This design comes from an exercise in tuning for small area on the open sky130 flow, not from production work.
At most, simulation tests tie the RTL to the original design; equivalence was not proved.
Some runs may be left out. An edit can pass the tests and still lose a function that they never use.
Function not checked in runs 3, 4 and 14: the RTL went through the layout flow alone.

$ cat run.sh
#!/bin/bash
# synth_recipe.tcl (not shown) runs the flow's synth.tcl, then flattens the netlist and writes it again
# the make line also repeats each setting of config.mk as NAME=value (left out here)
make -C /OpenROAD-flow-scripts/flow DESIGN_CONFIG=/design/flow/config.mk WORK_HOME=/design/flow/orfs CLKGATE_MAP_FILE= SYNTH_SCRIPT=/design/flow/synth_recipe.tcl finish
$ cat config.mk
export PLATFORM = sky130hd
export DESIGN_NAME = missile_predictor_fpga
export DESIGN_NICKNAME = missile_predictor_fpga
export VERILOG_FILES = /design/flow/design.v
export SDC_FILE = /design/flow/constraint.sdc
export NUM_CORES = 4
export LEC_CHECK = 0
export CAP_MARGIN = 20
export CORE_MARGIN = 2
export CORE_UTILIZATION = 40
export SLEW_MARGIN = 20
$ cat constraint.sdc
create_clock -name core_clock -period 20.0 [get_ports {clk50mhz}]
set_input_delay 4.0000 -clock core_clock [delete_from_list [all_inputs] [get_ports {clk50mhz}]]
set_output_delay 4.0000 -clock core_clock [all_outputs]
set_load 0.01 [all_outputs]
$ cat design.v
module missile_predictor_fpga(
    input clk50mhz,
    input rst,
    input uart_rx,
    output reg servo_pwm_out_x,
    output reg servo_pwm_out_y
);
    parameter CLK_FREQ = 50000000;
    parameter BAUD_RATE = 9600;
    parameter BAUD_TICK = CLK_FREQ / BAUD_RATE;
    reg [12:0] baud_cnt;
    reg [3:0] bit_cnt;
    reg [9:0] rx_shift;
    reg receiving;
    reg [7:0] rx_data;
    reg data_ready;
    reg byte_state;
    reg [7:0] uart_x;
    reg [7:0] uart_y;
    always @(posedge clk50mhz) begin
        if (rst) begin
            baud_cnt <= 0;
            bit_cnt <= 0;
            rx_shift <= 10'b1111111111;
            receiving <= 0;
            rx_data <= 0;
            data_ready <= 0;
        end else begin
        data_ready <= 0;
        if (!receiving) begin
            if (uart_rx == 0) begin
                receiving <= 1;
                baud_cnt <= BAUD_TICK / 2;
                bit_cnt <= 0;
            end
        end else begin
            if (baud_cnt == 0) begin
                baud_cnt <= BAUD_TICK - 1;
                rx_shift <= {uart_rx, rx_shift[9:1]};
                bit_cnt <= bit_cnt + 1;
                if (bit_cnt == 9) begin
                    receiving <= 0;
                    rx_data <= rx_shift[8:1];
                    data_ready <= 1;
                end
            end else begin
                baud_cnt <= baud_cnt - 1;
            end
        end
        end
    end
    reg [7:0] x_history [0:19];
    reg [7:0] y_history [0:19];
    integer i;
    reg [4:0] sample_count;
    reg [7:0] last_x;
    reg [7:0] last_y;
    reg [3:0] predict_counter;
    reg [7:0] x_pos;
    reg [7:0] y_pos;
    reg reset_samples;
    wire signed [8:0] dx = x_history[19] - x_history[0];
    wire signed [8:0] dy = y_history[19] - y_history[0];
    wire signed [8:0] vx = dx >>> 4;   
    wire signed [8:0] vy = dy >>> 4;
    wire signed [8:0] pred_x = x_history[19] + vx * 10;
    wire signed [8:0] pred_y = y_history[19] + vy * 10;
    wire [7:0] final_x = (pred_x < 0) ? 0 : (pred_x > 255) ? 255 : pred_x[7:0];
    wire [7:0] final_y = (pred_y < 0) ? 0 : (pred_y > 255) ? 255 : pred_y[7:0];
    always @(posedge clk50mhz) begin
        if (rst) begin
            byte_state <= 0;
            uart_x <= 128;
            uart_y <= 128;
            sample_count <= 0;
            last_x <= 128;
            last_y <= 128;
            predict_counter <= 0;
            x_pos <= 128;
            y_pos <= 128;
            reset_samples <= 0;
        end else begin
        if (reset_samples) begin
            sample_count <= 0;
            reset_samples <= 0;
        end
        if (data_ready) begin
            if (byte_state == 0) begin
                uart_x <= rx_data;
                byte_state <= 1;
            end else begin
                uart_y <= rx_data;
                byte_state <= 0;
                if ((uart_x != last_x) || (uart_y != last_y)) begin
                    last_x <= uart_x;
                    last_y <= uart_y;
                    if (sample_count < 20)
                        sample_count <= sample_count + 1;
                    for (i = 0; i < 19; i = i + 1) begin
                        x_history[i] <= x_history[i+1];
                        y_history[i] <= y_history[i+1];
                    end
                    x_history[19] <= uart_x;
                    y_history[19] <= uart_y;
                end
            end
        end
        if (data_ready && byte_state == 0 && sample_count == 20) begin
            predict_counter <= predict_counter + 1;
            if (predict_counter == 10) begin
                x_pos <= final_x;
                y_pos <= final_y;
                predict_counter <= 0;
                reset_samples <= 1;
            end
        end
        end
    end
    reg [19:0] pwm_cnt;
    always @(posedge clk50mhz) begin
        if (rst)
            pwm_cnt <= 0;
        else if (pwm_cnt >= 20'd999_999)
            pwm_cnt <= 0;
        else
            pwm_cnt <= pwm_cnt + 1;
    end
    wire [19:0] pulse_x = 20'd25000 + x_pos * 20'd294;  
    wire [19:0] pulse_y = 20'd50000 + y_pos * 20'd294;
    always @(posedge clk50mhz) begin
        if (rst) begin
            servo_pwm_out_x <= 0;
            servo_pwm_out_y <= 0;
        end else begin
            servo_pwm_out_x <= (pwm_cnt < pulse_x);
            servo_pwm_out_y <= (pwm_cnt < pulse_y);
        end
    end
endmodule
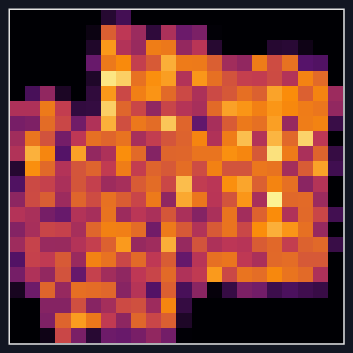
run_1/util_map.png
Scale: 1.5 px per um. The die is cut into 22 by 22 equal tiles; black is low, pale yellow is high, 0 to 100% covered.
tiles over 75% full	8.3%
nearly empty tiles	21%
fullest tile	97%
emptiest ninth of the die	upper left
mean over tiles	42%
Initial Util: 0.407
Core ar.: 46800 sq um

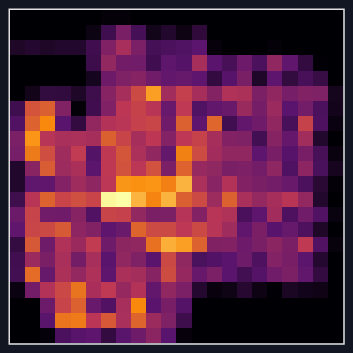
run_1/route_heat.png
Scale: 1.5 px per um. The die is cut into 22 by 22 equal tiles; black is low, pale yellow is high, scaled to the fullest tile. Values are wire area over tile area, all layers added.
mean over tiles	0.097
densest ninth of the die	centre
nearly empty tiles	22%
fullest tile	0.35

==> flow_metrics.py, run 1 <==
metrics = {
    "yosys": {
        "synth_edf_count": 320,
        "synthCells": 1433,
        "synthAdderAreaFrac": 0.123,
        "synthXorXnorAreaFrac": 0.0449,
        "ys_top_cells_by_count": "320 x edfxtp_1, 162 x ha_1, 117 x dfxtp_1",
        "synth-compound-area-share": 0.0803,
        "synth_top_family_by_area": "adder cells",
    },
    "cells_and_area": {
        "nFillCells": 4161,
        "design_area_sq_um": 21400,
        "layout_commonest_cell": "edfxtp_1",
        "num-nets-final": 1647,
        "area_delta_synth_final_pct": 12.3,
    },
    "place": {
        "gp_congestion": 0.760,
    },
    "clock_tree": {
        "post_cts_resized": 0,
        "clk_pin_slew_worst_paths_ns": 0.06,
        "cts.htree.levels": 2,
    },
    "setup_path": {
        "worst_setup_path_start_kind": "primary input",
        "crit_family": "buffers and inverters",
        "cp.required_ns": 20.20,
        "cp.arrival_ns": 6.08,
        "cpMostUsedCell": "buf_4",
        "r2r-start": "y_pos[4]",
        "critPathKind": "in2reg",
        "cp.depth": 4,
        "cp-endpoint": "y_history[6][6]",
        "worstPathCellList": "buf_2, nor3_4, buf_4, buf_4",
    },
    "grt": {
        "grt_pass1_wl_mm": 50.8,
        "grt_pass1_vias": 9978,
    },
    "routing": {
        "route.detailed.drc": 0,
    },
    "sta": {
        "hold_viol_final": 0,
        "rsz0062_at_grt": "false",
        "finalMaxSlewViolations": 0,
        "skew_ns": 0.0241,
    },
    "outcome": {
        "run_status": "timing/DRC/antenna clean",
    },
    "min_path": {
        "holdPathStages": 0,
    },
}
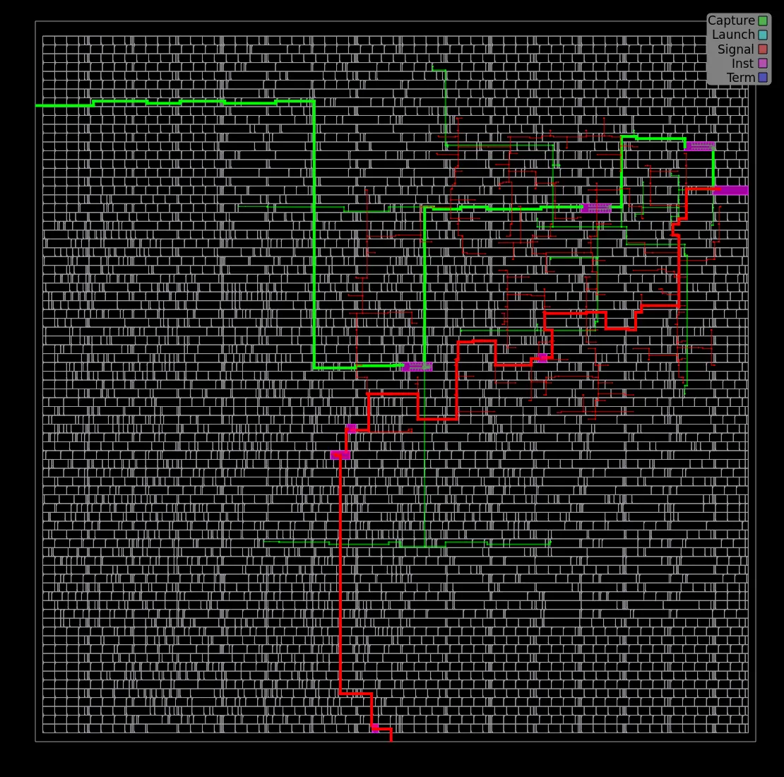
run_1/critical_path.png
final worst slack: 14.11 ns
Core Util, Final: 0.457
crit path time final: 5.89 ns
setup TNS: 0 ns
Finished Layout Cells: 2107

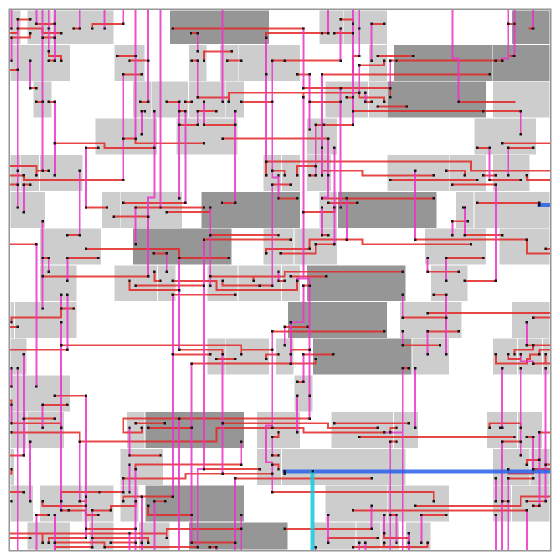
run_1/closeup.png
Region (36, 36) to (76, 76) um. Cells in grey, sequential cells in the stronger grey; small squares are vias.
colour	layer
magenta	M2
cyan	M4
blue	M3
red	M1
sequential cells in the window	13
cells with their middle in the window	99
most frequent	nor2_1 (15), ha_1 (15), dfxtp_1 (13)
netlist names of flops here include	`pwm_cnt` (12), `predict_counter` (1)

-- run 1: state kept, by name (all words and copies together) (netlist names), 9 cells and up --
register,count
y_history,160
baud_cnt,13
rx_shift,9
x_history,160
pwm_cnt,20
-- run 1: per-stage QoR --
step	hold WS, ns
5_1_grt	0.404
3_5_place_dp	0.405
4_1_cts	0.405
2_1_floorplan	0.400
3_3_place_gp	0.401
6_report	0.405
-- run 1: final cells by class --
class	instances	area, sq um	area share
repair buffers	12	98.8	0.00462
clock buffers	56	1200	0.0561
inverters	81	304	0.0142
clock inverters	26	370	0.0173
flip-flops and latches	437	12000	0.559
well taps	607	759	0.0355
multi-input cells	888	6700	0.313
-- run 1: layer usage --
metal	track usage	vias up	wire length (um)
met5	0	-	0
met3	0.0286	52	1220
met2	0.186	112	13300
li1	-	5272	-
met4	0.0368	0	611
met1	0.184	5061	15600
## Run 2: what changed since run 1
==> design.v (replaced) <==
module missile_predictor_fpga(
    input clk50mhz,
    input rst,
    input uart_rx,
    output reg servo_pwm_out_x,
    output reg servo_pwm_out_y
);
    reg [12:0] baud_cnt;
    reg [3:0]  bit_cnt;
    reg        byte_state;      
    reg        diff_x;          
    reg [7:0]  last_x;
    reg [7:0]  last_y;
    reg [7:0]  uart_y;
    wire rx_idle = bit_cnt[3] & bit_cnt[1];
    wire done    = rx_idle & ~bit_cnt[0];
    wire tick    = ~rx_idle & (baud_cnt == 13'd0);
    wire shift   = tick & ~bit_cnt[3];
    always @(posedge clk50mhz) begin
        if (rx_idle)
            baud_cnt <= 13'd2604;
        else if (baud_cnt == 13'd0)
            baud_cnt <= 13'd5207;
        else
            baud_cnt <= baud_cnt - 13'd1;
    end
    always @(posedge clk50mhz) begin
        if (rst)
            bit_cnt <= 4'd15;
        else if (rx_idle)
            bit_cnt <= uart_rx ? 4'd15 : 4'd0;
        else if (baud_cnt == 13'd0)
            bit_cnt <= bit_cnt + 4'd1;
    end
    always @(posedge clk50mhz) begin
        if (shift & ~byte_state)
            diff_x <= ((bit_cnt[2:0] != 3'd0) & diff_x) | (last_x[0] ^ uart_rx);
    end
    reg [4:0] cnt;
    wire x_done  = done & ~byte_state;
    wire push    = diff_x | (uart_y != last_y);
    wire cnt_hi  = cnt[4] & (cnt[3] | cnt[2]);           
    wire cnt_end = cnt[4] & cnt[3] & cnt[2] & cnt[1];    
    wire predict = x_done & cnt_end;
    wire pop     = x_done & push & cnt_hi & ~cnt_end;
    always @(posedge clk50mhz) begin
        if (rst) begin
            byte_state <= 1'b0;
            last_x <= 8'd128;
            last_y <= 8'd128;
            uart_y <= 8'd128;
            cnt <= 5'd0;
        end else begin
            if (done)
                byte_state <= ~byte_state;
            if (shift & ~byte_state)
                last_x <= {uart_rx, last_x[7:1]};
            if (shift & byte_state)
                uart_y <= {uart_rx, uart_y[7:1]};
            if (x_done) begin
                last_y <= uart_y;
                if (cnt_end)
                    cnt <= {4'd0, push};
                else if (cnt_hi | push)
                    cnt <= cnt + 5'd1;
            end
        end
    end
    reg [7:0] ring_x [0:10];
    reg [7:0] ring_y [0:10];
    reg [3:0] slot;
    integer i;
    always @(posedge clk50mhz) begin
        if (rst)
            slot <= 4'd0;
        else if (!pop)
            slot <= (slot == 4'd10) ? 4'd0 : slot + 4'd1;
    end
    wire wr = byte_state & ({1'b0, slot} + 5'd1 == cnt);
    always @(posedge clk50mhz) begin
        for (i = 0; i < 10; i = i + 1) begin
            ring_x[i] <= ring_x[i+1];
            ring_y[i] <= ring_y[i+1];
        end
        ring_x[10] <= wr ? last_x : ring_x[0];
        ring_y[10] <= wr ? last_y : ring_y[0];
    end
    function [7:0] extrap(input [7:0] h19, input [7:0] h0);
        reg [8:0] d, v, p;
        begin
            d = {1'b0, h19} - {1'b0, h0};
            v = {{4{d[8]}}, d[8:4]};
            p = {1'b0, h19} + {v[5:0], 3'b000} + {v[7:0], 1'b0};
            extrap = p[7:0] & {8{~p[8]}};
        end
    endfunction
    reg [7:0] pred_x, pred_y;
    always @(posedge clk50mhz) begin
        if (byte_state & (slot == 4'd0)) begin
            pred_x <= extrap(last_x, ring_x[0]);
            pred_y <= extrap(last_y, ring_y[0]);
        end
    end
    reg [7:0] x_pos, y_pos;
    always @(posedge clk50mhz) begin
        if (rst) begin
            x_pos <= 8'd128;
            y_pos <= 8'd128;
        end else if (predict) begin
            x_pos <= pred_x;
            y_pos <= pred_y;
        end
    end
    reg [8:0]  pr;
    reg [11:0] pq;
    wire pr_end = &(pr | ~9'd293);
    wire pq_end = &(pq | ~12'd3401);
    always @(posedge clk50mhz) begin
        if (rst | (pq_end & (pr == 9'd105))) begin
            pr <= 9'd0;
            pq <= 12'd0;
        end else if (pr_end) begin
            pr <= 9'd0;
            pq <= pq + 12'd1;
        end else
            pr <= pr + 9'd1;
    end
    wire [8:0] kx = {1'b0, x_pos} + 9'd85;
    wire [8:0] ky = {1'b0, y_pos} + 9'd170;
    always @(posedge clk50mhz) begin
        if (rst) begin
            servo_pwm_out_x <= 1'b0;
            servo_pwm_out_y <= 1'b0;
        end else begin
            servo_pwm_out_x <= {pq, pr >= 9'd10} < {3'b000, kx, 1'b1};
            servo_pwm_out_y <= {pq, pr >= 9'd20} < {3'b000, ky, 1'b1};
        end
    end
endmodule
==> run 2 against run 1 <==
  * Synthesized cell count down 34%
  * Highest routed layer unchanged
  * Cell count shrank 38%
  * Flip-flop and latch count down 154
  * Final area down 46%
  * Critical endpoint is now servo_pwm_out_y
  * Critical path depth down 3
  * Critical path type is now reg2out
  * Maximum frequency rose by 9.7%
  * Wire length shrank 44%
  * Via count shrank 40%
  * Largest cell class unchanged
  * Clock skew down 0.014 ns
  * Clock-buffer cell count decreased by 24
==> flow_metrics.py, run 2 <==
metrics = {
    "min_path": {
        "holdPathStages": 0,
    },
    "outcome": {
        "run_status": "timing/DRC/antenna clean",
    },
    "clock_tree": {
        "clk_pin_slew_worst_paths_ns": 0.07,
    },
    "grt": {
        "met2_usage": 0.212,
        "grt_pass1_vias": 6112,
    },
    "cells_and_area": {
        "buffers_excl_clock": 7,
        "multi_input_gates": 582,
        "num-nets-final": 1029,
        "area_delta_synth_final_pct": 13.6,
        "inverters": 52,
        "largestRegisters": "ring_x x88, ring_y x88, baud_cnt x13",
    },
    "floorplanning": {
        "initial_core_util": 0.407,
        "tap_cells": 330,
    },
    "setup_path": {
        "worstPathCellList": "clkdlybuf4s50_1",
        "cp.required_ns": 16.00,
        "cp.arrival_ns": 1.37,
        "critPathKind": "reg2out",
    },
    "yosys": {
        "synthCells": 945,
        "ys_top_cells_by_count": "266 x dfxtp_1, 74 x nand2_1, 65 x ha_1",
    },
    "routing": {
        "route.detailed.drc": 0,
    },
    "sta": {
        "rsz0062_at_grt": "false",
    },
}
## run 2: cells by family after synthesis
| logic type | Yosys count | share of synthesized area |
|---|---|---|
| compound gates | 145 | 0.0864 |
| simple gates | 261 | 0.127 |
| mux | 33 | 0.0337 |
| flops | 283 | 0.570 |
| xor+xnor | 72 | 0.0616 |
| fa+ha+maj | 71 | 0.0912 |
| buf+inv | 80 | 0.0301 |
## run 2: worst max-delay path by stage
stage / startpoint / endpoint / slack [ns] / cells after the start
after global routing: rst / pr[5] / 14.53 / 7
after detailed placement: rst / pr[5] / 14.13 / 7
after global placement: rst / pr[4] / 14.18 / 7
after CTS: servo_pwm_out_y / servo_pwm_out_y / 14.59 / 1
after floorplan: rst / pr[2] / 15.04 / 6
final: servo_pwm_out_y / servo_pwm_out_y / 14.63 / 1
## run 2: metrics by stage
step	std cells	setup slack, ns	hold WS (ns)	instance area (sq um)
6_report	1308	14.63	0.325	11600
5_1_grt	1308	14.53	0.329	11600
4_1_cts	1308	14.59	0.323	11600
3_5_place_dp	1254	14.13	0.312	10600
3_3_place_gp	1254	14.18	0.310	10600
2_1_floorplan	945	15.04	0.310	10200
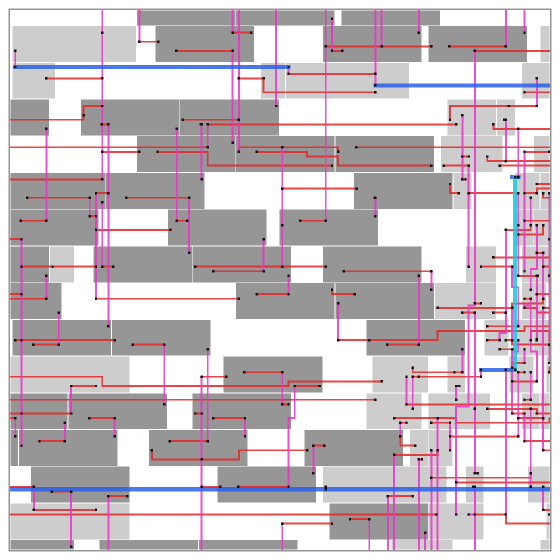
run_2/closeup.png
Region (21, 21) to (61, 61) um. Cells in grey, sequential cells in the stronger grey; small squares are vias.
colour	layer
cyan	M4
red	M1
blue	M3
magenta	M2
most frequent	dfxtp_1 (33), inv_1 (5), clkbuf_16 (5)
netlist names of flops here include	`ring_x` (32), `ring_y` (1)
cells with their middle in the window	65
sequential cells in the window	33

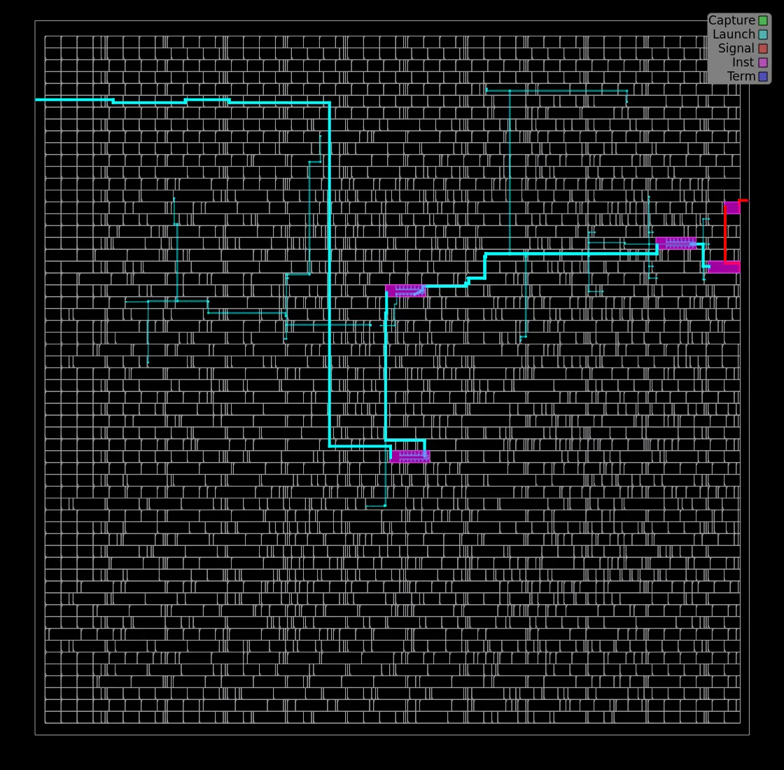
run_2/critical_path.png
final worst slack: 14.63 ns
crit path time final: 5.37 ns
Core Util, Final: 0.462
Finished Layout Cells: 1308

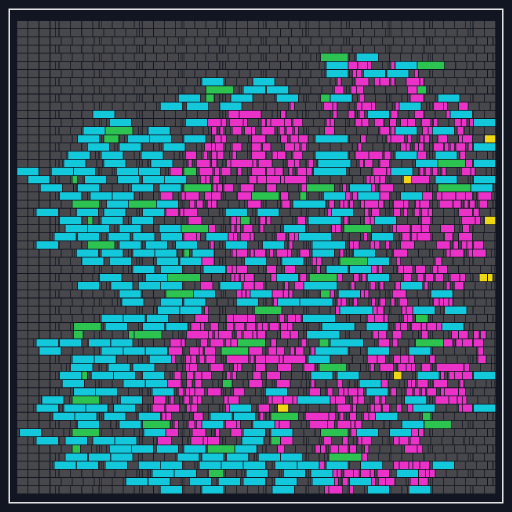
run_2/class_map.png
Scale: 3 px per um. Fill, decap, tap and diode cells in grey.
colour	class	cells
cyan	registers	283
magenta	remaining logic cells	634
yellow	remaining buffers and delay cells	7
green	clock drivers and dummy loads	54
Core ar.: 25200 sq um
sequential cell area share: 0.502

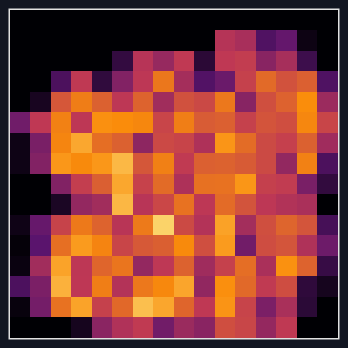
run_2/util_map.png
Scale: 2 px per um. The die is cut into 16 by 16 equal tiles; black is low, pale yellow is high, 0 to 100% covered.
emptiest ninth of the die	upper left
nearly empty tiles	19%
fullest tile	90%
tiles over 75% full	9.4%
mean over tiles	42%

## Run 3: what changed since run 2
==> design.v (replaced) <==
module missile_predictor_fpga(
    input clk50mhz,
    input rst,
    input uart_rx,
    output reg servo_pwm_out_x,
    output reg servo_pwm_out_y
);
    reg [12:0] baud;
    reg [3:0]  bit_cnt;
    reg        byte_state;      
    reg        diff;            
    reg [7:0]  last_x;
    reg [7:0]  uart_y;
    wire rx_idle = bit_cnt[3] & bit_cnt[1];
    wire done    = rx_idle & ~bit_cnt[0];
    wire tick    = ~rx_idle & (&baud);
    wire shift   = tick & ~bit_cnt[3];
    always @(posedge clk50mhz) begin
        if (rx_idle)
            baud <= 13'h1b8b;
        else if (&baud)
            baud <= 13'h08ea;
        else
            baud <= {baud[11:0], baud[12] ^ baud[11] ^ baud[10] ^ baud[7]};
    end
    always @(posedge clk50mhz) begin
        if (rst)
            bit_cnt <= 4'd15;
        else if (rx_idle)
            bit_cnt <= uart_rx ? 4'd15 : 4'd0;
        else if (&baud)
            bit_cnt <= bit_cnt + 4'd1;
    end
    reg [4:0] cnt;
    wire x_done  = done & ~byte_state;
    wire cnt_hi  = cnt[4] & (cnt[3] | cnt[2]);           
    wire cnt_end = cnt[4] & cnt[3] & cnt[2] & cnt[1];    
    wire predict = x_done & cnt_end;
    wire pop     = x_done & diff & cnt_hi & ~cnt_end;
    wire win     = byte_state & ((bit_cnt == 4'd0) | (bit_cnt == 4'd15));
    wire old_bit = byte_state ? uart_y[0] : last_x[0];
    always @(posedge clk50mhz) begin
        if (rst) begin
            byte_state <= 1'b0;
            diff <= 1'b0;
            last_x <= 8'd128;
            uart_y <= 8'd128;
            cnt <= 5'd0;
        end else begin
            if (done)
                byte_state <= ~byte_state;
            if (shift)
                diff <= (diff & ~(byte_state & (bit_cnt[2:0] == 3'd0))) | (old_bit ^ uart_rx);
            if (shift & ~byte_state)
                last_x <= {uart_rx, last_x[7:1]};
            if (shift & byte_state)
                uart_y <= {uart_rx, uart_y[7:1]};
            if (x_done) begin
                if (cnt_end)
                    cnt <= {4'd0, diff};
                else if (cnt_hi | diff)
                    cnt <= cnt + 5'd1;
            end
        end
    end
    reg [7:0] ring_x [0:10];
    reg [7:0] ring_y [0:10];
    reg [3:0] slot;
    integer i;
    always @(posedge clk50mhz) begin
        if (rst)
            slot <= 4'd0;
        else if (!pop)
            slot <= (slot == 4'd10) ? 4'd0 : slot + 4'd1;
    end
    wire wr = win & ({1'b0, slot} + 5'd1 == cnt);
    always @(posedge clk50mhz) begin
        for (i = 0; i < 10; i = i + 1) begin
            ring_x[i] <= ring_x[i+1];
            ring_y[i] <= ring_y[i+1];
        end
        ring_x[10] <= wr ? last_x : ring_x[0];
        ring_y[10] <= wr ? uart_y : ring_y[0];
    end
    function [7:0] extrap(input [7:0] h19, input [7:0] h0);
        reg [8:0] d, v, p;
        begin
            d = {1'b0, h19} - {1'b0, h0};
            v = {{4{d[8]}}, d[8:4]};
            p = {1'b0, h19} + {v[5:0], 3'b000} + {v[7:0], 1'b0};
            extrap = p[7:0] & {8{~p[8]}};
        end
    endfunction
    reg [7:0] pred_x, pred_y;
    always @(posedge clk50mhz) begin
        if (win & (slot == 4'd0)) begin
            pred_x <= extrap(last_x, ring_x[0]);
            pred_y <= extrap(uart_y, ring_y[0]);
        end
    end
    reg [7:0] x_pos, y_pos;
    always @(posedge clk50mhz) begin
        if (rst) begin
            x_pos <= 8'd128;
            y_pos <= 8'd128;
        end else if (predict) begin
            x_pos <= pred_x;
            y_pos <= pred_y;
        end
    end
    reg [8:0]  pr;
    reg [11:0] pq;
    wire pr_end = &(pr | ~9'd293);
    wire pq_end = &(pq | ~12'd3316) & ~pq[8];
    wire pq_neg = &pq[11:8];
    always @(posedge clk50mhz) begin
        if (rst | (pq_end & pr_end)) begin
            pr <= 9'd188;
            pq <= 12'd4011;
        end else if (pr_end) begin
            pr <= 9'd0;
            pq <= pq + 12'd1;
        end else
            pr <= pr + 9'd1;
    end
    wire [8:0] ky = {1'b0, y_pos} + 9'd85;
    always @(posedge clk50mhz) begin
        if (rst) begin
            servo_pwm_out_x <= 1'b0;
            servo_pwm_out_y <= 1'b0;
        end else begin
            servo_pwm_out_x <= pq_neg | ({pq, pr >= 9'd198} < {4'b0000, x_pos, 1'b1});
            servo_pwm_out_y <= pq_neg | ({pq, pr >= 9'd208} < {3'b000, ky, 1'b1});
        end
    end
endmodule
--- a/config.mk
+++ b/config.mk
@@ -5,7 +5,10 @@
 export SDC_FILE = /design/flow/constraint.sdc
 export NUM_CORES = 4
 export LEC_CHECK = 0
+export ABC_AREA = 1
 export CAP_MARGIN = 20
 export CORE_MARGIN = 2
-export CORE_UTILIZATION = 40
+export CORE_UTILIZATION = 60
+export CTS_BUF_LIST = sky130_fd_sc_hd__clkbuf_2 sky130_fd_sc_hd__clkbuf_4
+export CTS_CLUSTER_SIZE = 30
 export SLEW_MARGIN = 20
==> run 3 against run 2 <==
  * Worst hold slack lost 0.014 ns
  * Largest cell class unchanged
  * Global-route usage grew 7.1 points
  * Clock-buffer cell count grew 60
  * Core utilization grew 22 points
  * Wire length shrank 2.5%
  * Final area shrank 6.5%
  * Cell count grew 4.5%
  * Die area shrank 35%
==> flow_metrics.py, run 3 <==
metrics = {
    "outcome": {
        "run_status": "timing/DRC/antenna clean",
    },
    "cells_and_area": {
        "num-nets-final": 1179,
        "largestRegisters": "ring_x x88, ring_y x88, baud x13",
        "nFillCells": 1321,
        "layout_commonest_cell": "dfxtp_1",
        "area_delta_synth_final_pct": 11.0,
    },
    "clock_tree": {
        "clk_pin_slew_worst_paths_ns": 0.07,
        "cts.htree.levels": 3,
    },
    "sta": {
        "whs_ns": 0.310,
        "rsz0062_at_grt": "false",
        "finalMaxSlewViolations": 0,
        "skew_ns": 0.0402,
        "hold_viol_final": 0,
    },
    "setup_path": {
        "worstPathCellList": "clkdlybuf4s50_1",
        "worst_setup_path_start_kind": "register",
        "crit_family": "buffers and inverters",
        "r2r-start": "last_x[5]",
    },
    "place": {
        "place_ws_ns": 13.95,
        "placed_cell_area_sq_um": 10100,
        "gp_congestion": 0.871,
    },
    "floorplanning": {
        "design.core.area_sq_um": 15900,
    },
    "min_path": {
        "holdPathStages": 0,
    },
    "grt": {
        "grt_pass1_vias": 6259,
    },
    "yosys": {
        "ys_top_cells_by_count": "259 x dfxtp_1, 185 x nand2_1, 137 x inv_1",
    },
}
## run 3: worst max path at each step
stage,to,start
floorplan,pq[9],rst
global placement,bit_cnt[0],rst
finish,servo_pwm_out_x,servo_pwm_out_x
CTS,servo_pwm_out_x,servo_pwm_out_x
global route,servo_pwm_out_x,servo_pwm_out_x
detailed placement,bit_cnt[0],rst
## run 3: cell type report
cell class                      instances  area [sq um]  share of cell area
Clock inverter                         17           115              0.0106
Inverter                              139           522              0.0480
Sequential cell                       275          5670               0.521
Clock buffer                           92           691              0.0635
Multi-Input combinational cell        621          3560               0.327
Timing Repair Buffer                    6          55.1             0.00506
Tap cell                              216           270              0.0248
Antenna cell                            1          2.50            0.000230
## run 3: routing by layer
layer | vias to the layer above | track usage | part of all wire
li1 | 3524 | - | -
met1 | 2974 | 0.272 | 0.49
met2 | 117 | 0.305 | 0.43
met3 | 45 | 0.0515 | 0.040
met4 | 0 | 0.104 | 0.032
met5 | - | 0 | 0
## run 3: kinds of logic after synthesis
kind of cell	count (synthesis)	share of synthesized area
adder cells (fa/ha/maj)	67	0.0902
flip-flops	275	0.578
AO/OA/AOI/OAI	133	0.0738
buffers and inverters	151	0.0586
XOR/XNOR	39	0.0349
AND/OR/NAND/NOR	382	0.164
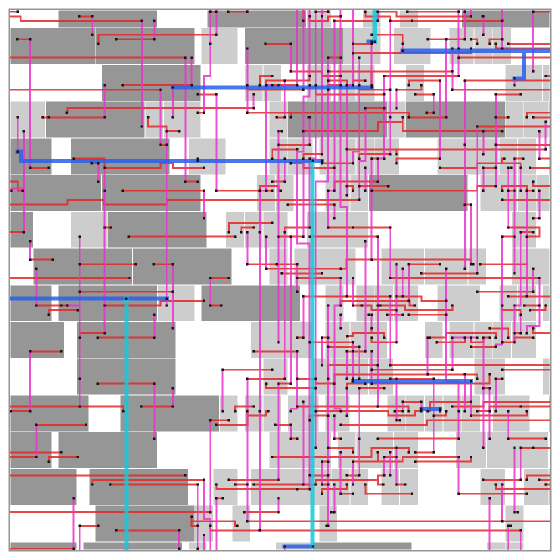
run_3/closeup.png
Region (13, 13) to (53, 53) um. Cells in grey, sequential cells in the stronger grey; small squares are vias.
colour	layer
cyan	M4
magenta	M2
red	M1
blue	M3
most frequent	dfxtp_1 (25), nand2_1 (22), inv_1 (16)
netlist names of flops here include	`ring_x` (22), `last_x` (3)
sequential cells in the window	25
cells with their middle in the window	123

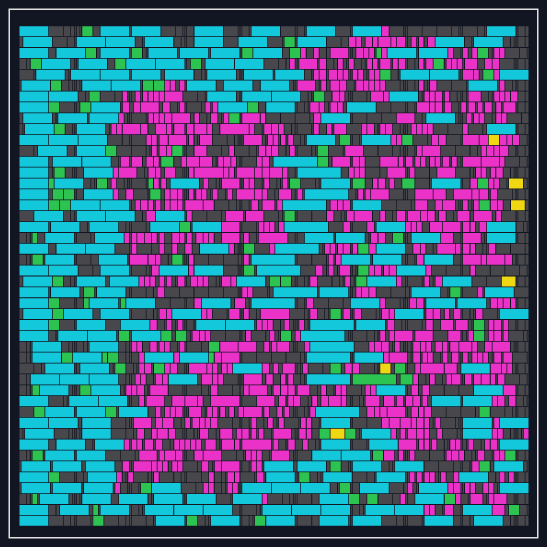
run_3/class_map.png
Scale: 4 px per um. Fill, decap, tap and diode cells in grey.
colour	class	cells
magenta	remaining logic cells	760
yellow	remaining buffers and delay cells	6
green	clock drivers and dummy loads	109
cyan	registers	275

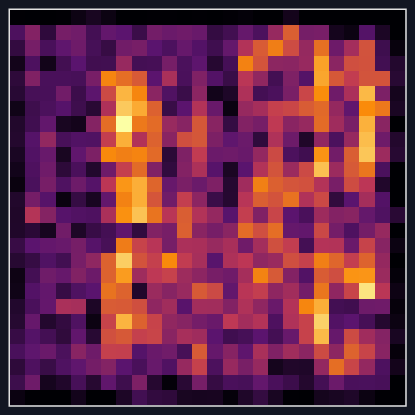
run_3/route_heat.png
Scale: 3 px per um. The die is cut into 26 by 26 equal tiles; black is low, pale yellow is high, scaled to the fullest tile. Values are wire area over tile area, all layers added.
fullest tile	0.46
nearly empty tiles	6.5%
tiles over half the peak	23%
mean over tiles	0.15
wire length per cell: 12.2 um
GRT Util Overall: 0.203
final WL: 16.6 mm

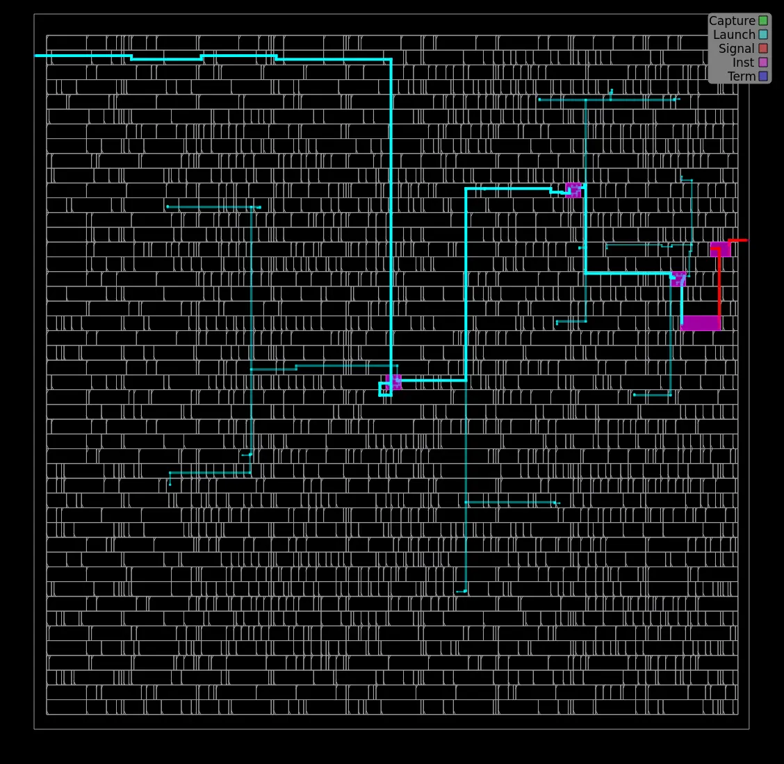
run_3/critical_path.png
final worst slack: 14.51 ns
crit path time final: 5.49 ns
Finished Layout Cells: 1367

## Run 4: what changed since run 3
--- a/config.mk
+++ b/config.mk
@@ -8,7 +8,6 @@
 export ABC_AREA = 1
 export CAP_MARGIN = 20
 export CORE_MARGIN = 2
-export CORE_UTILIZATION = 60
-export CTS_BUF_LIST = sky130_fd_sc_hd__clkbuf_2 sky130_fd_sc_hd__clkbuf_4
-export CTS_CLUSTER_SIZE = 30
+export CORE_UTILIZATION = 40
+export CTS_BUF_LIST = sky130_fd_sc_hd__clkbuf_4
 export SLEW_MARGIN = 20
==> run 4 against run 3 <==
  * Still clean on timing, DRC and antenna
  * First-iteration DRC count increased by 3.0%
  * Core utilization decreased by 22 points
  * Sequential share of layout area decreased by 1.1 points
  * Non-clock buffer count increased by 1
  * Via count decreased by 0.27%
  * Global-route usage decreased by 6.7 points
  * Cell count increased by 8.9%
  * Clock skew decreased by 0.0066 ns
==> flow_metrics.py, run 4 <==
metrics = {
    "outcome": {
        "run_status": "timing/DRC/antenna clean",
    },
    "cells_and_area": {
        "ff_latch_area_sq_um": 5670,
        "largestRegisters": "ring_x x88, ring_y x88, baud x13",
        "num-nets-final": 1183,
        "nFillCells": 2337,
    },
    "yosys": {
        "synth_edf_count": 16,
        "synthCells": 1047,
        "synth_top_family_by_area": "simple AND/OR/NAND/NOR gates",
        "synth-compound-area-share": 0.0738,
        "synthXorXnorAreaFrac": 0.0349,
        "synthMuxAreaShare": 0,
        "synthAdderAreaFrac": 0.0902,
    },
    "sta": {
        "fin_tns_setup_ns": 0,
        "skew_ns": 0.0335,
        "hold_viol_final": 0,
        "finalMaxSlewViolations": 0,
        "rsz0062_at_grt": "false",
        "whs_ns": 0.299,
    },
    "clock_tree": {
        "cts.htree.levels": 3,
        "post_cts_resized": 0,
    },
    "setup_path": {
        "cpMostUsedCell": "inv_1",
        "worst_setup_path_start_kind": "primary input",
        "cp.depth": 5,
        "worstPathCellList": "clkdlybuf4s50_1, inv_1, o21ai_0, inv_1, o211ai_1",
        "cp.arrival_ns": 6.01,
        "crit_family": "buffers and inverters",
        "cp.required_ns": 20.51,
    },
    "min_path": {
        "holdPathStages": 0,
    },
    "grt": {
        "track_usage": 0.135,
        "grt_pass1_vias": 6351,
    },
    "routing": {
        "wire_per_inst_um": 11.2,
        "routed_wl_mm": 16.8,
    },
    "place": {
        "gp_congestion": 0.829,
    },
}
-- run 4: cell counts after synthesis --
No cell type changed its count.
-- run 4: area by class of cell --
cell class,count,share of cell area
Inverter,139,0.0470
Sequential cell,275,0.510
Clock inverter,22,0.0127
Timing Repair Buffer,7,0.00563
Tap cell,324,0.0365
Multi-Input combinational cell,621,0.320
Clock buffer,100,0.0676
Antenna cell,1,0.000225
-- run 4: layer usage --
metal / track usage / vias up / share of wire
li1: - / 3545 / -
met1: 0.182 / 2972 / 0.51
met2: 0.200 / 88 / 0.43
met3: 0.0369 / 37 / 0.033
met4: 0.0708 / 0 / 0.024
met5: 0 / - / 0
-- run 4: path summary, 6_finish.rpt --
kind                startpoint           end  slack [ns]
setup / recovery           rst    bit_cnt[2]       14.50
hold reg to reg   ring_y[1][2]  ring_y[0][2]        0.30
hold / removal    ring_y[1][2]  ring_y[0][2]        0.30
setup reg to reg     last_x[5]     pred_x[7]       16.52
-- run 4: per-stage QoR --
stage               instance area (sq um)  instances  setup slack [ns]
floorplan                            9800       1047             15.29
global placement                    10200       1366             13.87
detailed placement                  10200       1366             13.84
CTS                                 11100       1488             14.46
global route                        11100       1489             14.31
finish                              11100       1489             14.50
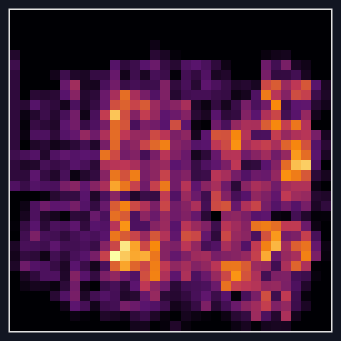
run_4/route_heat.png
Scale: 2 px per um. The die is cut into 32 by 32 equal tiles; black is low, pale yellow is high, scaled to the fullest tile. Values are wire area over tile area, all layers added.
tiles over half the peak	13%
fullest tile	0.46
nearly empty tiles	26%
mean over tiles	0.10
emptiest ninth of the die	upper left

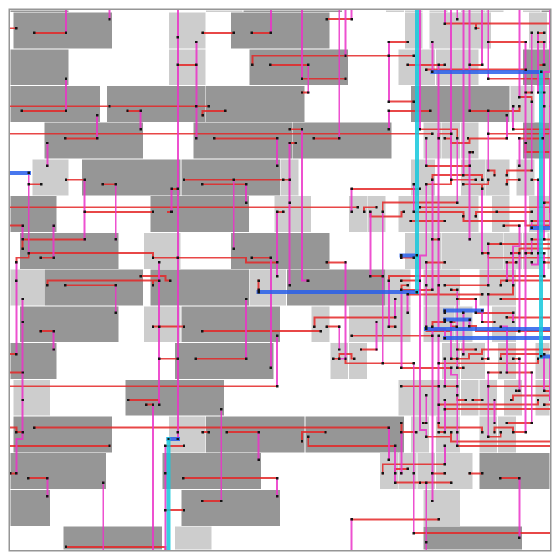
run_4/closeup.png
Region (20, 20) to (60, 60) um. Cells in grey, sequential cells in the stronger grey; small squares are vias.
colour	layer
cyan	M4
magenta	M2
red	M1
blue	M3
netlist names of flops here include	`ring_x` (31), `ring_y` (1)
sequential cells in the window	32
cells with their middle in the window	95
most frequent	dfxtp_1 (32), clkbuf_4 (15), nand2_1 (13)

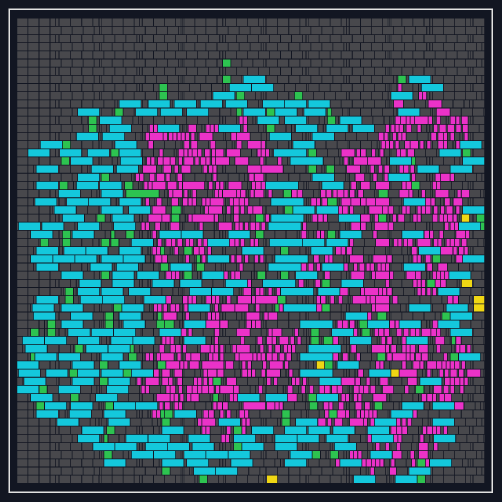
run_4/class_map.png
Scale: 3 px per um. Fill, decap, tap and diode cells in grey.
colour	class	cells
yellow	remaining buffers and delay cells	7
cyan	registers	275
green	clock drivers and dummy loads	122
magenta	remaining logic cells	760
Core ar.: 24200 sq um
sequential cell area share: 0.510

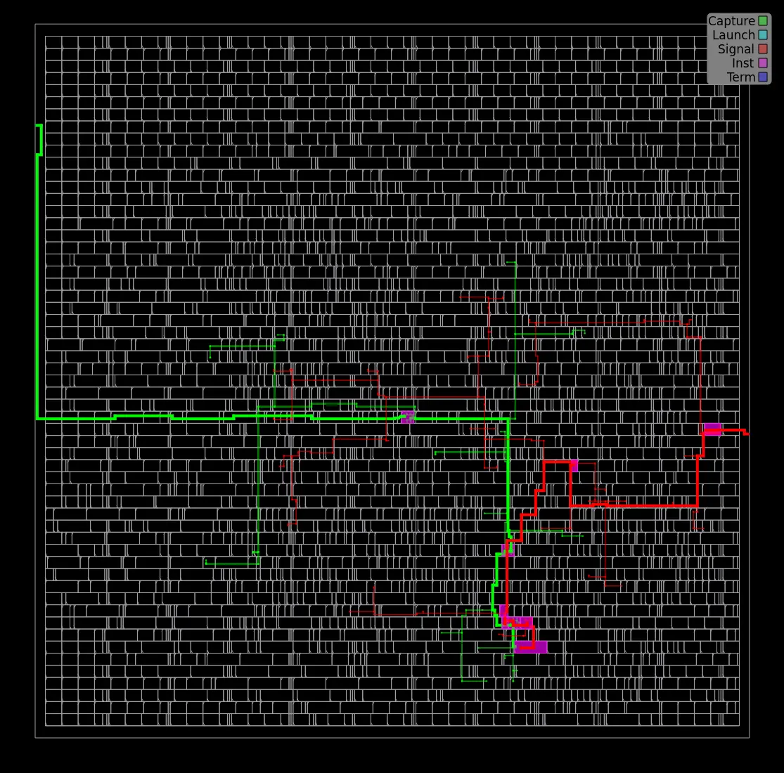
run_4/critical_path.png
Core Util, Final: 0.459
crit path time final: 5.50 ns

## Run 5: what changed since run 4
--- a/design.v
+++ b/design.v
@@ -63,24 +63,31 @@
             end
         end
     end
-    reg [7:0] ring_x [0:10];
-    reg [7:0] ring_y [0:10];
+    reg [7:0] ring [0:21];
     reg [3:0] slot;
+    reg       slot_y;
+    reg       pop_d;
     integer i;
     always @(posedge clk50mhz) begin
-        if (rst)
+        if (rst) begin
             slot <= 4'd0;
-        else if (!pop)
-            slot <= (slot == 4'd10) ? 4'd0 : slot + 4'd1;
+            slot_y <= 1'b0;
+            pop_d <= 1'b0;
+        end else begin
+            pop_d <= pop;
+            if (!(pop | pop_d)) begin
+                slot_y <= ~slot_y;
+                if (slot_y)
+                    slot <= (slot == 4'd10) ? 4'd0 : slot + 4'd1;
+            end
+        end
     end
+    wire [7:0] newest = slot_y ? uart_y : last_x;
     wire wr = win & ({1'b0, slot} + 5'd1 == cnt);
     always @(posedge clk50mhz) begin
-        for (i = 0; i < 10; i = i + 1) begin
-            ring_x[i] <= ring_x[i+1];
-            ring_y[i] <= ring_y[i+1];
-        end
-        ring_x[10] <= wr ? last_x : ring_x[0];
-        ring_y[10] <= wr ? uart_y : ring_y[0];
+        for (i = 0; i < 21; i = i + 1)
+            ring[i] <= ring[i+1];
+        ring[21] <= wr ? newest : ring[0];
     end
     function [7:0] extrap(input [7:0] h19, input [7:0] h0);
         reg [8:0] d, v, p;
@@ -91,12 +98,13 @@
             extrap = p[7:0] & {8{~p[8]}};
         end
     endfunction
+    wire [7:0] pred = extrap(newest, ring[0]);
     reg [7:0] pred_x, pred_y;
     always @(posedge clk50mhz) begin
-        if (win & (slot == 4'd0)) begin
-            pred_x <= extrap(last_x, ring_x[0]);
-            pred_y <= extrap(uart_y, ring_y[0]);
-        end
+        if (win & (slot == 4'd0) & ~slot_y)
+            pred_x <= pred;
+        if (win & (slot == 4'd0) & slot_y)
+            pred_y <= pred;
     end
     reg [7:0] x_pos, y_pos;
     always @(posedge clk50mhz) begin
--- a/config.mk
+++ b/config.mk
@@ -5,9 +5,7 @@
 export SDC_FILE = /design/flow/constraint.sdc
 export NUM_CORES = 4
 export LEC_CHECK = 0
-export ABC_AREA = 1
 export CAP_MARGIN = 20
 export CORE_MARGIN = 2
 export CORE_UTILIZATION = 40
-export CTS_BUF_LIST = sky130_fd_sc_hd__clkbuf_4
 export SLEW_MARGIN = 20
==> run 5 against run 4 <==
  * Core utilization is 0.45 points higher
  * Worst hold slack improved by 0.023 ns
  * First-iteration DRC count fell by 30%
  * Non-clock buffer count is 2 higher
  * Synthesized cell count decreased by 26%
  * Cell count decreased by 27%
  * Still clean on timing, DRC and antenna
  * Register-to-register slack got worse by 1.7 ns
==> flow_metrics.py, run 5 <==
metrics = {
    "grt": {
        "track_usage": 0.122,
        "grt_pass1_wl_mm": 24.3,
    },
    "cells_and_area": {
        "buffer_area_frac": 0.00697,
        "largestRegisters": "ring x176, baud x13, pq x12",
        "multi_input_gates": 427,
        "nFillCells": 2037,
        "area_delta_synth_final_pct": 14.9,
        "multi_input_area_share": 0.298,
        "design_area_sq_um": 10400,
        "inverters": 46,
        "top_register": "ring",
        "largest_reg_flops": 176,
    },
    "place": {
        "place_ws_ns": 14.46,
        "placed_cell_area_sq_um": 9400,
    },
    "floorplanning": {
        "design.core.area_sq_um": 22400,
        "initial_core_util": 0.404,
    },
    "sta": {
        "hold_viol_final": 0,
        "fin_tns_setup_ns": 0,
        "finalMaxSlewViolations": 0,
    },
    "setup_path": {
        "cp.arrival_ns": 1.35,
        "r2r-start": "slot_y",
        "cp-endpoint": "servo_pwm_out_x",
        "rrSetupSlack_ns": 14.85,
        "r2r_end": "pred_x[6]",
        "cp.depth": 1,
    },
    "yosys": {
        "synth_edf_count": 16,
    },
    "outcome": {
        "run_status": "timing/DRC/antenna clean",
    },
    "clock_tree": {
        "cts.htree.levels": 1,
    },
    "routing": {
        "routed_wl_mm": 14.2,
    },
}
==> run 5: changes by cell type after synthesis, moves of 7 or more <==
cell and change:
mux2_2 +12, inv_1 -92, nand2_1 -143, a21oi_1 -20, ha_1 -16, o21ai_0 -27, mux2i_1 +29, nor2_1 -52
nand3_1 -52, and3_1 +7
==> run 5: cell families after synthesis <==
| kind of cell | synth area share |
|---|---|
| simple gates | 0.0982 |
| xor+xnor | 0.0445 |
| fa+ha+maj | 0.0688 |
| flops | 0.630 |
| mux | 0.0485 |
| compound gates | 0.0816 |
| buf+inv | 0.0285 |
==> run 5: through the flow <==
stage          instances  hold slack [ns]
2_1_floorplan        771            0.310
3_3_place_gp        1044            0.311
3_5_place_dp        1044            0.312
4_1_cts             1092            0.323
5_1_grt             1092            0.329
6_report            1092            0.322
==> run 5: per-layer routing <==
layer  wire (um)  vias up  GRT usage
li1            -     2678          -
met1        7270     2349      0.169
met2        6120       58      0.191
met3         425       25     0.0247
met4         425        0     0.0410
met5           0        -          0
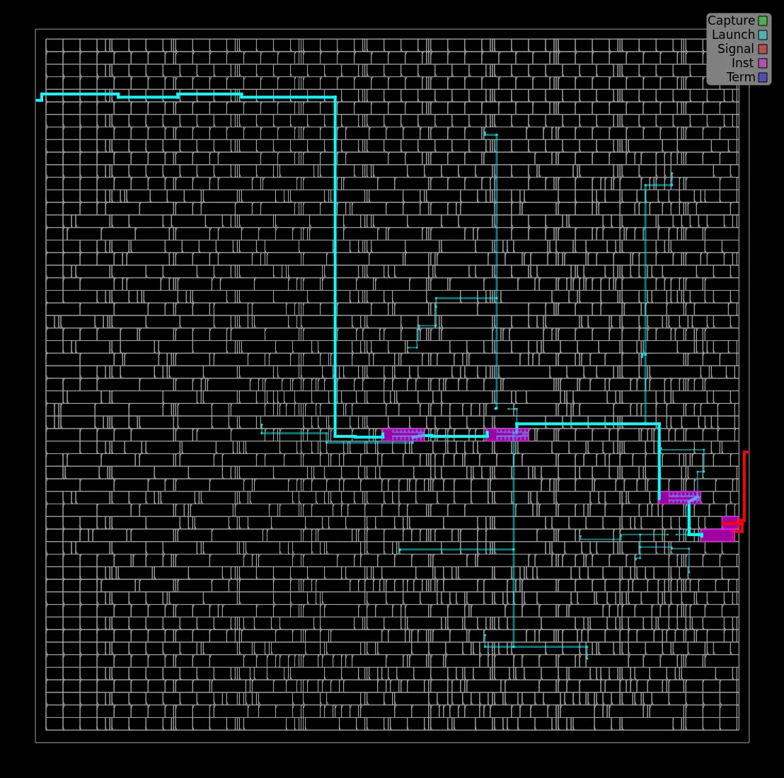
run_5/critical_path.png
Finished Layout Cells: 1092
crit path time final: 5.35 ns
Core Util, Final: 0.464

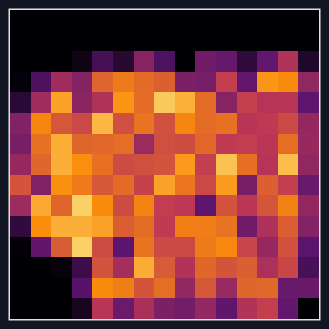
run_5/util_map.png
Scale: 2 px per um. The die is cut into 15 by 15 equal tiles; black is low, pale yellow is high, 0 to 100% covered.
tiles over 75% full	10%
nearly empty tiles	20%
mean over tiles	42%

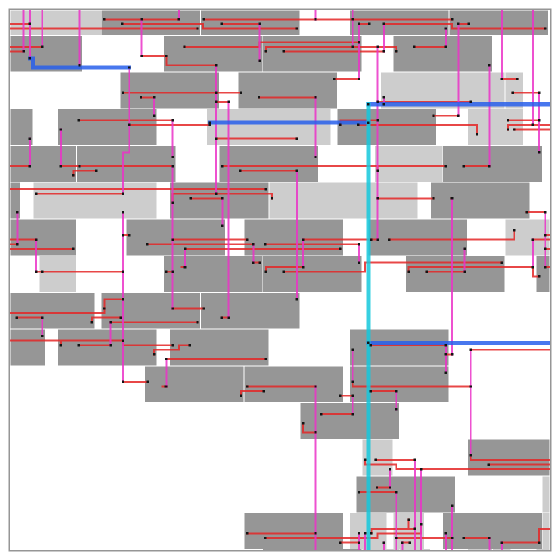
run_5/closeup.png
Region (19, 19) to (59, 59) um. Cells in grey, sequential cells in the stronger grey; small squares are vias.
colour	layer
cyan	M4
magenta	M2
red	M1
blue	M3
sequential cells in the window	39
cells with their middle in the window	52
most frequent	dfxtp_1 (39), clkbuf_16 (4), mux2_2 (2)
netlist names of flops here include	`ring` (35), `baud` (4)

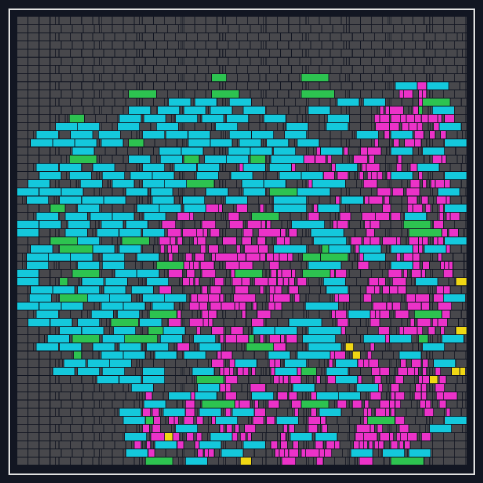
run_5/class_map.png
Scale: 3 px per um. Fill, decap, tap and diode cells in grey.
colour	class	cells
green	clock drivers and dummy loads	48
yellow	remaining buffers and delay cells	9
magenta	remaining logic cells	473
cyan	registers	277

## Run 6: what changed since run 5
--- a/config.mk
+++ b/config.mk
@@ -7,5 +7,7 @@
 export LEC_CHECK = 0
 export CAP_MARGIN = 20
 export CORE_MARGIN = 2
-export CORE_UTILIZATION = 40
+export CORE_UTILIZATION = 60
+export CTS_BUF_LIST = sky130_fd_sc_hd__clkbuf_2 sky130_fd_sc_hd__clkbuf_4
+export CTS_CLUSTER_SIZE = 30
 export SLEW_MARGIN = 20
==> run 6 against run 5 <==
  * Still clean
  * Synthesized area unchanged
  * Die area decreased by 33%
  * Register-to-register slack got worse by 0.05 ns
  * Global-route usage increased by 7.7 points
  * Non-clock buffer count decreased by 1
  * Clock skew increased by 0.019 ns
  * Worst hold slack got worse by 0.0066 ns
  * Highest routed layer unchanged
==> flow_metrics.py, run 6 <==
metrics = {
    "place": {
        "gp_congestion": 0.816,
    },
    "cells_and_area": {
        "layout_commonest_cell": "dfxtp_1",
        "area_delta_synth_final_pct": 12.8,
        "largestRegisters": "ring x176, baud x13, pq x12",
        "top_register": "ring",
    },
    "yosys": {
        "synthCells": 771,
        "synthAdderAreaFrac": 0.0688,
        "ys_top_cells_by_count": "261 x dfxtp_1, 47 x nor2_1, 45 x ha_1, 45 x inv_1, 42 x nand2_1",
        "yosys.area_share.simple": 0.0982,
        "synthMuxAreaShare": 0.0485,
        "synthXorXnorAreaFrac": 0.0445,
        "synth_top_family_by_area": "simple AND/OR/NAND/NOR gates",
        "synth_edf_count": 16,
    },
    "outcome": {
        "run_status": "timing/DRC/antenna clean",
    },
    "sta": {
        "whs_ns": 0.316,
    },
    "setup_path": {
        "worst_setup_path_start_kind": "register",
        "cp.required_ns": 16.00,
        "cp.arrival_ns": 1.46,
        "cp.depth": 1,
    },
    "routing": {
        "routed_wl_mm": 14.8,
    },
    "clock_tree": {
        "cts.htree.levels": 3,
    },
}
[run 6: path summary, 6_finish.rpt]
check	slack, ns	end
worst max register to register	14.80	pred_y[6]
worst min register to register	0.32	ring[0][1]
worst max-delay path	14.54	servo_pwm_out_y
worst min-delay path	0.32	ring[0][1]
[run 6: area by class of cell]
type / instances / area [sq um] / share of cell area
clock inverter: 21 / 145 / 0.0142
clock buffer: 104 / 781 / 0.0765
tap: 184 / 230 / 0.0225
antenna: 1 / 2.50 / 0.000245
timing repair buffer: 8 / 73.8 / 0.00723
sequential: 277 / 5710 / 0.559
inverter: 46 / 173 / 0.0169
multi-input combinational: 427 / 3100 / 0.304
[run 6: cell families after synthesis]
kind of cell	count (synthesis)
XOR/XNOR	46
buffers and inverters	67
AND/OR/NAND/NOR	176
adder cells (fa/ha/maj)	48
flip-flops	277
multiplexers	42
AO/OA/AOI/OAI	115
[run 6: per-layer routing]
metal | track usage | up-vias | wire length (um)
met1 | 0.256 | 2653 | 7040
met2 | 0.308 | 93 | 6950
met3 | 0.0553 | 30 | 548
met5 | 0 | - | 0
met4 | 0.103 | 0 | 292
li1 | - | 2818 | -
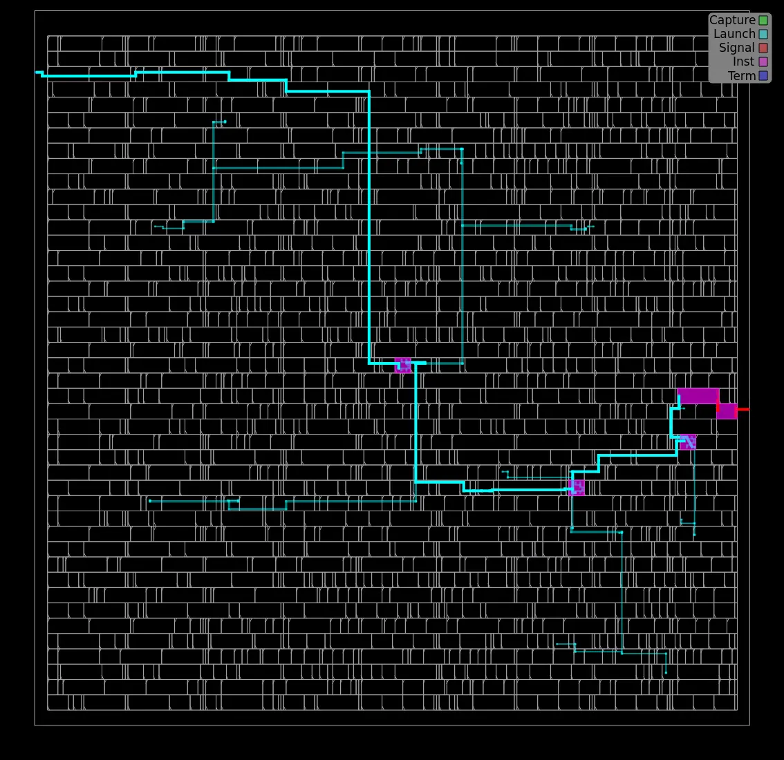
run_6/critical_path.png
crit path time final: 5.46 ns
Finished Layout Cells: 1068
final worst slack: 14.54 ns

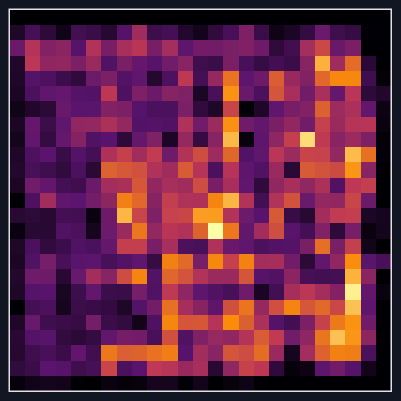
run_6/route_heat.png
Scale: 3 px per um. The die is cut into 25 by 25 equal tiles; black is low, pale yellow is high, scaled to the fullest tile. Values are wire area over tile area, all layers added.
mean over tiles	0.14
fullest tile	0.47
emptiest ninth of the die	lower left
densest ninth of the die	centre

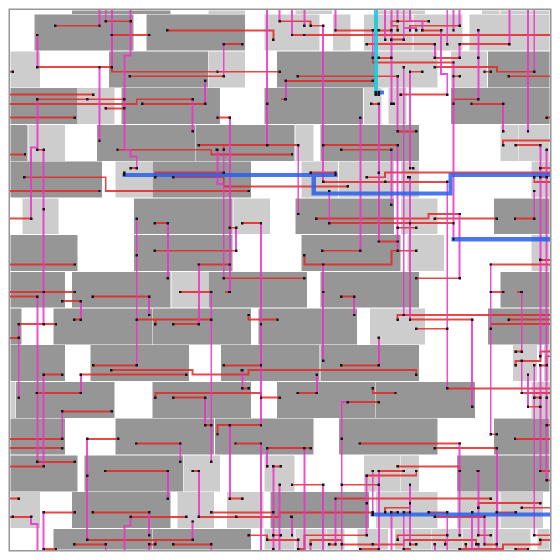
run_6/closeup.png
Region (12, 12) to (52, 52) um. Cells in grey, sequential cells in the stronger grey; small squares are vias.
colour	layer
red	M1
cyan	M4
magenta	M2
blue	M3
cells with their middle in the window	97
most frequent	dfxtp_1 (49), clkbuf_4 (17), mux2_2 (4)
netlist names of flops here include	`ring` (38), `baud` (5), `last_x` (3)
sequential cells in the window	49

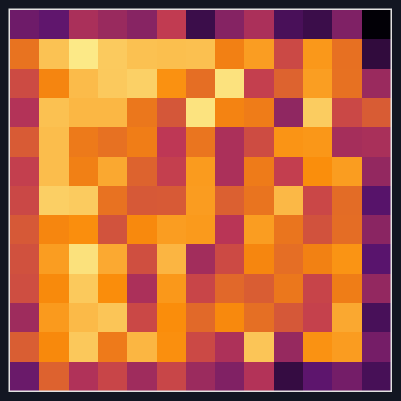
run_6/util_map.png
Scale: 3 px per um. The die is cut into 13 by 13 equal tiles; black is low, pale yellow is high, 0 to 100% covered.
mean over tiles	62%
nearly empty tiles	0.60%
tiles over 75% full	32%
Core ar.: 14600 sq um
Initial Util: 0.619
Core Util, Final: 0.697

## Run 7: what changed since run 6
--- a/config.mk
+++ b/config.mk
@@ -8,6 +8,7 @@
 export CAP_MARGIN = 20
 export CORE_MARGIN = 2
 export CORE_UTILIZATION = 60
-export CTS_BUF_LIST = sky130_fd_sc_hd__clkbuf_2 sky130_fd_sc_hd__clkbuf_4
+export CTS_BUF_LIST = sky130_fd_sc_hd__clkbuf_8 sky130_fd_sc_hd__clkbuf_16
+export CTS_CLUSTER_DIAMETER = 80
 export CTS_CLUSTER_SIZE = 30
 export SLEW_MARGIN = 20
==> run 7 against run 6 <==
  * First-iteration DRC count increased by 9.1%
  * Register-to-register slack got worse by 0.02 ns
  * Clock skew decreased by 0.00089 ns
  * Critical path depth unchanged
  * Non-clock buffer count unchanged
  * Cell count decreased by 9.7%
  * Die area unchanged
  * Wire length decreased by 4.2%
  * Via count decreased by 6.6%
  * Sequential share of layout area increased by 2.8 points
  * Critical endpoint unchanged
  * Largest cell class unchanged
==> flow_metrics.py, run 7 <==
metrics = {
    "cells_and_area": {
        "inverters": 46,
        "nFlopsAndLatches": 277,
        "nFillCells": 1062,
        "area_delta_synth_final_pct": 7.40,
        "design_area_sq_um": 9730,
        "top_register": "ring",
        "largestRegisters": "ring x176, baud x13, pq x12",
        "buffers_excl_clock": 8,
        "layout_commonest_cell": "dfxtp_1",
        "multi_input_area_sq_um": 3100,
        "diodes": 0,
        "largest_reg_flops": 176,
        "num-nets-final": 825,
        "largest_class": "sequential cells",
        "buffer_area_frac": 0.00759,
        "num-clock-buffers": 15,
        "multi_input_area_share": 0.319,
    },
    "place": {
        "placed_cell_area_sq_um": 9280,
        "place_inst": 942,
        "gp_congestion": 0.816,
        "place_ws_ns": 14.17,
    },
    "setup_path": {
        "worst_setup_path_start_kind": "register",
        "critPathKind": "reg2out",
        "worstPathCellList": "clkdlybuf4s50_1",
        "r2r-start": "slot_y",
        "crit_family": "buffers and inverters",
        "r2r_end": "pred_y[6]",
        "cp.required_ns": 16.00,
    },
    "yosys": {
        "synthCells": 771,
        "ys_top_cells_by_count": "261 x dfxtp_1, 47 x nor2_1, 45 x ha_1, 45 x inv_1, 42 x nand2_1",
        "synth_edf_count": 16,
    },
    "clock_tree": {
        "post_cts_resized": 0,
        "clk_pin_slew_worst_paths_ns": 0.11,
        "cts.htree.levels": 1,
    },
    "sta": {
        "fin_tns_setup_ns": 0,
        "rsz0062_at_grt": "false",
        "hold_viol_final": 0,
        "finalMaxSlewViolations": 0,
    },
    "routing": {
        "route.detailed.drc": 0,
    },
    "floorplanning": {
        "initial_core_util": 0.619,
        "tap_cells": 184,
        "design.core.area_sq_um": 14600,
    },
    "outcome": {
        "run_status": "timing/DRC/antenna clean",
    },
    "grt": {
        "grt_pass1_vias": 5203,
    },
    "min_path": {
        "min_to": "ring[19][3]",
    },
}
run 7: logic make-up after synthesis:
| family | after synthesis | share of synthesized area |
|---|---|---|
| buffers and inverters | 67 | 0.0285 |
| AND/OR/NAND/NOR | 176 | 0.0982 |
| AO/OA/AOI/OAI | 115 | 0.0816 |
| XOR/XNOR | 46 | 0.0445 |
| adder cells (fa/ha/maj) | 48 | 0.0688 |
| multiplexers | 42 | 0.0485 |
| flip-flops | 277 | 0.630 |
run 7: routing by layer:
layer / track usage / routed length, um
met3: 0.0270 / 417
met1: 0.264 / 6980
met4: 0.0485 / 285
met2: 0.295 / 6510
met5: 0 / 0
run 7: worst max path at each step:
| stage | slack [ns] | to | cells past startpoint | start |
|---|---|---|---|---|
| global placement | 14.20 | diff | 5 | rst |
| global route | 14.50 | pred_x[6] | 15 | slot_y |
| CTS | 14.67 | servo_pwm_out_y | 1 | servo_pwm_out_y |
| detailed placement | 14.17 | diff | 5 | rst |
| finish | 14.68 | servo_pwm_out_y | 1 | servo_pwm_out_y |
| floorplan | 15.24 | cnt[3] | 3 | rst |
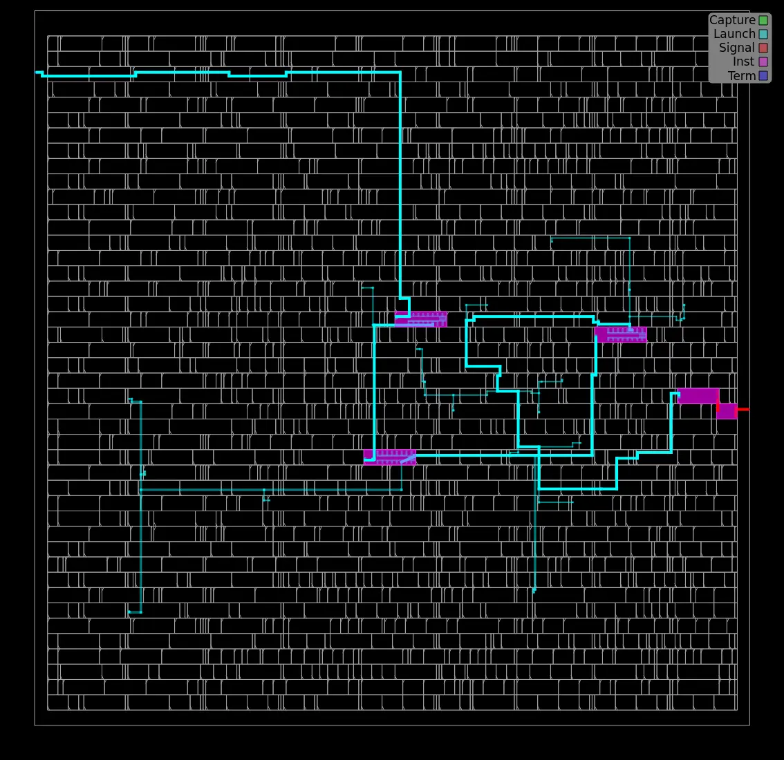
run_7/critical_path.png
final worst slack: 14.68 ns
Finished Layout Cells: 964
crit path time final: 5.32 ns

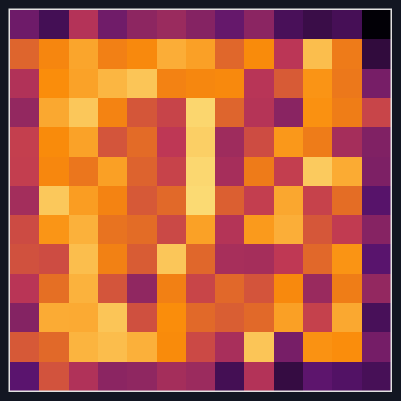
run_7/util_map.png
Scale: 3 px per um. The die is cut into 13 by 13 equal tiles; black is low, pale yellow is high, 0 to 100% covered.
mean over tiles	59%
tiles over 75% full	27%
fullest tile	92%
nearly empty tiles	0.60%
Core Util, Final: 0.664

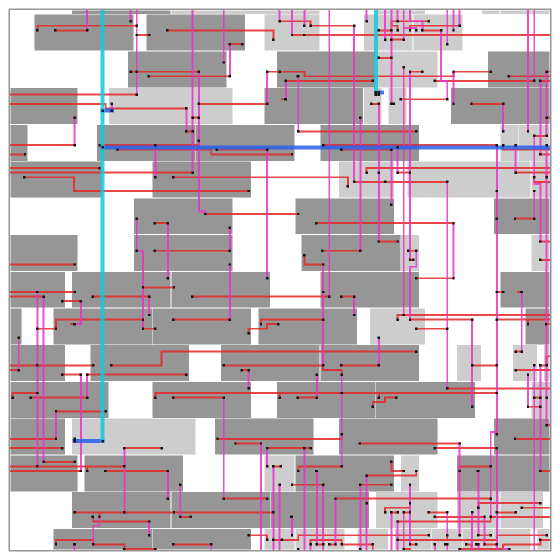
run_7/closeup.png
Region (12, 12) to (52, 52) um. Cells in grey, sequential cells in the stronger grey; small squares are vias.
colour	layer
magenta	M2
blue	M3
cyan	M4
red	M1
sequential cells in the window	48
cells with their middle in the window	80
most frequent	dfxtp_1 (48), mux2_2 (4)
netlist names of flops here include	`ring` (37), `baud` (6), `uart_y` (3)

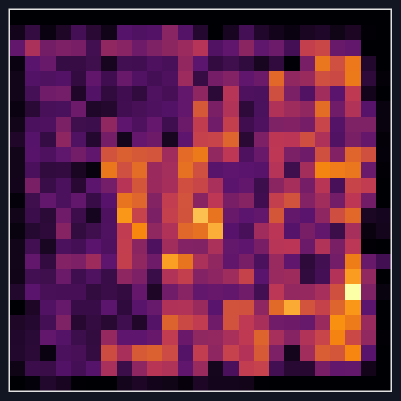
run_7/route_heat.png
Scale: 3 px per um. The die is cut into 25 by 25 equal tiles; black is low, pale yellow is high, scaled to the fullest tile. Values are wire area over tile area, all layers added.
nearly empty tiles	10%
fullest tile	0.48
densest ninth of the die	centre
mean over tiles	0.14
wire length per cell: 14.7 um
final WL: 14.2 mm
via count: 5226
GRT Util Overall: 0.184

## Run 8: what changed since run 7
--- a/config.mk
+++ b/config.mk
@@ -8,7 +8,7 @@
 export CAP_MARGIN = 20
 export CORE_MARGIN = 2
 export CORE_UTILIZATION = 60
-export CTS_BUF_LIST = sky130_fd_sc_hd__clkbuf_8 sky130_fd_sc_hd__clkbuf_16
-export CTS_CLUSTER_DIAMETER = 80
-export CTS_CLUSTER_SIZE = 30
+export CTS_BUF_LIST = sky130_fd_sc_hd__clkbuf_16
+export CTS_CLUSTER_DIAMETER = 200
+export CTS_CLUSTER_SIZE = 20
 export SLEW_MARGIN = 20
==> run 8 against run 7 <==
  * Still clean
  * Flip-flop and latch count unchanged
  * Cell count up 0.10%
  * Register-to-register slack better by 0.05 ns
  * Clock-buffer cell count up 2
  * Wire length up 2.8%
  * Synthesized area unchanged
  * Final area up 0.10%
  * Worst setup slack worse by 0.0065 ns
  * Largest cell class unchanged
==> flow_metrics.py, run 8 <==
metrics = {
    "yosys": {
        "synth_edf_count": 16,
        "ys_top_cells_by_count": "261 x dfxtp_1, 47 x nor2_1, 45 x ha_1, 45 x inv_1, 42 x nand2_1",
        "synthCells": 771,
    },
    "cells_and_area": {
        "multi_input_area_sq_um": 3100,
        "buffers_excl_clock": 8,
        "area_delta_synth_final_pct": 7.51,
        "largestRegisters": "ring x176, baud x13, pq x12",
        "buffer_area_frac": 0.00758,
        "largest_reg_flops": 176,
        "clkCellAreaFrac": 0.0466,
        "num-nets-final": 828,
        "num-clock-buffers": 17,
        "ff_latch_area_sq_um": 5710,
        "top_register": "ring",
        "nFillCells": 1059,
        "inverters": 46,
        "diodes": 0,
    },
    "floorplanning": {
        "tap_cells": 184,
        "initial_core_util": 0.619,
    },
    "grt": {
        "track_usage": 0.189,
        "busiest_layer": "met2",
        "grt_pass1_vias": 5269,
        "globalRouteMet1Util": 0.262,
    },
    "routing": {
        "routed_wl_mm": 14.6,
        "wl_met1_mm": 6.99,
        "wl_met2_mm": 6.89,
        "dr.max_layer_used": "met4",
    },
    "setup_path": {
        "worstPathCellList": "clkdlybuf4s50_1",
        "crit_family": "buffers and inverters",
        "critPathKind": "reg2out",
        "cp.arrival_ns": 1.33,
        "worst_setup_path_start_kind": "register",
        "r2r_end": "pred_y[6]",
        "rrSetupSlack_ns": 14.83,
        "cp.required_ns": 16.00,
    },
    "place": {
        "place_inst": 942,
        "gp_congestion": 0.816,
        "placed_cell_area_sq_um": 9280,
    },
    "clock_tree": {
        "clk_pin_slew_worst_paths_ns": 0.09,
        "post_cts_resized": 0,
    },
    "sta": {
        "whs_ns": 0.323,
        "skew_ns": 0.0113,
        "hold_viol_final": 0,
        "finalMaxSlewViolations": 0,
        "fin_tns_setup_ns": 0,
        "rsz0062_at_grt": "false",
    },
    "outcome": {
        "run_status": "timing/DRC/antenna clean",
    },
    "min_path": {
        "holdPathStages": 0,
        "hold_path_startpoint": "ring[9][4]",
    },
}
-- run 8: cell counts after synthesis --
Identical to the previous run, type by type.
-- run 8: cells by family after synthesis --
group,Yosys count,synth area share
flip-flops,277,0.630
AND/OR/NAND/NOR,176,0.0982
AO/OA/AOI/OAI,115,0.0816
buffers and inverters,67,0.0285
adder cells (fa/ha/maj),48,0.0688
XOR/XNOR,46,0.0445
multiplexers,42,0.0485
-- run 8: worst max-delay path by stage --
stage | start | endpoint | slack [ns]
finish | servo_pwm_out_y | servo_pwm_out_y | 14.67
floorplan | rst | cnt[3] | 15.24
global placement | rst | diff | 14.20
CTS | servo_pwm_out_y | servo_pwm_out_y | 14.66
detailed placement | rst | diff | 14.17
global route | slot_y | pred_y[1] | 14.51
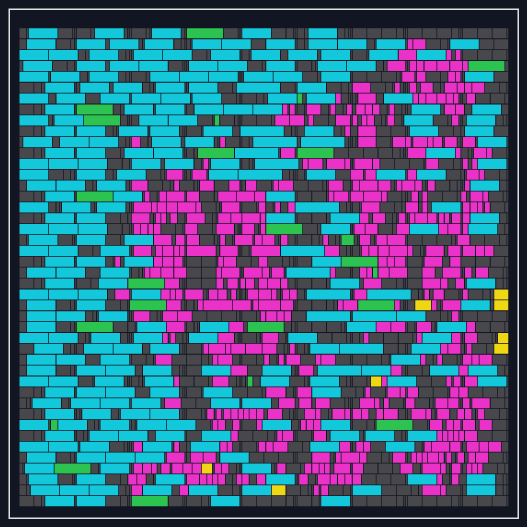
run_8/class_map.png
Scale: 4 px per um. Fill, decap, tap and diode cells in grey.
colour	class	cells
magenta	remaining logic cells	473
cyan	registers	277
green	clock drivers and dummy loads	23
yellow	remaining buffers and delay cells	8
Final Cell Area: 9740 sq um
sequential cell area share: 0.586
Core Util, Final: 0.665

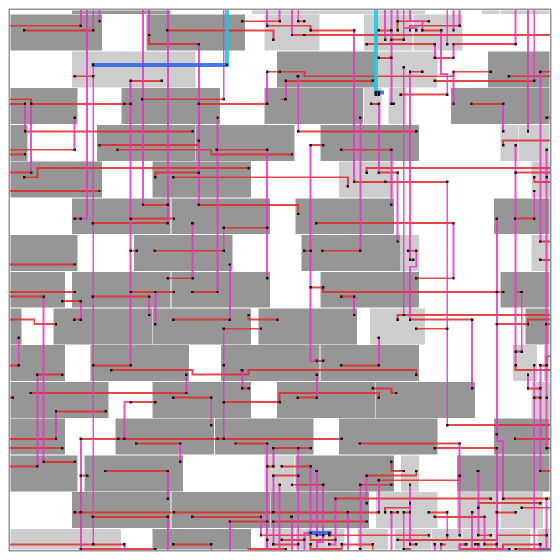
run_8/closeup.png
Region (12, 12) to (52, 52) um. Cells in grey, sequential cells in the stronger grey; small squares are vias.
colour	layer
magenta	M2
cyan	M4
red	M1
blue	M3
sequential cells in the window	49
netlist names of flops here include	`ring` (37), `baud` (7), `uart_y` (3)
most frequent	dfxtp_1 (49), mux2_2 (4)
cells with their middle in the window	79

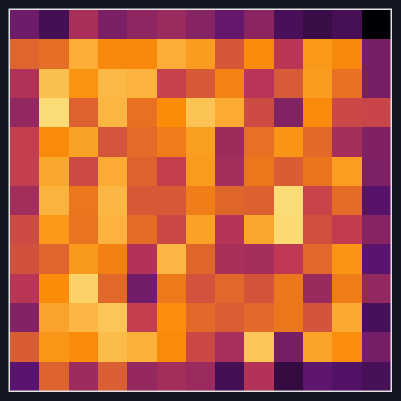
run_8/util_map.png
Scale: 3 px per um. The die is cut into 13 by 13 equal tiles; black is low, pale yellow is high, 0 to 100% covered.
mean over tiles	59%
nearly empty tiles	0.60%
fullest tile	93%
tiles over 75% full	25%

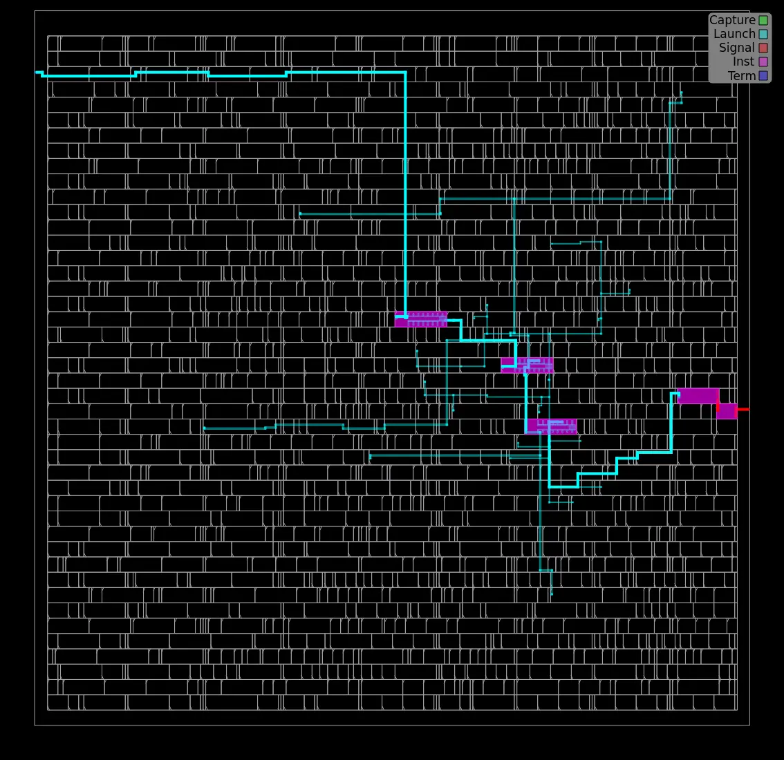
run_8/critical_path.png
crit path time final: 5.33 ns
Finished Layout Cells: 965
final worst slack: 14.67 ns

## Run 9: what changed since run 8
--- a/config.mk
+++ b/config.mk
@@ -9,6 +9,6 @@
 export CORE_MARGIN = 2
 export CORE_UTILIZATION = 60
 export CTS_BUF_LIST = sky130_fd_sc_hd__clkbuf_16
-export CTS_CLUSTER_DIAMETER = 200
-export CTS_CLUSTER_SIZE = 20
+export CTS_CLUSTER_DIAMETER = 100
+export CTS_CLUSTER_SIZE = 30
 export SLEW_MARGIN = 20
==> run 9 against run 8 <==
  * Still clean
  * Synthesized area stayed put
  * Critical path depth is the same
  * Cell count is 0.52% lower
==> flow_metrics.py, run 9 <==
metrics = {
    "setup_path": {
        "r2r_end": "pred_y[6]",
        "cp.required_ns": 16.00,
        "setup.worst_path.start": "servo_pwm_out_y",
        "worstPathCellList": "clkdlybuf4s50_1",
        "cp-endpoint": "servo_pwm_out_y",
    },
    "clock_tree": {
        "clk_pin_slew_worst_paths_ns": 0.11,
        "cts.htree.levels": 1,
    },
    "cells_and_area": {
        "inverters": 46,
        "buffers_excl_clock": 8,
        "area_delta_synth_final_pct": 6.53,
        "num-clock-buffers": 13,
        "diodes": 0,
        "seq_share": 0.591,
        "layout_commonest_cell": "dfxtp_1",
        "multi_input_gates": 427,
    },
    "yosys": {
        "synth_top_family_by_area": "simple AND/OR/NAND/NOR gates",
        "synth-compound-area-share": 0.0816,
        "synthMuxAreaShare": 0.0485,
        "yosys.area_share.simple": 0.0982,
        "synthXorXnorAreaFrac": 0.0445,
        "synth_edf_count": 16,
    },
    "place": {
        "placed_cell_area_sq_um": 9280,
    },
    "grt": {
        "grt_pass1_vias": 5199,
    },
    "outcome": {
        "run_status": "timing/DRC/antenna clean",
    },
    "sta": {
        "rsz0062_at_grt": "false",
    },
}
[run 9: changes by cell type in the layout (fill, tap and decap cells not counted), sizes merged]
cell | previous run | this run
clkbuf | 17 | 13
inv | 50 | 49
[run 9: how the worst min path moves through the flow]
stage	from	endpoint	slack [ns]	cells past startpoint
4_1_cts	ring[1][2]	ring[0][2]	0.31	0
3_3_place_gp	ring[6][4]	ring[5][4]	0.31	0
2_1_floorplan	ring[1][0]	ring[0][0]	0.31	0
5_1_grt	ring[9][7]	ring[8][7]	0.32	0
3_5_place_dp	ring[17][0]	ring[16][0]	0.31	0
6_report	ring[9][7]	ring[8][7]	0.32	0
[run 9: per-stage QoR]
stage           util  instances  hold WS (ns)  setup WS (ns)
2_1_floorplan      -        771         0.310          15.24
4_1_cts        0.659        960         0.312          14.65
6_report       0.659        960         0.316          14.67
5_1_grt        0.659        960         0.320          14.50
3_3_place_gp   0.633        941         0.311          14.20
3_5_place_dp   0.634        942         0.312          14.17
[run 9: per-layer routing]
layer,share of wire,global-route usage
met5,0,0
met4,0.017,0.0478
met1,0.49,0.261
met3,0.028,0.0240
met2,0.46,0.298
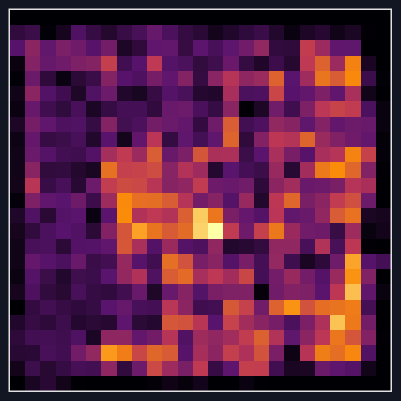
run_9/route_heat.png
Scale: 3 px per um. The die is cut into 25 by 25 equal tiles; black is low, pale yellow is high, scaled to the fullest tile. Values are wire area over tile area, all layers added.
mean over tiles	0.14
densest ninth of the die	centre
fullest tile	0.49
nearly empty tiles	11%
tiles over half the peak	15%
via count: 5179
GRT Util Overall: 0.183
wire length per cell: 14.8 um

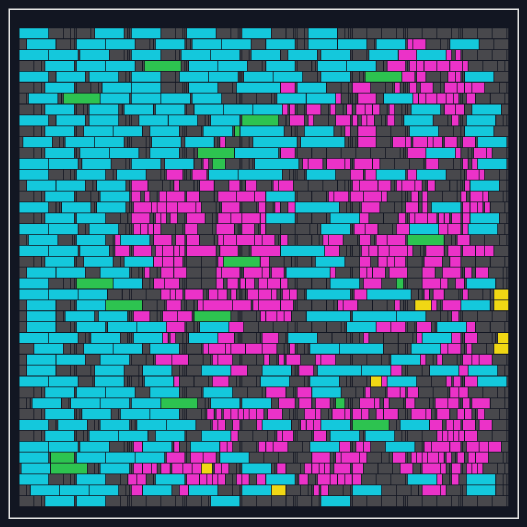
run_9/class_map.png
Scale: 4 px per um. Fill, decap, tap and diode cells in grey.
colour	class	cells
cyan	registers	277
magenta	remaining logic cells	473
green	clock drivers and dummy loads	18
yellow	remaining buffers and delay cells	8

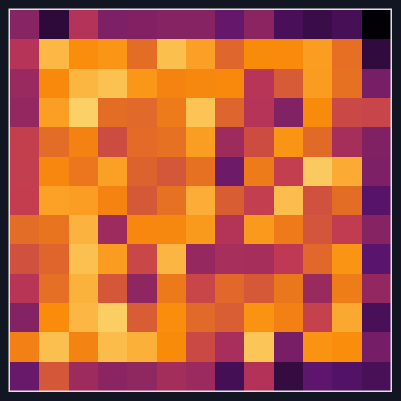
run_9/util_map.png
Scale: 3 px per um. The die is cut into 13 by 13 equal tiles; black is low, pale yellow is high, 0 to 100% covered.
mean over tiles	59%
fullest tile	90%
nearly empty tiles	0.60%

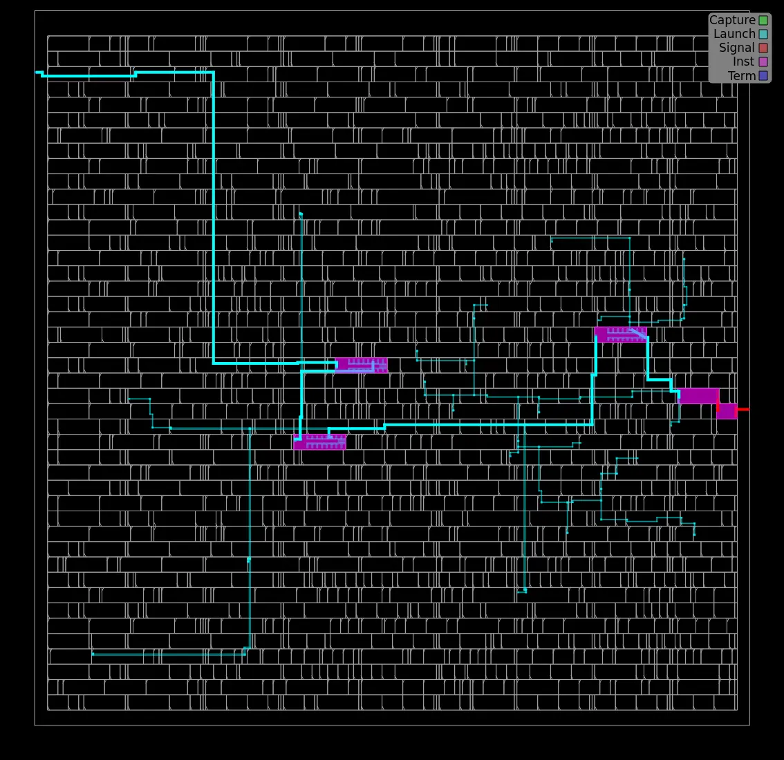
run_9/critical_path.png
Finished Layout Cells: 960
crit path time final: 5.33 ns
Core Util, Final: 0.659
final worst slack: 14.67 ns

## Run 10: what changed since run 9
--- a/config.mk
+++ b/config.mk
@@ -7,8 +7,8 @@
 export LEC_CHECK = 0
 export CAP_MARGIN = 20
 export CORE_MARGIN = 2
-export CORE_UTILIZATION = 60
+export CORE_UTILIZATION = 70
 export CTS_BUF_LIST = sky130_fd_sc_hd__clkbuf_16
-export CTS_CLUSTER_DIAMETER = 100
-export CTS_CLUSTER_SIZE = 30
+export CTS_CLUSTER_DIAMETER = 80
+export CTS_CLUSTER_SIZE = 35
 export SLEW_MARGIN = 20
==> run 10 against run 9 <==
  * Cell count is 1.5% lower
  * Die area is 14% lower
  * Worst setup slack worse by 0.046 ns
  * Critical endpoint is now pred_y[6]
  * Largest cell class unchanged
  * Non-clock buffer count is 3 lower
  * Critical path type is now reg2reg
  * Maximum frequency is 0.86% lower
==> flow_metrics.py, run 10 <==
metrics = {
    "setup_path": {
        "crit_family": "compound AO/OA/AOI/OAI gates",
        "r2r_end": "pred_y[6]",
        "cp.arrival_ns": 5.68,
        "cpMostUsedCell": "ha_1",
        "cp.required_ns": 20.30,
        "setup.worst_path.start": "slot_y",
        "cp.depth": 15,
        "critPathKind": "reg2reg",
        "r2r-start": "slot_y",
        "worstPathCellList": "mux2_2, ha_1, o21ai_0, a21oi_1, o211ai_1, or4b_2, o311a_1, fa_1, inv_1, ha_1, o21a_1, o31a_1, o22ai_1, or3_1, a221oi_2",
        "rrSetupSlack_ns": 14.62,
    },
    "cells_and_area": {
        "utilization": 0.764,
        "nFillCells": 819,
        "diodes": 0,
        "area_delta_synth_final_pct": 6.38,
        "largest_reg_flops": 176,
        "layout_commonest_cell": "dfxtp_1",
    },
    "grt": {
        "grt_pass1_vias": 5311,
        "use_met3": 0.0315,
        "busiest_layer": "met2",
        "met2_usage": 0.387,
        "grt_pass1_wl_mm": 25.8,
        "globalRouteMet1Util": 0.293,
    },
    "routing": {
        "dr.max_layer_used": "met4",
        "route.detailed.drc": 0,
        "antenna_left": 0,
        "wl_met1_mm": 6.97,
        "routed_wl_mm": 15.2,
        "via_per_inst": 5.59,
        "wl_met2_mm": 7.37,
        "wire_per_inst_um": 16.1,
        "dr_wl_met3_um": 478,
    },
    "floorplanning": {
        "initial_core_util": 0.718,
        "design.core.area_sq_um": 12600,
    },
    "min_path": {
        "min_to": "ring[2][7]",
        "holdPathStages": 0,
        "hold_path_startpoint": "ring[3][7]",
    },
    "yosys": {
        "ys_top_cells_by_count": "261 x dfxtp_1, 47 x nor2_1, 45 x ha_1, 45 x inv_1, 42 x nand2_1",
        "synth-seq-area-share": 0.630,
        "synthCells": 771,
        "ys_ff_latch": 277,
    },
    "clock_tree": {
        "clk_pin_slew_worst_paths_ns": 0.12,
        "post_cts_resized": 0,
        "cts.htree.levels": 1,
    },
    "place": {
        "dpl.hpwl_mm": 9.97,
        "place_ws_ns": 14.22,
        "placed_cell_area_sq_um": 9250,
    },
    "sta": {
        "fin_crit_ns": 5.38,
        "finalMaxSlewViolations": 0,
        "skew_ns": 0.0121,
        "hold_viol_final": 0,
        "fin_tns_setup_ns": 0,
        "timing.final.ws_setup_ns": 14.62,
    },
    "outcome": {
        "run_status": "timing/DRC/antenna clean",
    },
}
## run 10: cells by family after synthesis
group | after synthesis | share of synthesized area
AOI/OAI and AO/OA | 115 | 0.0816
and+or+nand+nor | 176 | 0.0982
muxes | 42 | 0.0485
buffers and inverters | 67 | 0.0285
xor gates and xnor gates | 46 | 0.0445
adders and majority gates | 48 | 0.0688
DFF | 277 | 0.630
## run 10: final cells by class
type / instances / area [sq um] / share of cell area
tap: 172 / 215 / 0.0223
inverter: 46 / 173 / 0.0179
multi-input combinational: 427 / 3110 / 0.323
clock inverter: 6 / 57.6 / 0.00597
timing repair buffer: 5 / 47.5 / 0.00493
clock buffer: 13 / 325 / 0.0338
sequential: 277 / 5710 / 0.592
## run 10: through the flow
stage	std cells	hold WS, ns
finish	946	0.323
global route	946	0.330
CTS	946	0.329
detailed placement	927	0.312
global placement	927	0.310
floorplan	771	0.310
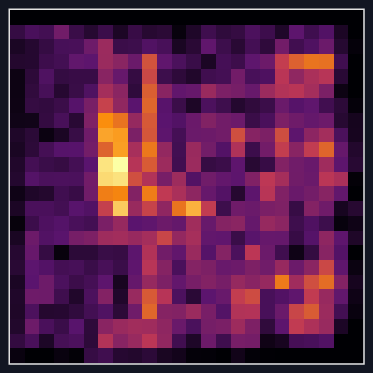
run_10/route_heat.png
Scale: 3 px per um. The die is cut into 24 by 24 equal tiles; black is low, pale yellow is high, scaled to the fullest tile. Values are wire area over tile area, all layers added.
nearly empty tiles	8.9%
mean over tiles	0.17
tiles over half the peak	9.0%

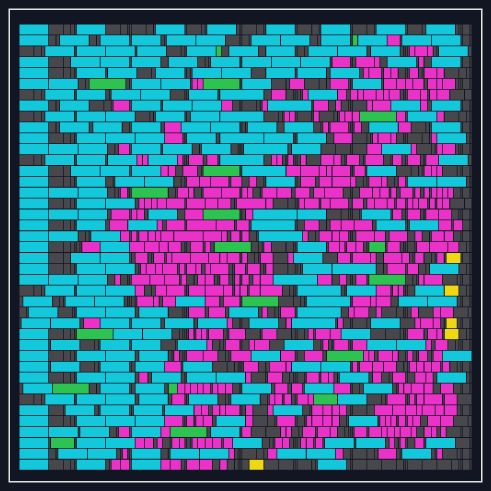
run_10/class_map.png
Scale: 4 px per um. Fill, decap, tap and diode cells in grey.
colour	class	cells
yellow	remaining buffers and delay cells	5
green	clock drivers and dummy loads	19
cyan	registers	277
magenta	remaining logic cells	473
row cnt: 41
Final Cell Area: 9640 sq um

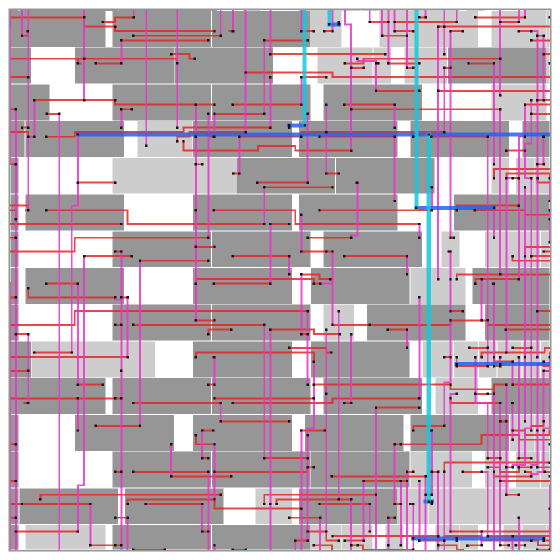
run_10/closeup.png
Region (9, 9) to (49, 49) um. Cells in grey, sequential cells in the stronger grey; small squares are vias.
colour	layer
cyan	M4
blue	M3
magenta	M2
red	M1
cells with their middle in the window	89
most frequent	dfxtp_1 (49), mux2_2 (6), o21ai_0 (5)
netlist names of flops here include	`ring` (37), `baud` (6), `last_x` (4)
sequential cells in the window	49

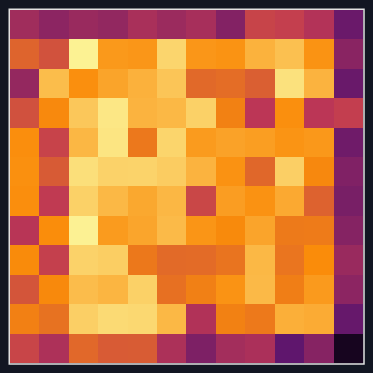
run_10/util_map.png
Scale: 3 px per um. The die is cut into 12 by 12 equal tiles; black is low, pale yellow is high, 0 to 100% covered.
tiles over 75% full	48%
mean over tiles	68%
fullest tile	97%

## Run 11: what changed since run 10
--- a/config.mk
+++ b/config.mk
@@ -8,7 +8,7 @@
 export CAP_MARGIN = 20
 export CORE_MARGIN = 2
 export CORE_UTILIZATION = 70
-export CTS_BUF_LIST = sky130_fd_sc_hd__clkbuf_16
+export CTS_BUF_LIST = sky130_fd_sc_hd__clkbuf_8 sky130_fd_sc_hd__clkbuf_16
 export CTS_CLUSTER_DIAMETER = 80
-export CTS_CLUSTER_SIZE = 35
+export CTS_CLUSTER_SIZE = 30
 export SLEW_MARGIN = 20
==> run 11 against run 10 <==
  * Core utilization is 0.13 points lower
  * Clock-buffer cell count stayed put
  * Clock skew is 0.0094 ns higher
  * Critical path depth stayed put
  * Die area stayed put
  * Sequential share of layout area is 0.10 points higher
  * Synthesized cell count stayed put
  * Global-route usage is 0.54 points higher
  * First-iteration DRC count is 0.53% higher
==> flow_metrics.py, run 11 <==
metrics = {
    "cells_and_area": {
        "area_delta_synth_final_pct": 6.20,
        "diodes": 0,
    },
    "yosys": {
        "yosys.area_share.simple": 0.0982,
        "synthAdderAreaFrac": 0.0688,
        "synth-seq-area-share": 0.630,
        "synth_edf_count": 16,
        "synth-compound-area-share": 0.0816,
        "synth_top_family_by_area": "simple AND/OR/NAND/NOR gates",
    },
    "setup_path": {
        "rrSetupSlack_ns": 14.60,
        "r2r_end": "pred_x[6]",
        "cp.depth": 15,
        "worst_setup_path_start_kind": "register",
        "cpMostUsedCell": "ha_1",
    },
    "outcome": {
        "run_status": "timing/DRC/antenna clean",
    },
    "sta": {
        "skew_ns": 0.0215,
        "hold_viol_final": 0,
        "rsz0062_at_grt": "false",
        "whs_ns": 0.310,
    },
    "routing": {
        "routed_wl_mm": 15.5,
        "wire_per_inst_um": 16.4,
        "route.detailed.drc": 0,
    },
    "min_path": {
        "hold_path_startpoint": "ring[5][7]",
        "min_to": "ring[4][7]",
    },
}
## run 11: stage by stage
step                      setup WS (ns)  instances  area [sq um]
after floorplan                   15.24        771          9060
after global placement            14.26        927          9240
after detailed placement          14.22        927          9250
after CTS                         14.62        946          9610
after global routing              14.32        946          9620
final                             14.60        946          9620
## run 11: cell type report
| type | instances | area [sq um] |
|---|---|---|
| fill | 807 | 3000 |
| multi-input combinational | 427 | 3110 |
| sequential | 277 | 5710 |
| clock inverter | 6 | 41.3 |
| tap | 172 | 215 |
| inverter | 46 | 173 |
| timing repair buffer | 5 | 47.5 |
| clock buffer | 13 | 325 |
## run 11: kinds of logic after synthesis
logic type | Yosys count
DFF | 277
xor gates and xnor gates | 46
adders and majority gates | 48
buffers and inverters | 67
AOI/OAI and AO/OA | 115
muxes | 42
and+or+nand+nor | 176
## run 11: per-layer routing
metal | global-route usage | up-vias | wire [um]
li1 | - | 2632 | -
met1 | 0.299 | 2554 | 6970
met2 | 0.406 | 94 | 7690
met3 | 0.0291 | 28 | 491
met4 | 0.0633 | 0 | 361
met5 | 0 | - | 0
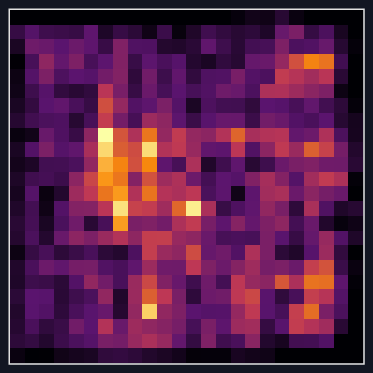
run_11/route_heat.png
Scale: 3 px per um. The die is cut into 24 by 24 equal tiles; black is low, pale yellow is high, scaled to the fullest tile. Values are wire area over tile area, all layers added.
densest ninth of the die	centre
tiles over half the peak	10%
mean over tiles	0.17
fullest tile	0.66
nearly empty tiles	8.2%

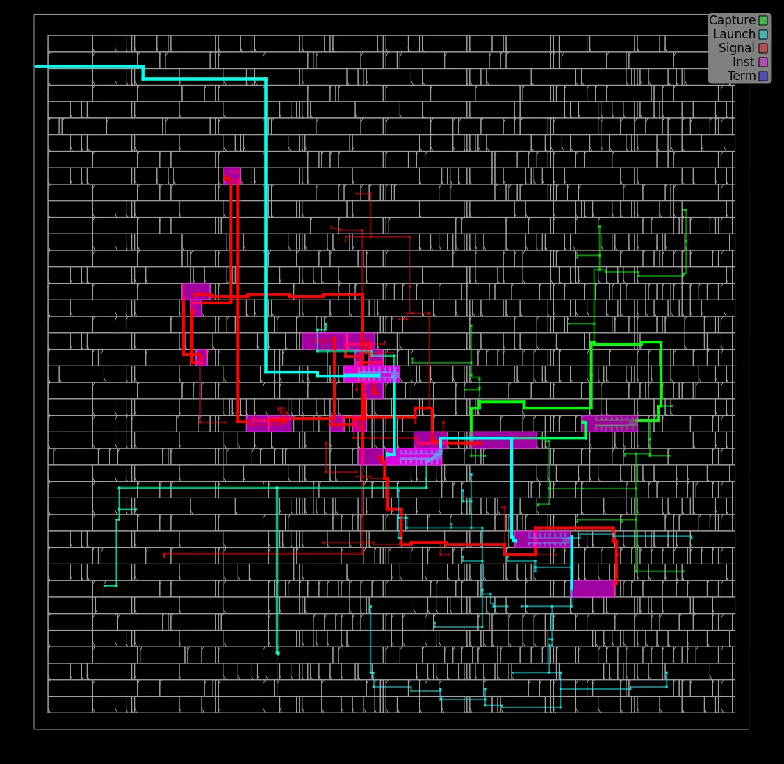
run_11/critical_path.png
Core Util, Final: 0.762
crit path time final: 5.40 ns

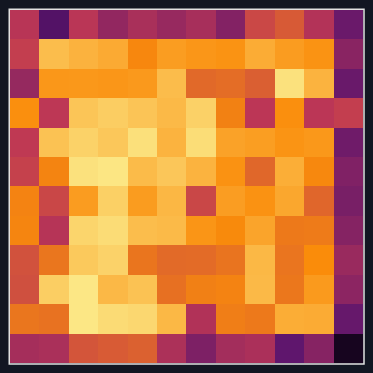
run_11/util_map.png
Scale: 3 px per um. The die is cut into 12 by 12 equal tiles; black is low, pale yellow is high, 0 to 100% covered.
tiles over 75% full	47%
fullest tile	95%
mean over tiles	68%
Core ar.: 12600 sq um
Initial Util: 0.718

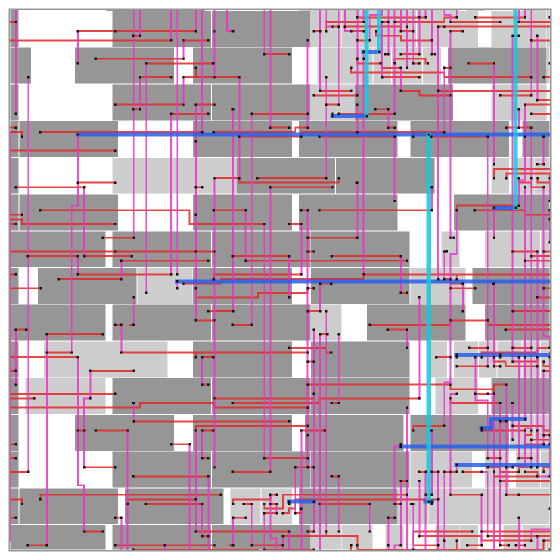
run_11/closeup.png
Region (9, 9) to (49, 49) um. Cells in grey, sequential cells in the stronger grey; small squares are vias.
colour	layer
red	M1
blue	M3
magenta	M2
cyan	M4
netlist names of flops here include	`ring` (38), `baud` (6), `last_x` (4)
sequential cells in the window	50
most frequent	dfxtp_1 (50), mux2_2 (6), inv_1 (6)
cells with their middle in the window	94

## Run 12: what changed since run 11
==> flow/run.sh (new file) <==
#!/bin/bash
set -euo pipefail
export CTS_ARGS="-sink_clustering_enable -repair_clock_nets -sink_clustering_size 30 -sink_clustering_max_diameter 80 -buf_list sky130_fd_sc_hd__clkbuf_16 -dont_use_dummy_load"
bash standard.sh > orfs_flow.log 2>&1
==> standard.sh (new file) <==
#!/bin/bash
# synth_recipe.tcl (not shown) runs the flow's synth.tcl, then flattens the netlist and writes it again
# the make line also repeats each setting of config.mk as NAME=value (left out here)
make -C /OpenROAD-flow-scripts/flow DESIGN_CONFIG=/design/flow/config.mk WORK_HOME=/design/flow/orfs CLKGATE_MAP_FILE= SYNTH_SCRIPT=/design/flow/synth_recipe.tcl "${@:-finish}"
--- a/config.mk
+++ b/config.mk
@@ -8,7 +8,4 @@
 export CAP_MARGIN = 20
 export CORE_MARGIN = 2
 export CORE_UTILIZATION = 70
-export CTS_BUF_LIST = sky130_fd_sc_hd__clkbuf_8 sky130_fd_sc_hd__clkbuf_16
-export CTS_CLUSTER_DIAMETER = 80
-export CTS_CLUSTER_SIZE = 30
 export SLEW_MARGIN = 20
removed: run.sh
==> run 12 against run 11 <==
  * Clock-buffer cell count stayed put
  * Sequential share of layout area rose by 0.26 points
  * Maximum frequency grew 0.33%
  * Critical endpoint unchanged
  * Largest cell class unchanged
==> flow_metrics.py, run 12 <==
metrics = {
    "outcome": {
        "run_status": "timing/DRC/antenna clean",
    },
    "cells_and_area": {
        "layout_commonest_cell": "dfxtp_1",
        "instances_no_fill": 940,
        "design_area_sq_um": 9580,
        "area_delta_synth_final_pct": 5.75,
        "num-nets-final": 821,
        "diodes": 0,
        "largest_reg_flops": 176,
        "utilization": 0.759,
    },
    "sta": {
        "whs_ns": 0.287,
        "fin_tns_setup_ns": 0,
        "skew_ns": 0.0393,
        "finalMaxSlewViolations": 0,
    },
    "grt": {
        "grt_pass1_vias": 5265,
        "track_usage": 0.228,
        "globalRouteMet1Util": 0.299,
        "grt_pass1_wl_mm": 26.0,
        "met2_usage": 0.398,
    },
    "setup_path": {
        "cpMostUsedCell": "ha_1",
        "setup.worst_path.start": "slot_y",
        "cp.required_ns": 20.29,
        "worstPathCellList": "mux2_2, ha_1, o21ai_0, a21oi_1, o211ai_1, or4b_2, o311a_1, fa_1, inv_1, ha_1, o21a_1, o31a_1, o22ai_1, or3_1, a221oi_2",
        "worst_setup_path_start_kind": "register",
        "r2r-start": "slot_y",
        "crit_family": "compound AO/OA/AOI/OAI gates",
    },
    "yosys": {
        "ys_top_cells_by_count": "261 x dfxtp_1, 47 x nor2_1, 45 x ha_1, 45 x inv_1, 42 x nand2_1",
        "synth_edf_count": 16,
        "ys_ff_latch": 277,
        "synth-seq-area-share": 0.630,
    },
    "clock_tree": {
        "clk_pin_slew_worst_paths_ns": 0.11,
        "cts.htree.levels": 1,
    },
    "routing": {
        "route.detailed.drc": 0,
        "num_vias": 5330,
        "wl_met2_mm": 7.56,
        "via_per_inst": 5.67,
        "routed_wl_mm": 15.5,
        "antenna_left": 0,
        "dr_wl_met3_um": 478,
        "dr.max_layer_used": "met4",
        "wl_met1_mm": 7.12,
    },
    "min_path": {
        "hold_path_startpoint": "ring[5][7]",
    },
    "place": {
        "place_inst": 927,
        "dpl.hpwl_mm": 9.97,
        "placed_cell_area_sq_um": 9250,
        "gp_congestion": 0.828,
    },
    "floorplanning": {
        "rows": 41,
        "initial_core_util": 0.718,
    },
}
[run 12: cell type report]
| class | count | area (sq um) |
|---|---|---|
| sequential | 277 | 5710 |
| multi-input combinational | 427 | 3110 |
| fill | 821 | 3040 |
| clock buffer | 13 | 325 |
| tap | 172 | 215 |
| inverter | 46 | 173 |
| timing repair buffer | 5 | 47.5 |
[run 12: cells by family after synthesis]
| logic type | after synthesis | synth area share |
|---|---|---|
| AO/OA/AOI/OAI | 115 | 0.0816 |
| XOR/XNOR | 46 | 0.0445 |
| adder cells (fa/ha/maj) | 48 | 0.0688 |
| buffers and inverters | 67 | 0.0285 |
| flip-flops | 277 | 0.630 |
| multiplexers | 42 | 0.0485 |
| AND/OR/NAND/NOR | 176 | 0.0982 |
[run 12: worst paths after layout]
path,end,slack (ns),cells after the start
worst min-delay path,ring[4][7],0.29,0
worst min register to register,ring[4][7],0.29,0
worst max register to register,pred_x[6],14.62,15
worst max-delay path,pred_x[6],14.62,15
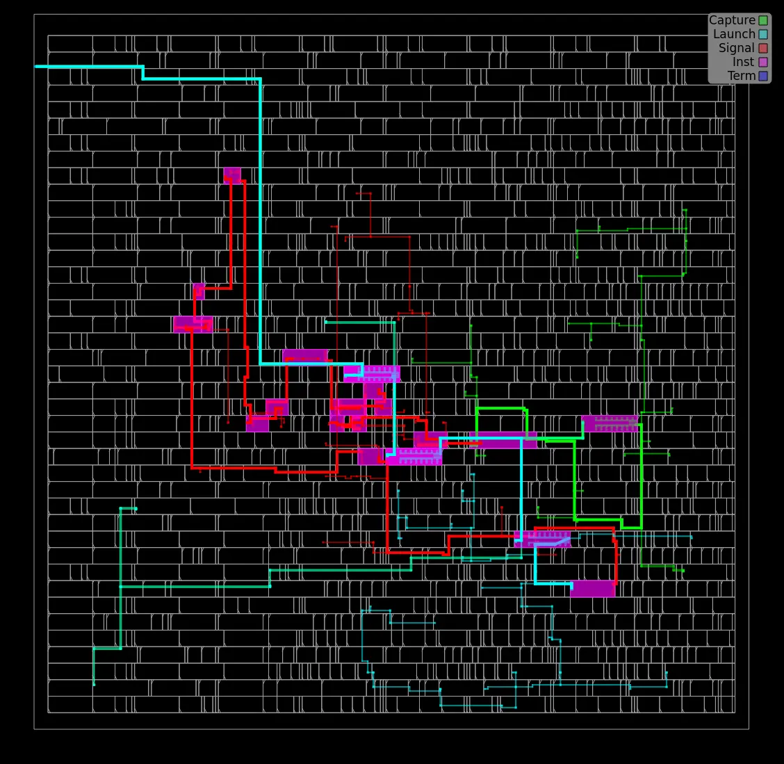
run_12/critical_path.png
final worst slack: 14.62 ns
crit path time final: 5.38 ns

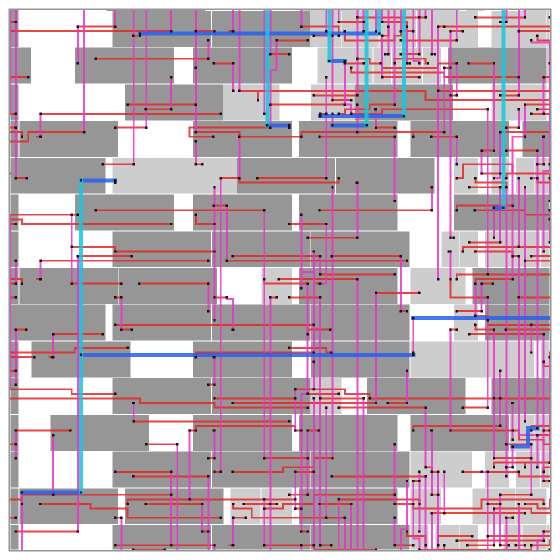
run_12/closeup.png
Region (9, 9) to (49, 49) um. Cells in grey, sequential cells in the stronger grey; small squares are vias.
colour	layer
blue	M3
magenta	M2
red	M1
cyan	M4
cells with their middle in the window	91
netlist names of flops here include	`ring` (38), `baud` (6), `last_x` (4)
most frequent	dfxtp_1 (50), mux2_2 (6)
sequential cells in the window	50

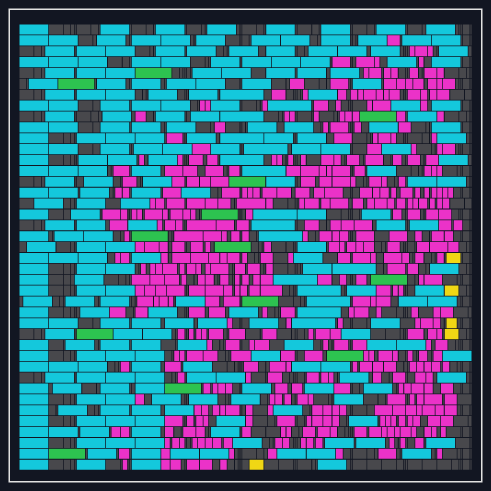
run_12/class_map.png
Scale: 4 px per um. Fill, decap, tap and diode cells in grey.
colour	class	cells
yellow	remaining buffers and delay cells	5
magenta	remaining logic cells	473
cyan	registers	277
green	clock-net drivers	13

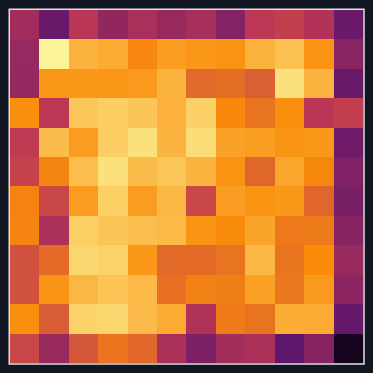
run_12/util_map.png
Scale: 3 px per um. The die is cut into 12 by 12 equal tiles; black is low, pale yellow is high, 0 to 100% covered.
fullest tile	98%
tiles over 75% full	49%
densest ninth of the die	centre
mean over tiles	68%

## Run 13: what changed since run 12
==> flow/run.sh (replaced) <==
#!/bin/bash
set -euo pipefail
export CTS_ARGS="-sink_clustering_enable -repair_clock_nets -sink_clustering_size 30 -sink_clustering_max_diameter 80 -buf_list {sky130_fd_sc_hd__clkbuf_8 sky130_fd_sc_hd__clkbuf_16} -dont_use_dummy_load"
bash standard.sh > orfs_flow.log 2>&1
==> run 13 against run 12 <==
  * Still clean
  * Die area unchanged
  * Global-route usage unchanged
  * Synthesized area stayed put
==> flow_metrics.py, run 13 <==
metrics = {
    "yosys": {
        "synth-seq-area-share": 0.630,
        "synthAdderAreaFrac": 0.0688,
        "synthMuxAreaShare": 0.0485,
        "ys_top_cells_by_count": "261 x dfxtp_1, 47 x nor2_1, 45 x ha_1, 45 x inv_1, 42 x nand2_1",
        "synthXorXnorAreaFrac": 0.0445,
        "synth_edf_count": 16,
    },
    "cells_and_area": {
        "nFillCells": 821,
        "buffer_area_frac": 0.00496,
        "largestRegisters": "ring x176, baud x13, pq x12",
        "clkCellAreaFrac": 0.0340,
        "layout_commonest_cell": "dfxtp_1",
        "area_delta_synth_final_pct": 5.75,
        "top_register": "ring",
        "inverters": 46,
        "utilization": 0.759,
        "buffers_excl_clock": 5,
        "multi_input_area_share": 0.325,
        "multi_input_gates": 427,
        "num-clock-buffers": 13,
        "largest_reg_flops": 176,
        "ff_latch_area_sq_um": 5710,
        "multi_input_area_sq_um": 3110,
    },
    "setup_path": {
        "setup.worst_path.start": "slot_y",
        "r2r-start": "slot_y",
        "cp.arrival_ns": 5.68,
        "worst_setup_path_start_kind": "register",
        "critPathKind": "reg2reg",
        "worstPathCellList": "mux2_2, ha_1, o21ai_0, a21oi_1, o211ai_1, or4b_2, o311a_1, fa_1, inv_1, ha_1, o21a_1, o31a_1, o22ai_1, or3_1, a221oi_2",
        "cp.required_ns": 20.29,
    },
    "routing": {
        "via_per_inst": 5.67,
        "route.detailed.drc": 0,
        "antenna_left": 0,
        "num_vias": 5330,
        "wire_per_inst_um": 16.5,
    },
    "floorplanning": {
        "tap_cells": 172,
        "design.core.area_sq_um": 12600,
        "rows": 41,
    },
    "clock_tree": {
        "clk_pin_slew_worst_paths_ns": 0.11,
        "cts.htree.levels": 1,
    },
    "sta": {
        "fin_crit_ns": 5.38,
        "hold_viol_final": 0,
        "finalMaxSlewViolations": 0,
        "skew_ns": 0.0393,
        "whs_ns": 0.287,
    },
    "place": {
        "gp_congestion": 0.828,
        "dpl.hpwl_mm": 9.97,
        "placed_cell_area_sq_um": 9250,
    },
    "min_path": {
        "hold_path_startpoint": "ring[5][7]",
    },
    "grt": {
        "track_usage": 0.228,
        "grt_pass1_vias": 5265,
    },
    "outcome": {
        "run_status": "timing/DRC/antenna clean",
    },
}
## run 13: cell counts after synthesis
No cell type changed its count.
## run 13: metrics by stage
| step | setup WS, ns | instances |
|---|---|---|
| floorplan | 15.24 | 771 |
| global placement | 14.26 | 927 |
| detailed placement | 14.22 | 927 |
| CTS | 14.65 | 940 |
| global route | 14.40 | 940 |
| finish | 14.62 | 940 |
## run 13: metal layers
layer,track usage,vias to the layer above,wire length [um]
li1,-,2629,-
met2,0.398,96,7560
met5,0,-,0
met1,0.299,2574,7120
met3,0.0310,31,478
met4,0.0617,0,336
## run 13: path summary, 6_finish.rpt
check,slack [ns],depth (start not counted),endpoint
max,14.62,15,pred_x[6]
min,0.29,0,ring[4][7]
max reg2reg,14.62,15,pred_x[6]
min reg2reg,0.29,0,ring[4][7]
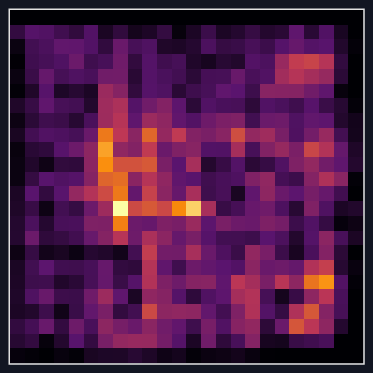
run_13/route_heat.png
Scale: 3 px per um. The die is cut into 24 by 24 equal tiles; black is low, pale yellow is high, scaled to the fullest tile. Values are wire area over tile area, all layers added.
densest ninth of the die	centre
mean over tiles	0.17
fullest tile	0.75
tiles over half the peak	5.6%
nearly empty tiles	9.7%

## Run 14: what changed since run 13
--- a/design.v
+++ b/design.v
@@ -122,9 +122,9 @@
     wire pq_end = &(pq | ~12'd3316) & ~pq[8];
     wire pq_neg = &pq[11:8];
     always @(posedge clk50mhz) begin
-        if (rst | (pq_end & pr_end)) begin
-            pr <= 9'd188;
-            pq <= 12'd4011;
+        if (rst | (pq_end & (pr == 9'd95))) begin
+            pr <= 9'd284;
+            pq <= 12'd4010;
         end else if (pr_end) begin
             pr <= 9'd0;
             pq <= pq + 12'd1;
@@ -137,8 +137,8 @@
             servo_pwm_out_x <= 1'b0;
             servo_pwm_out_y <= 1'b0;
         end else begin
-            servo_pwm_out_x <= pq_neg | ({pq, pr >= 9'd198} < {4'b0000, x_pos, 1'b1});
-            servo_pwm_out_y <= pq_neg | ({pq, pr >= 9'd208} < {3'b000, ky, 1'b1});
+            servo_pwm_out_x <= pq_neg | (pq < {4'b0000, x_pos});
+            servo_pwm_out_y <= pq_neg | ({pq, pr >= 9'd10} < {3'b000, ky, 1'b1});
         end
     end
 endmodule
==> flow/run.sh (replaced) <==
#!/bin/bash
set -euo pipefail
export CTS_ARGS="-sink_clustering_enable -repair_clock_nets -sink_clustering_size 20 -sink_clustering_max_diameter 60 -buf_list {sky130_fd_sc_hd__clkbuf_8 sky130_fd_sc_hd__clkbuf_16} -sink_clustering_buffer sky130_fd_sc_hd__clkbuf_8 -dont_use_dummy_load"
bash standard.sh > orfs_flow.log 2>&1
==> run 14 against run 13 <==
  * Cell count is 0.85% higher
  * Wire length decreased by 8.4%
  * Non-clock buffer count increased by 2
  * Flip-flop and latch count is the same
  * Highest routed layer unchanged
==> flow_metrics.py, run 14 <==
metrics = {
    "yosys": {
        "ys_top_cells_by_count": "261 x dfxtp_1, 56 x nor2_1, 45 x inv_1",
        "ys_ff_latch": 277,
    },
    "cells_and_area": {
        "buffer_area_frac": 0.00659,
        "largest_reg_flops": 176,
        "area_delta_synth_final_pct": 5.30,
        "num-clock-buffers": 18,
        "top_register": "ring",
        "nFlopsAndLatches": 277,
        "inverters": 45,
        "layout_commonest_cell": "dfxtp_1",
        "nFillCells": 857,
        "diodes": 0,
        "largest_class": "sequential cells",
        "largestRegisters": "ring x176, baud x13, pq x12",
    },
    "setup_path": {
        "cp-endpoint": "pred_x[6]",
        "r2r-start": "slot_y",
        "worst_setup_path_start_kind": "register",
        "cp.arrival_ns": 5.62,
        "cp.required_ns": 20.23,
    },
    "place": {
        "gp_congestion": 0.873,
        "place_inst": 930,
        "place_ws_ns": 14.16,
        "dpl.hpwl_mm": 9.76,
    },
    "outcome": {
        "run_status": "timing/DRC/antenna clean",
    },
    "routing": {
        "antenna_left": 0,
        "route.detailed.drc": 0,
        "via_per_inst": 5.46,
    },
    "floorplanning": {
        "initial_core_util": 0.715,
    },
    "sta": {
        "whs_ns": 0.304,
        "hold_viol_final": 0,
        "finalMaxSlewViolations": 0,
        "rsz0062_at_grt": "false",
        "skew_ns": 0.0781,
    },
    "clock_tree": {
        "post_cts_resized": 0,
        "clk_pin_slew_worst_paths_ns": 0.12,
        "cts.htree.levels": 1,
    },
    "min_path": {
        "hold_path_startpoint": "ring[10][6]",
        "holdPathStages": 0,
    },
    "grt": {
        "grt_pass1_wl_mm": 24.4,
    },
}
## run 14: cell types whose count changed after synthesis, sizes merged, moves of 4 or more
cell    previous run  this run
a211o              0         4
nand2             42        35
nand3             11        18
a21oi             31        40
o21ai             32        23
xor2              27        23
clkbuf            13        22
buf                8         1
nor3              17        13
nor2              47        56
and2               3         7
or3                3         8
## run 14: worst max-delay path, cell delays in order, from the launching register on
cell and delay, ns:
dfxtp_1 0.75, mux2_2 0.46, ha_1 0.29, o21ai_0 0.36
a22o_1 0.27, nor2_1 0.07, a311oi_1 0.72, xor2_1 0.17
ha_1 0.32, ha_1 0.37, o21a_1 0.22, o31a_1 0.13
o21a_1 0.19, or3_1 0.43, a221oi_1 0.42
## run 14: cell families after synthesis
kind of cell | after synthesis | share of synthesized area
multiplexers | 40 | 0.0460
AND/OR/NAND/NOR | 185 | 0.102
flip-flops | 277 | 0.632
XOR/XNOR | 43 | 0.0417
AO/OA/AOI/OAI | 114 | 0.0811
buffers and inverters | 68 | 0.0284
adder cells (fa/ha/maj) | 47 | 0.0677
## run 14: metal layers
layer	vias up	GRT usage	wire, um
met3	19	0.0315	458
met5	-	0	0
met2	71	0.355	6520
met1	2457	0.290	6910
li1	2625	-	-
met4	0	0.0587	312
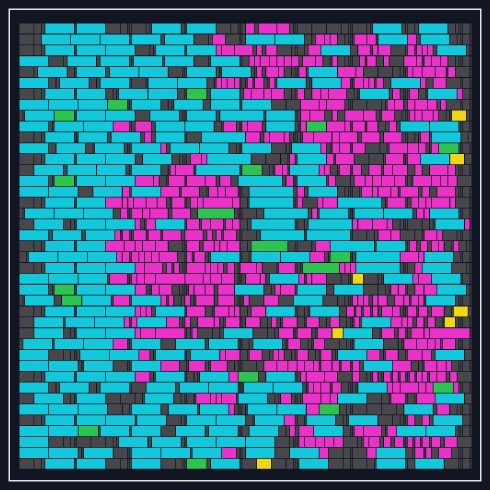
run_14/class_map.png
Scale: 4 px per um. Fill, decap, tap and diode cells in grey.
colour	class	cells
yellow	remaining buffers and delay cells	7
cyan	registers	277
green	clock-net drivers	18
magenta	remaining logic cells	474
Core Util, Final: 0.753
sequential cell area share: 0.601
Final Cell Area: 9500 sq um

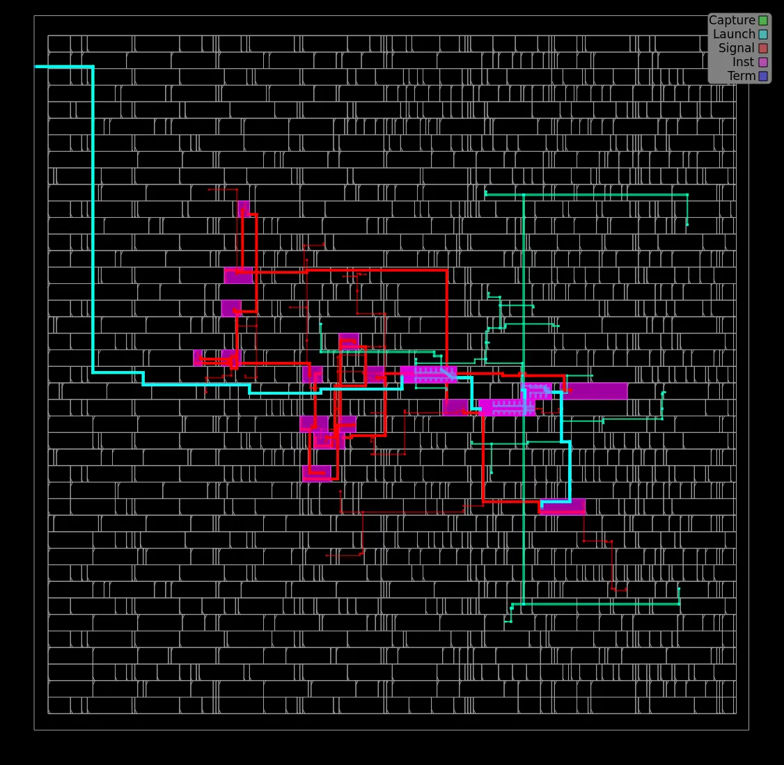
run_14/critical_path.png
crit path time final: 5.39 ns
Finished Layout Cells: 948
final worst slack: 14.61 ns

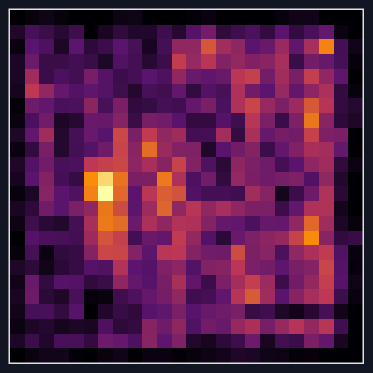
run_14/route_heat.png
Scale: 3 px per um. The die is cut into 24 by 24 equal tiles; black is low, pale yellow is high, scaled to the fullest tile. Values are wire area over tile area, all layers added.
emptiest ninth of the die	lower left
densest ninth of the die	centre
tiles over half the peak	8.0%
mean over tiles	0.16
fullest tile	0.63
nearly empty tiles	8.0%
final WL: 14.2 mm
wire length per cell: 15.0 um
GRT Util Overall: 0.212
via count: 5172

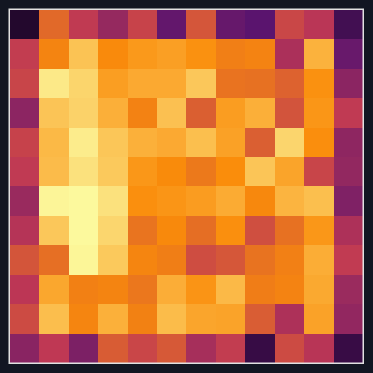
run_14/util_map.png
Scale: 3 px per um. The die is cut into 12 by 12 equal tiles; black is low, pale yellow is high, 0 to 100% covered.
mean over tiles	67%
fullest tile	99%
tiles over 75% full	44%

[afterwards: timing with drivers on the ports]
In the flow no input, the clock included, has a driving cell. The finished layouts below were timed again as built, in two steps.
Step 1, drivers: a clkbuf_16 drives clk50mhz and a buf_2 each remaining input, both assumed.
Step 2 moves the port delays by t, midway between the first and last clock arrival at a register: inputs arrive t later, outputs are due t later. That takes back most of the time a late clock gives input paths.
Slacks: no drivers / after step 1 / after step 2; pairs: no drivers / after step 1.
run	shift t [ns]	setup WS [ns]	hold WS [ns]	latest minus earliest clock arrival (ns)	worst slew at a driven data input, ns
run 1	0.621	14.114 / 14.147 / 13.525	0.405 / 0.405 / 0.405	0.026 / 0.025	0.03
run 2	0.579	14.634 / 14.587 / 14.166	0.325 / 0.325 / 0.325	0.011 / 0.011	0.05
run 3	0.679	14.508 / 14.470 / 13.952	0.310 / 0.310 / 0.310	0.043 / 0.042	0.04
run 4	0.674	14.501 / 14.500 / 13.840	0.299 / 0.299 / 0.299	0.040 / 0.040	0.03
run 5	0.563	14.649 / 14.605 / 14.501	0.322 / 0.322 / 0.322	0.009 / 0.010	0.03
run 6	0.671	14.536 / 14.500 / 14.164	0.316 / 0.315 / 0.315	0.027 / 0.027	0.03
run 7	0.506	14.679 / 14.638 / 14.195	0.318 / 0.318 / 0.318	0.036 / 0.035	0.03
run 8	0.528	14.672 / 14.631 / 14.188	0.323 / 0.323 / 0.323	0.015 / 0.016	0.03
run 9	0.518	14.668 / 14.627 / 14.190	0.316 / 0.316 / 0.316	0.034 / 0.033	0.03
run 10	0.510	14.621 / 14.621 / 14.218	0.323 / 0.323 / 0.323	0.016 / 0.017	0.03
run 11	0.500	14.597 / 14.597 / 14.195	0.310 / 0.310 / 0.310	0.023 / 0.022	0.03
run 12	0.493	14.615 / 14.615 / 14.192	0.287 / 0.287 / 0.287	0.042 / 0.043	0.03
run 13	0.493	14.615 / 14.615 / 14.192	0.287 / 0.287 / 0.287	0.042 / 0.043	0.03
run 14	0.493	14.607 / 14.607 / 14.187	0.304 / 0.304 / 0.304	0.079 / 0.078	0.03
After both steps every run listed still meets setup and hold. For run 4, which loses most, drivers alone change the setup slack by -0.001 ns; drivers and shift together by -0.661 ns.
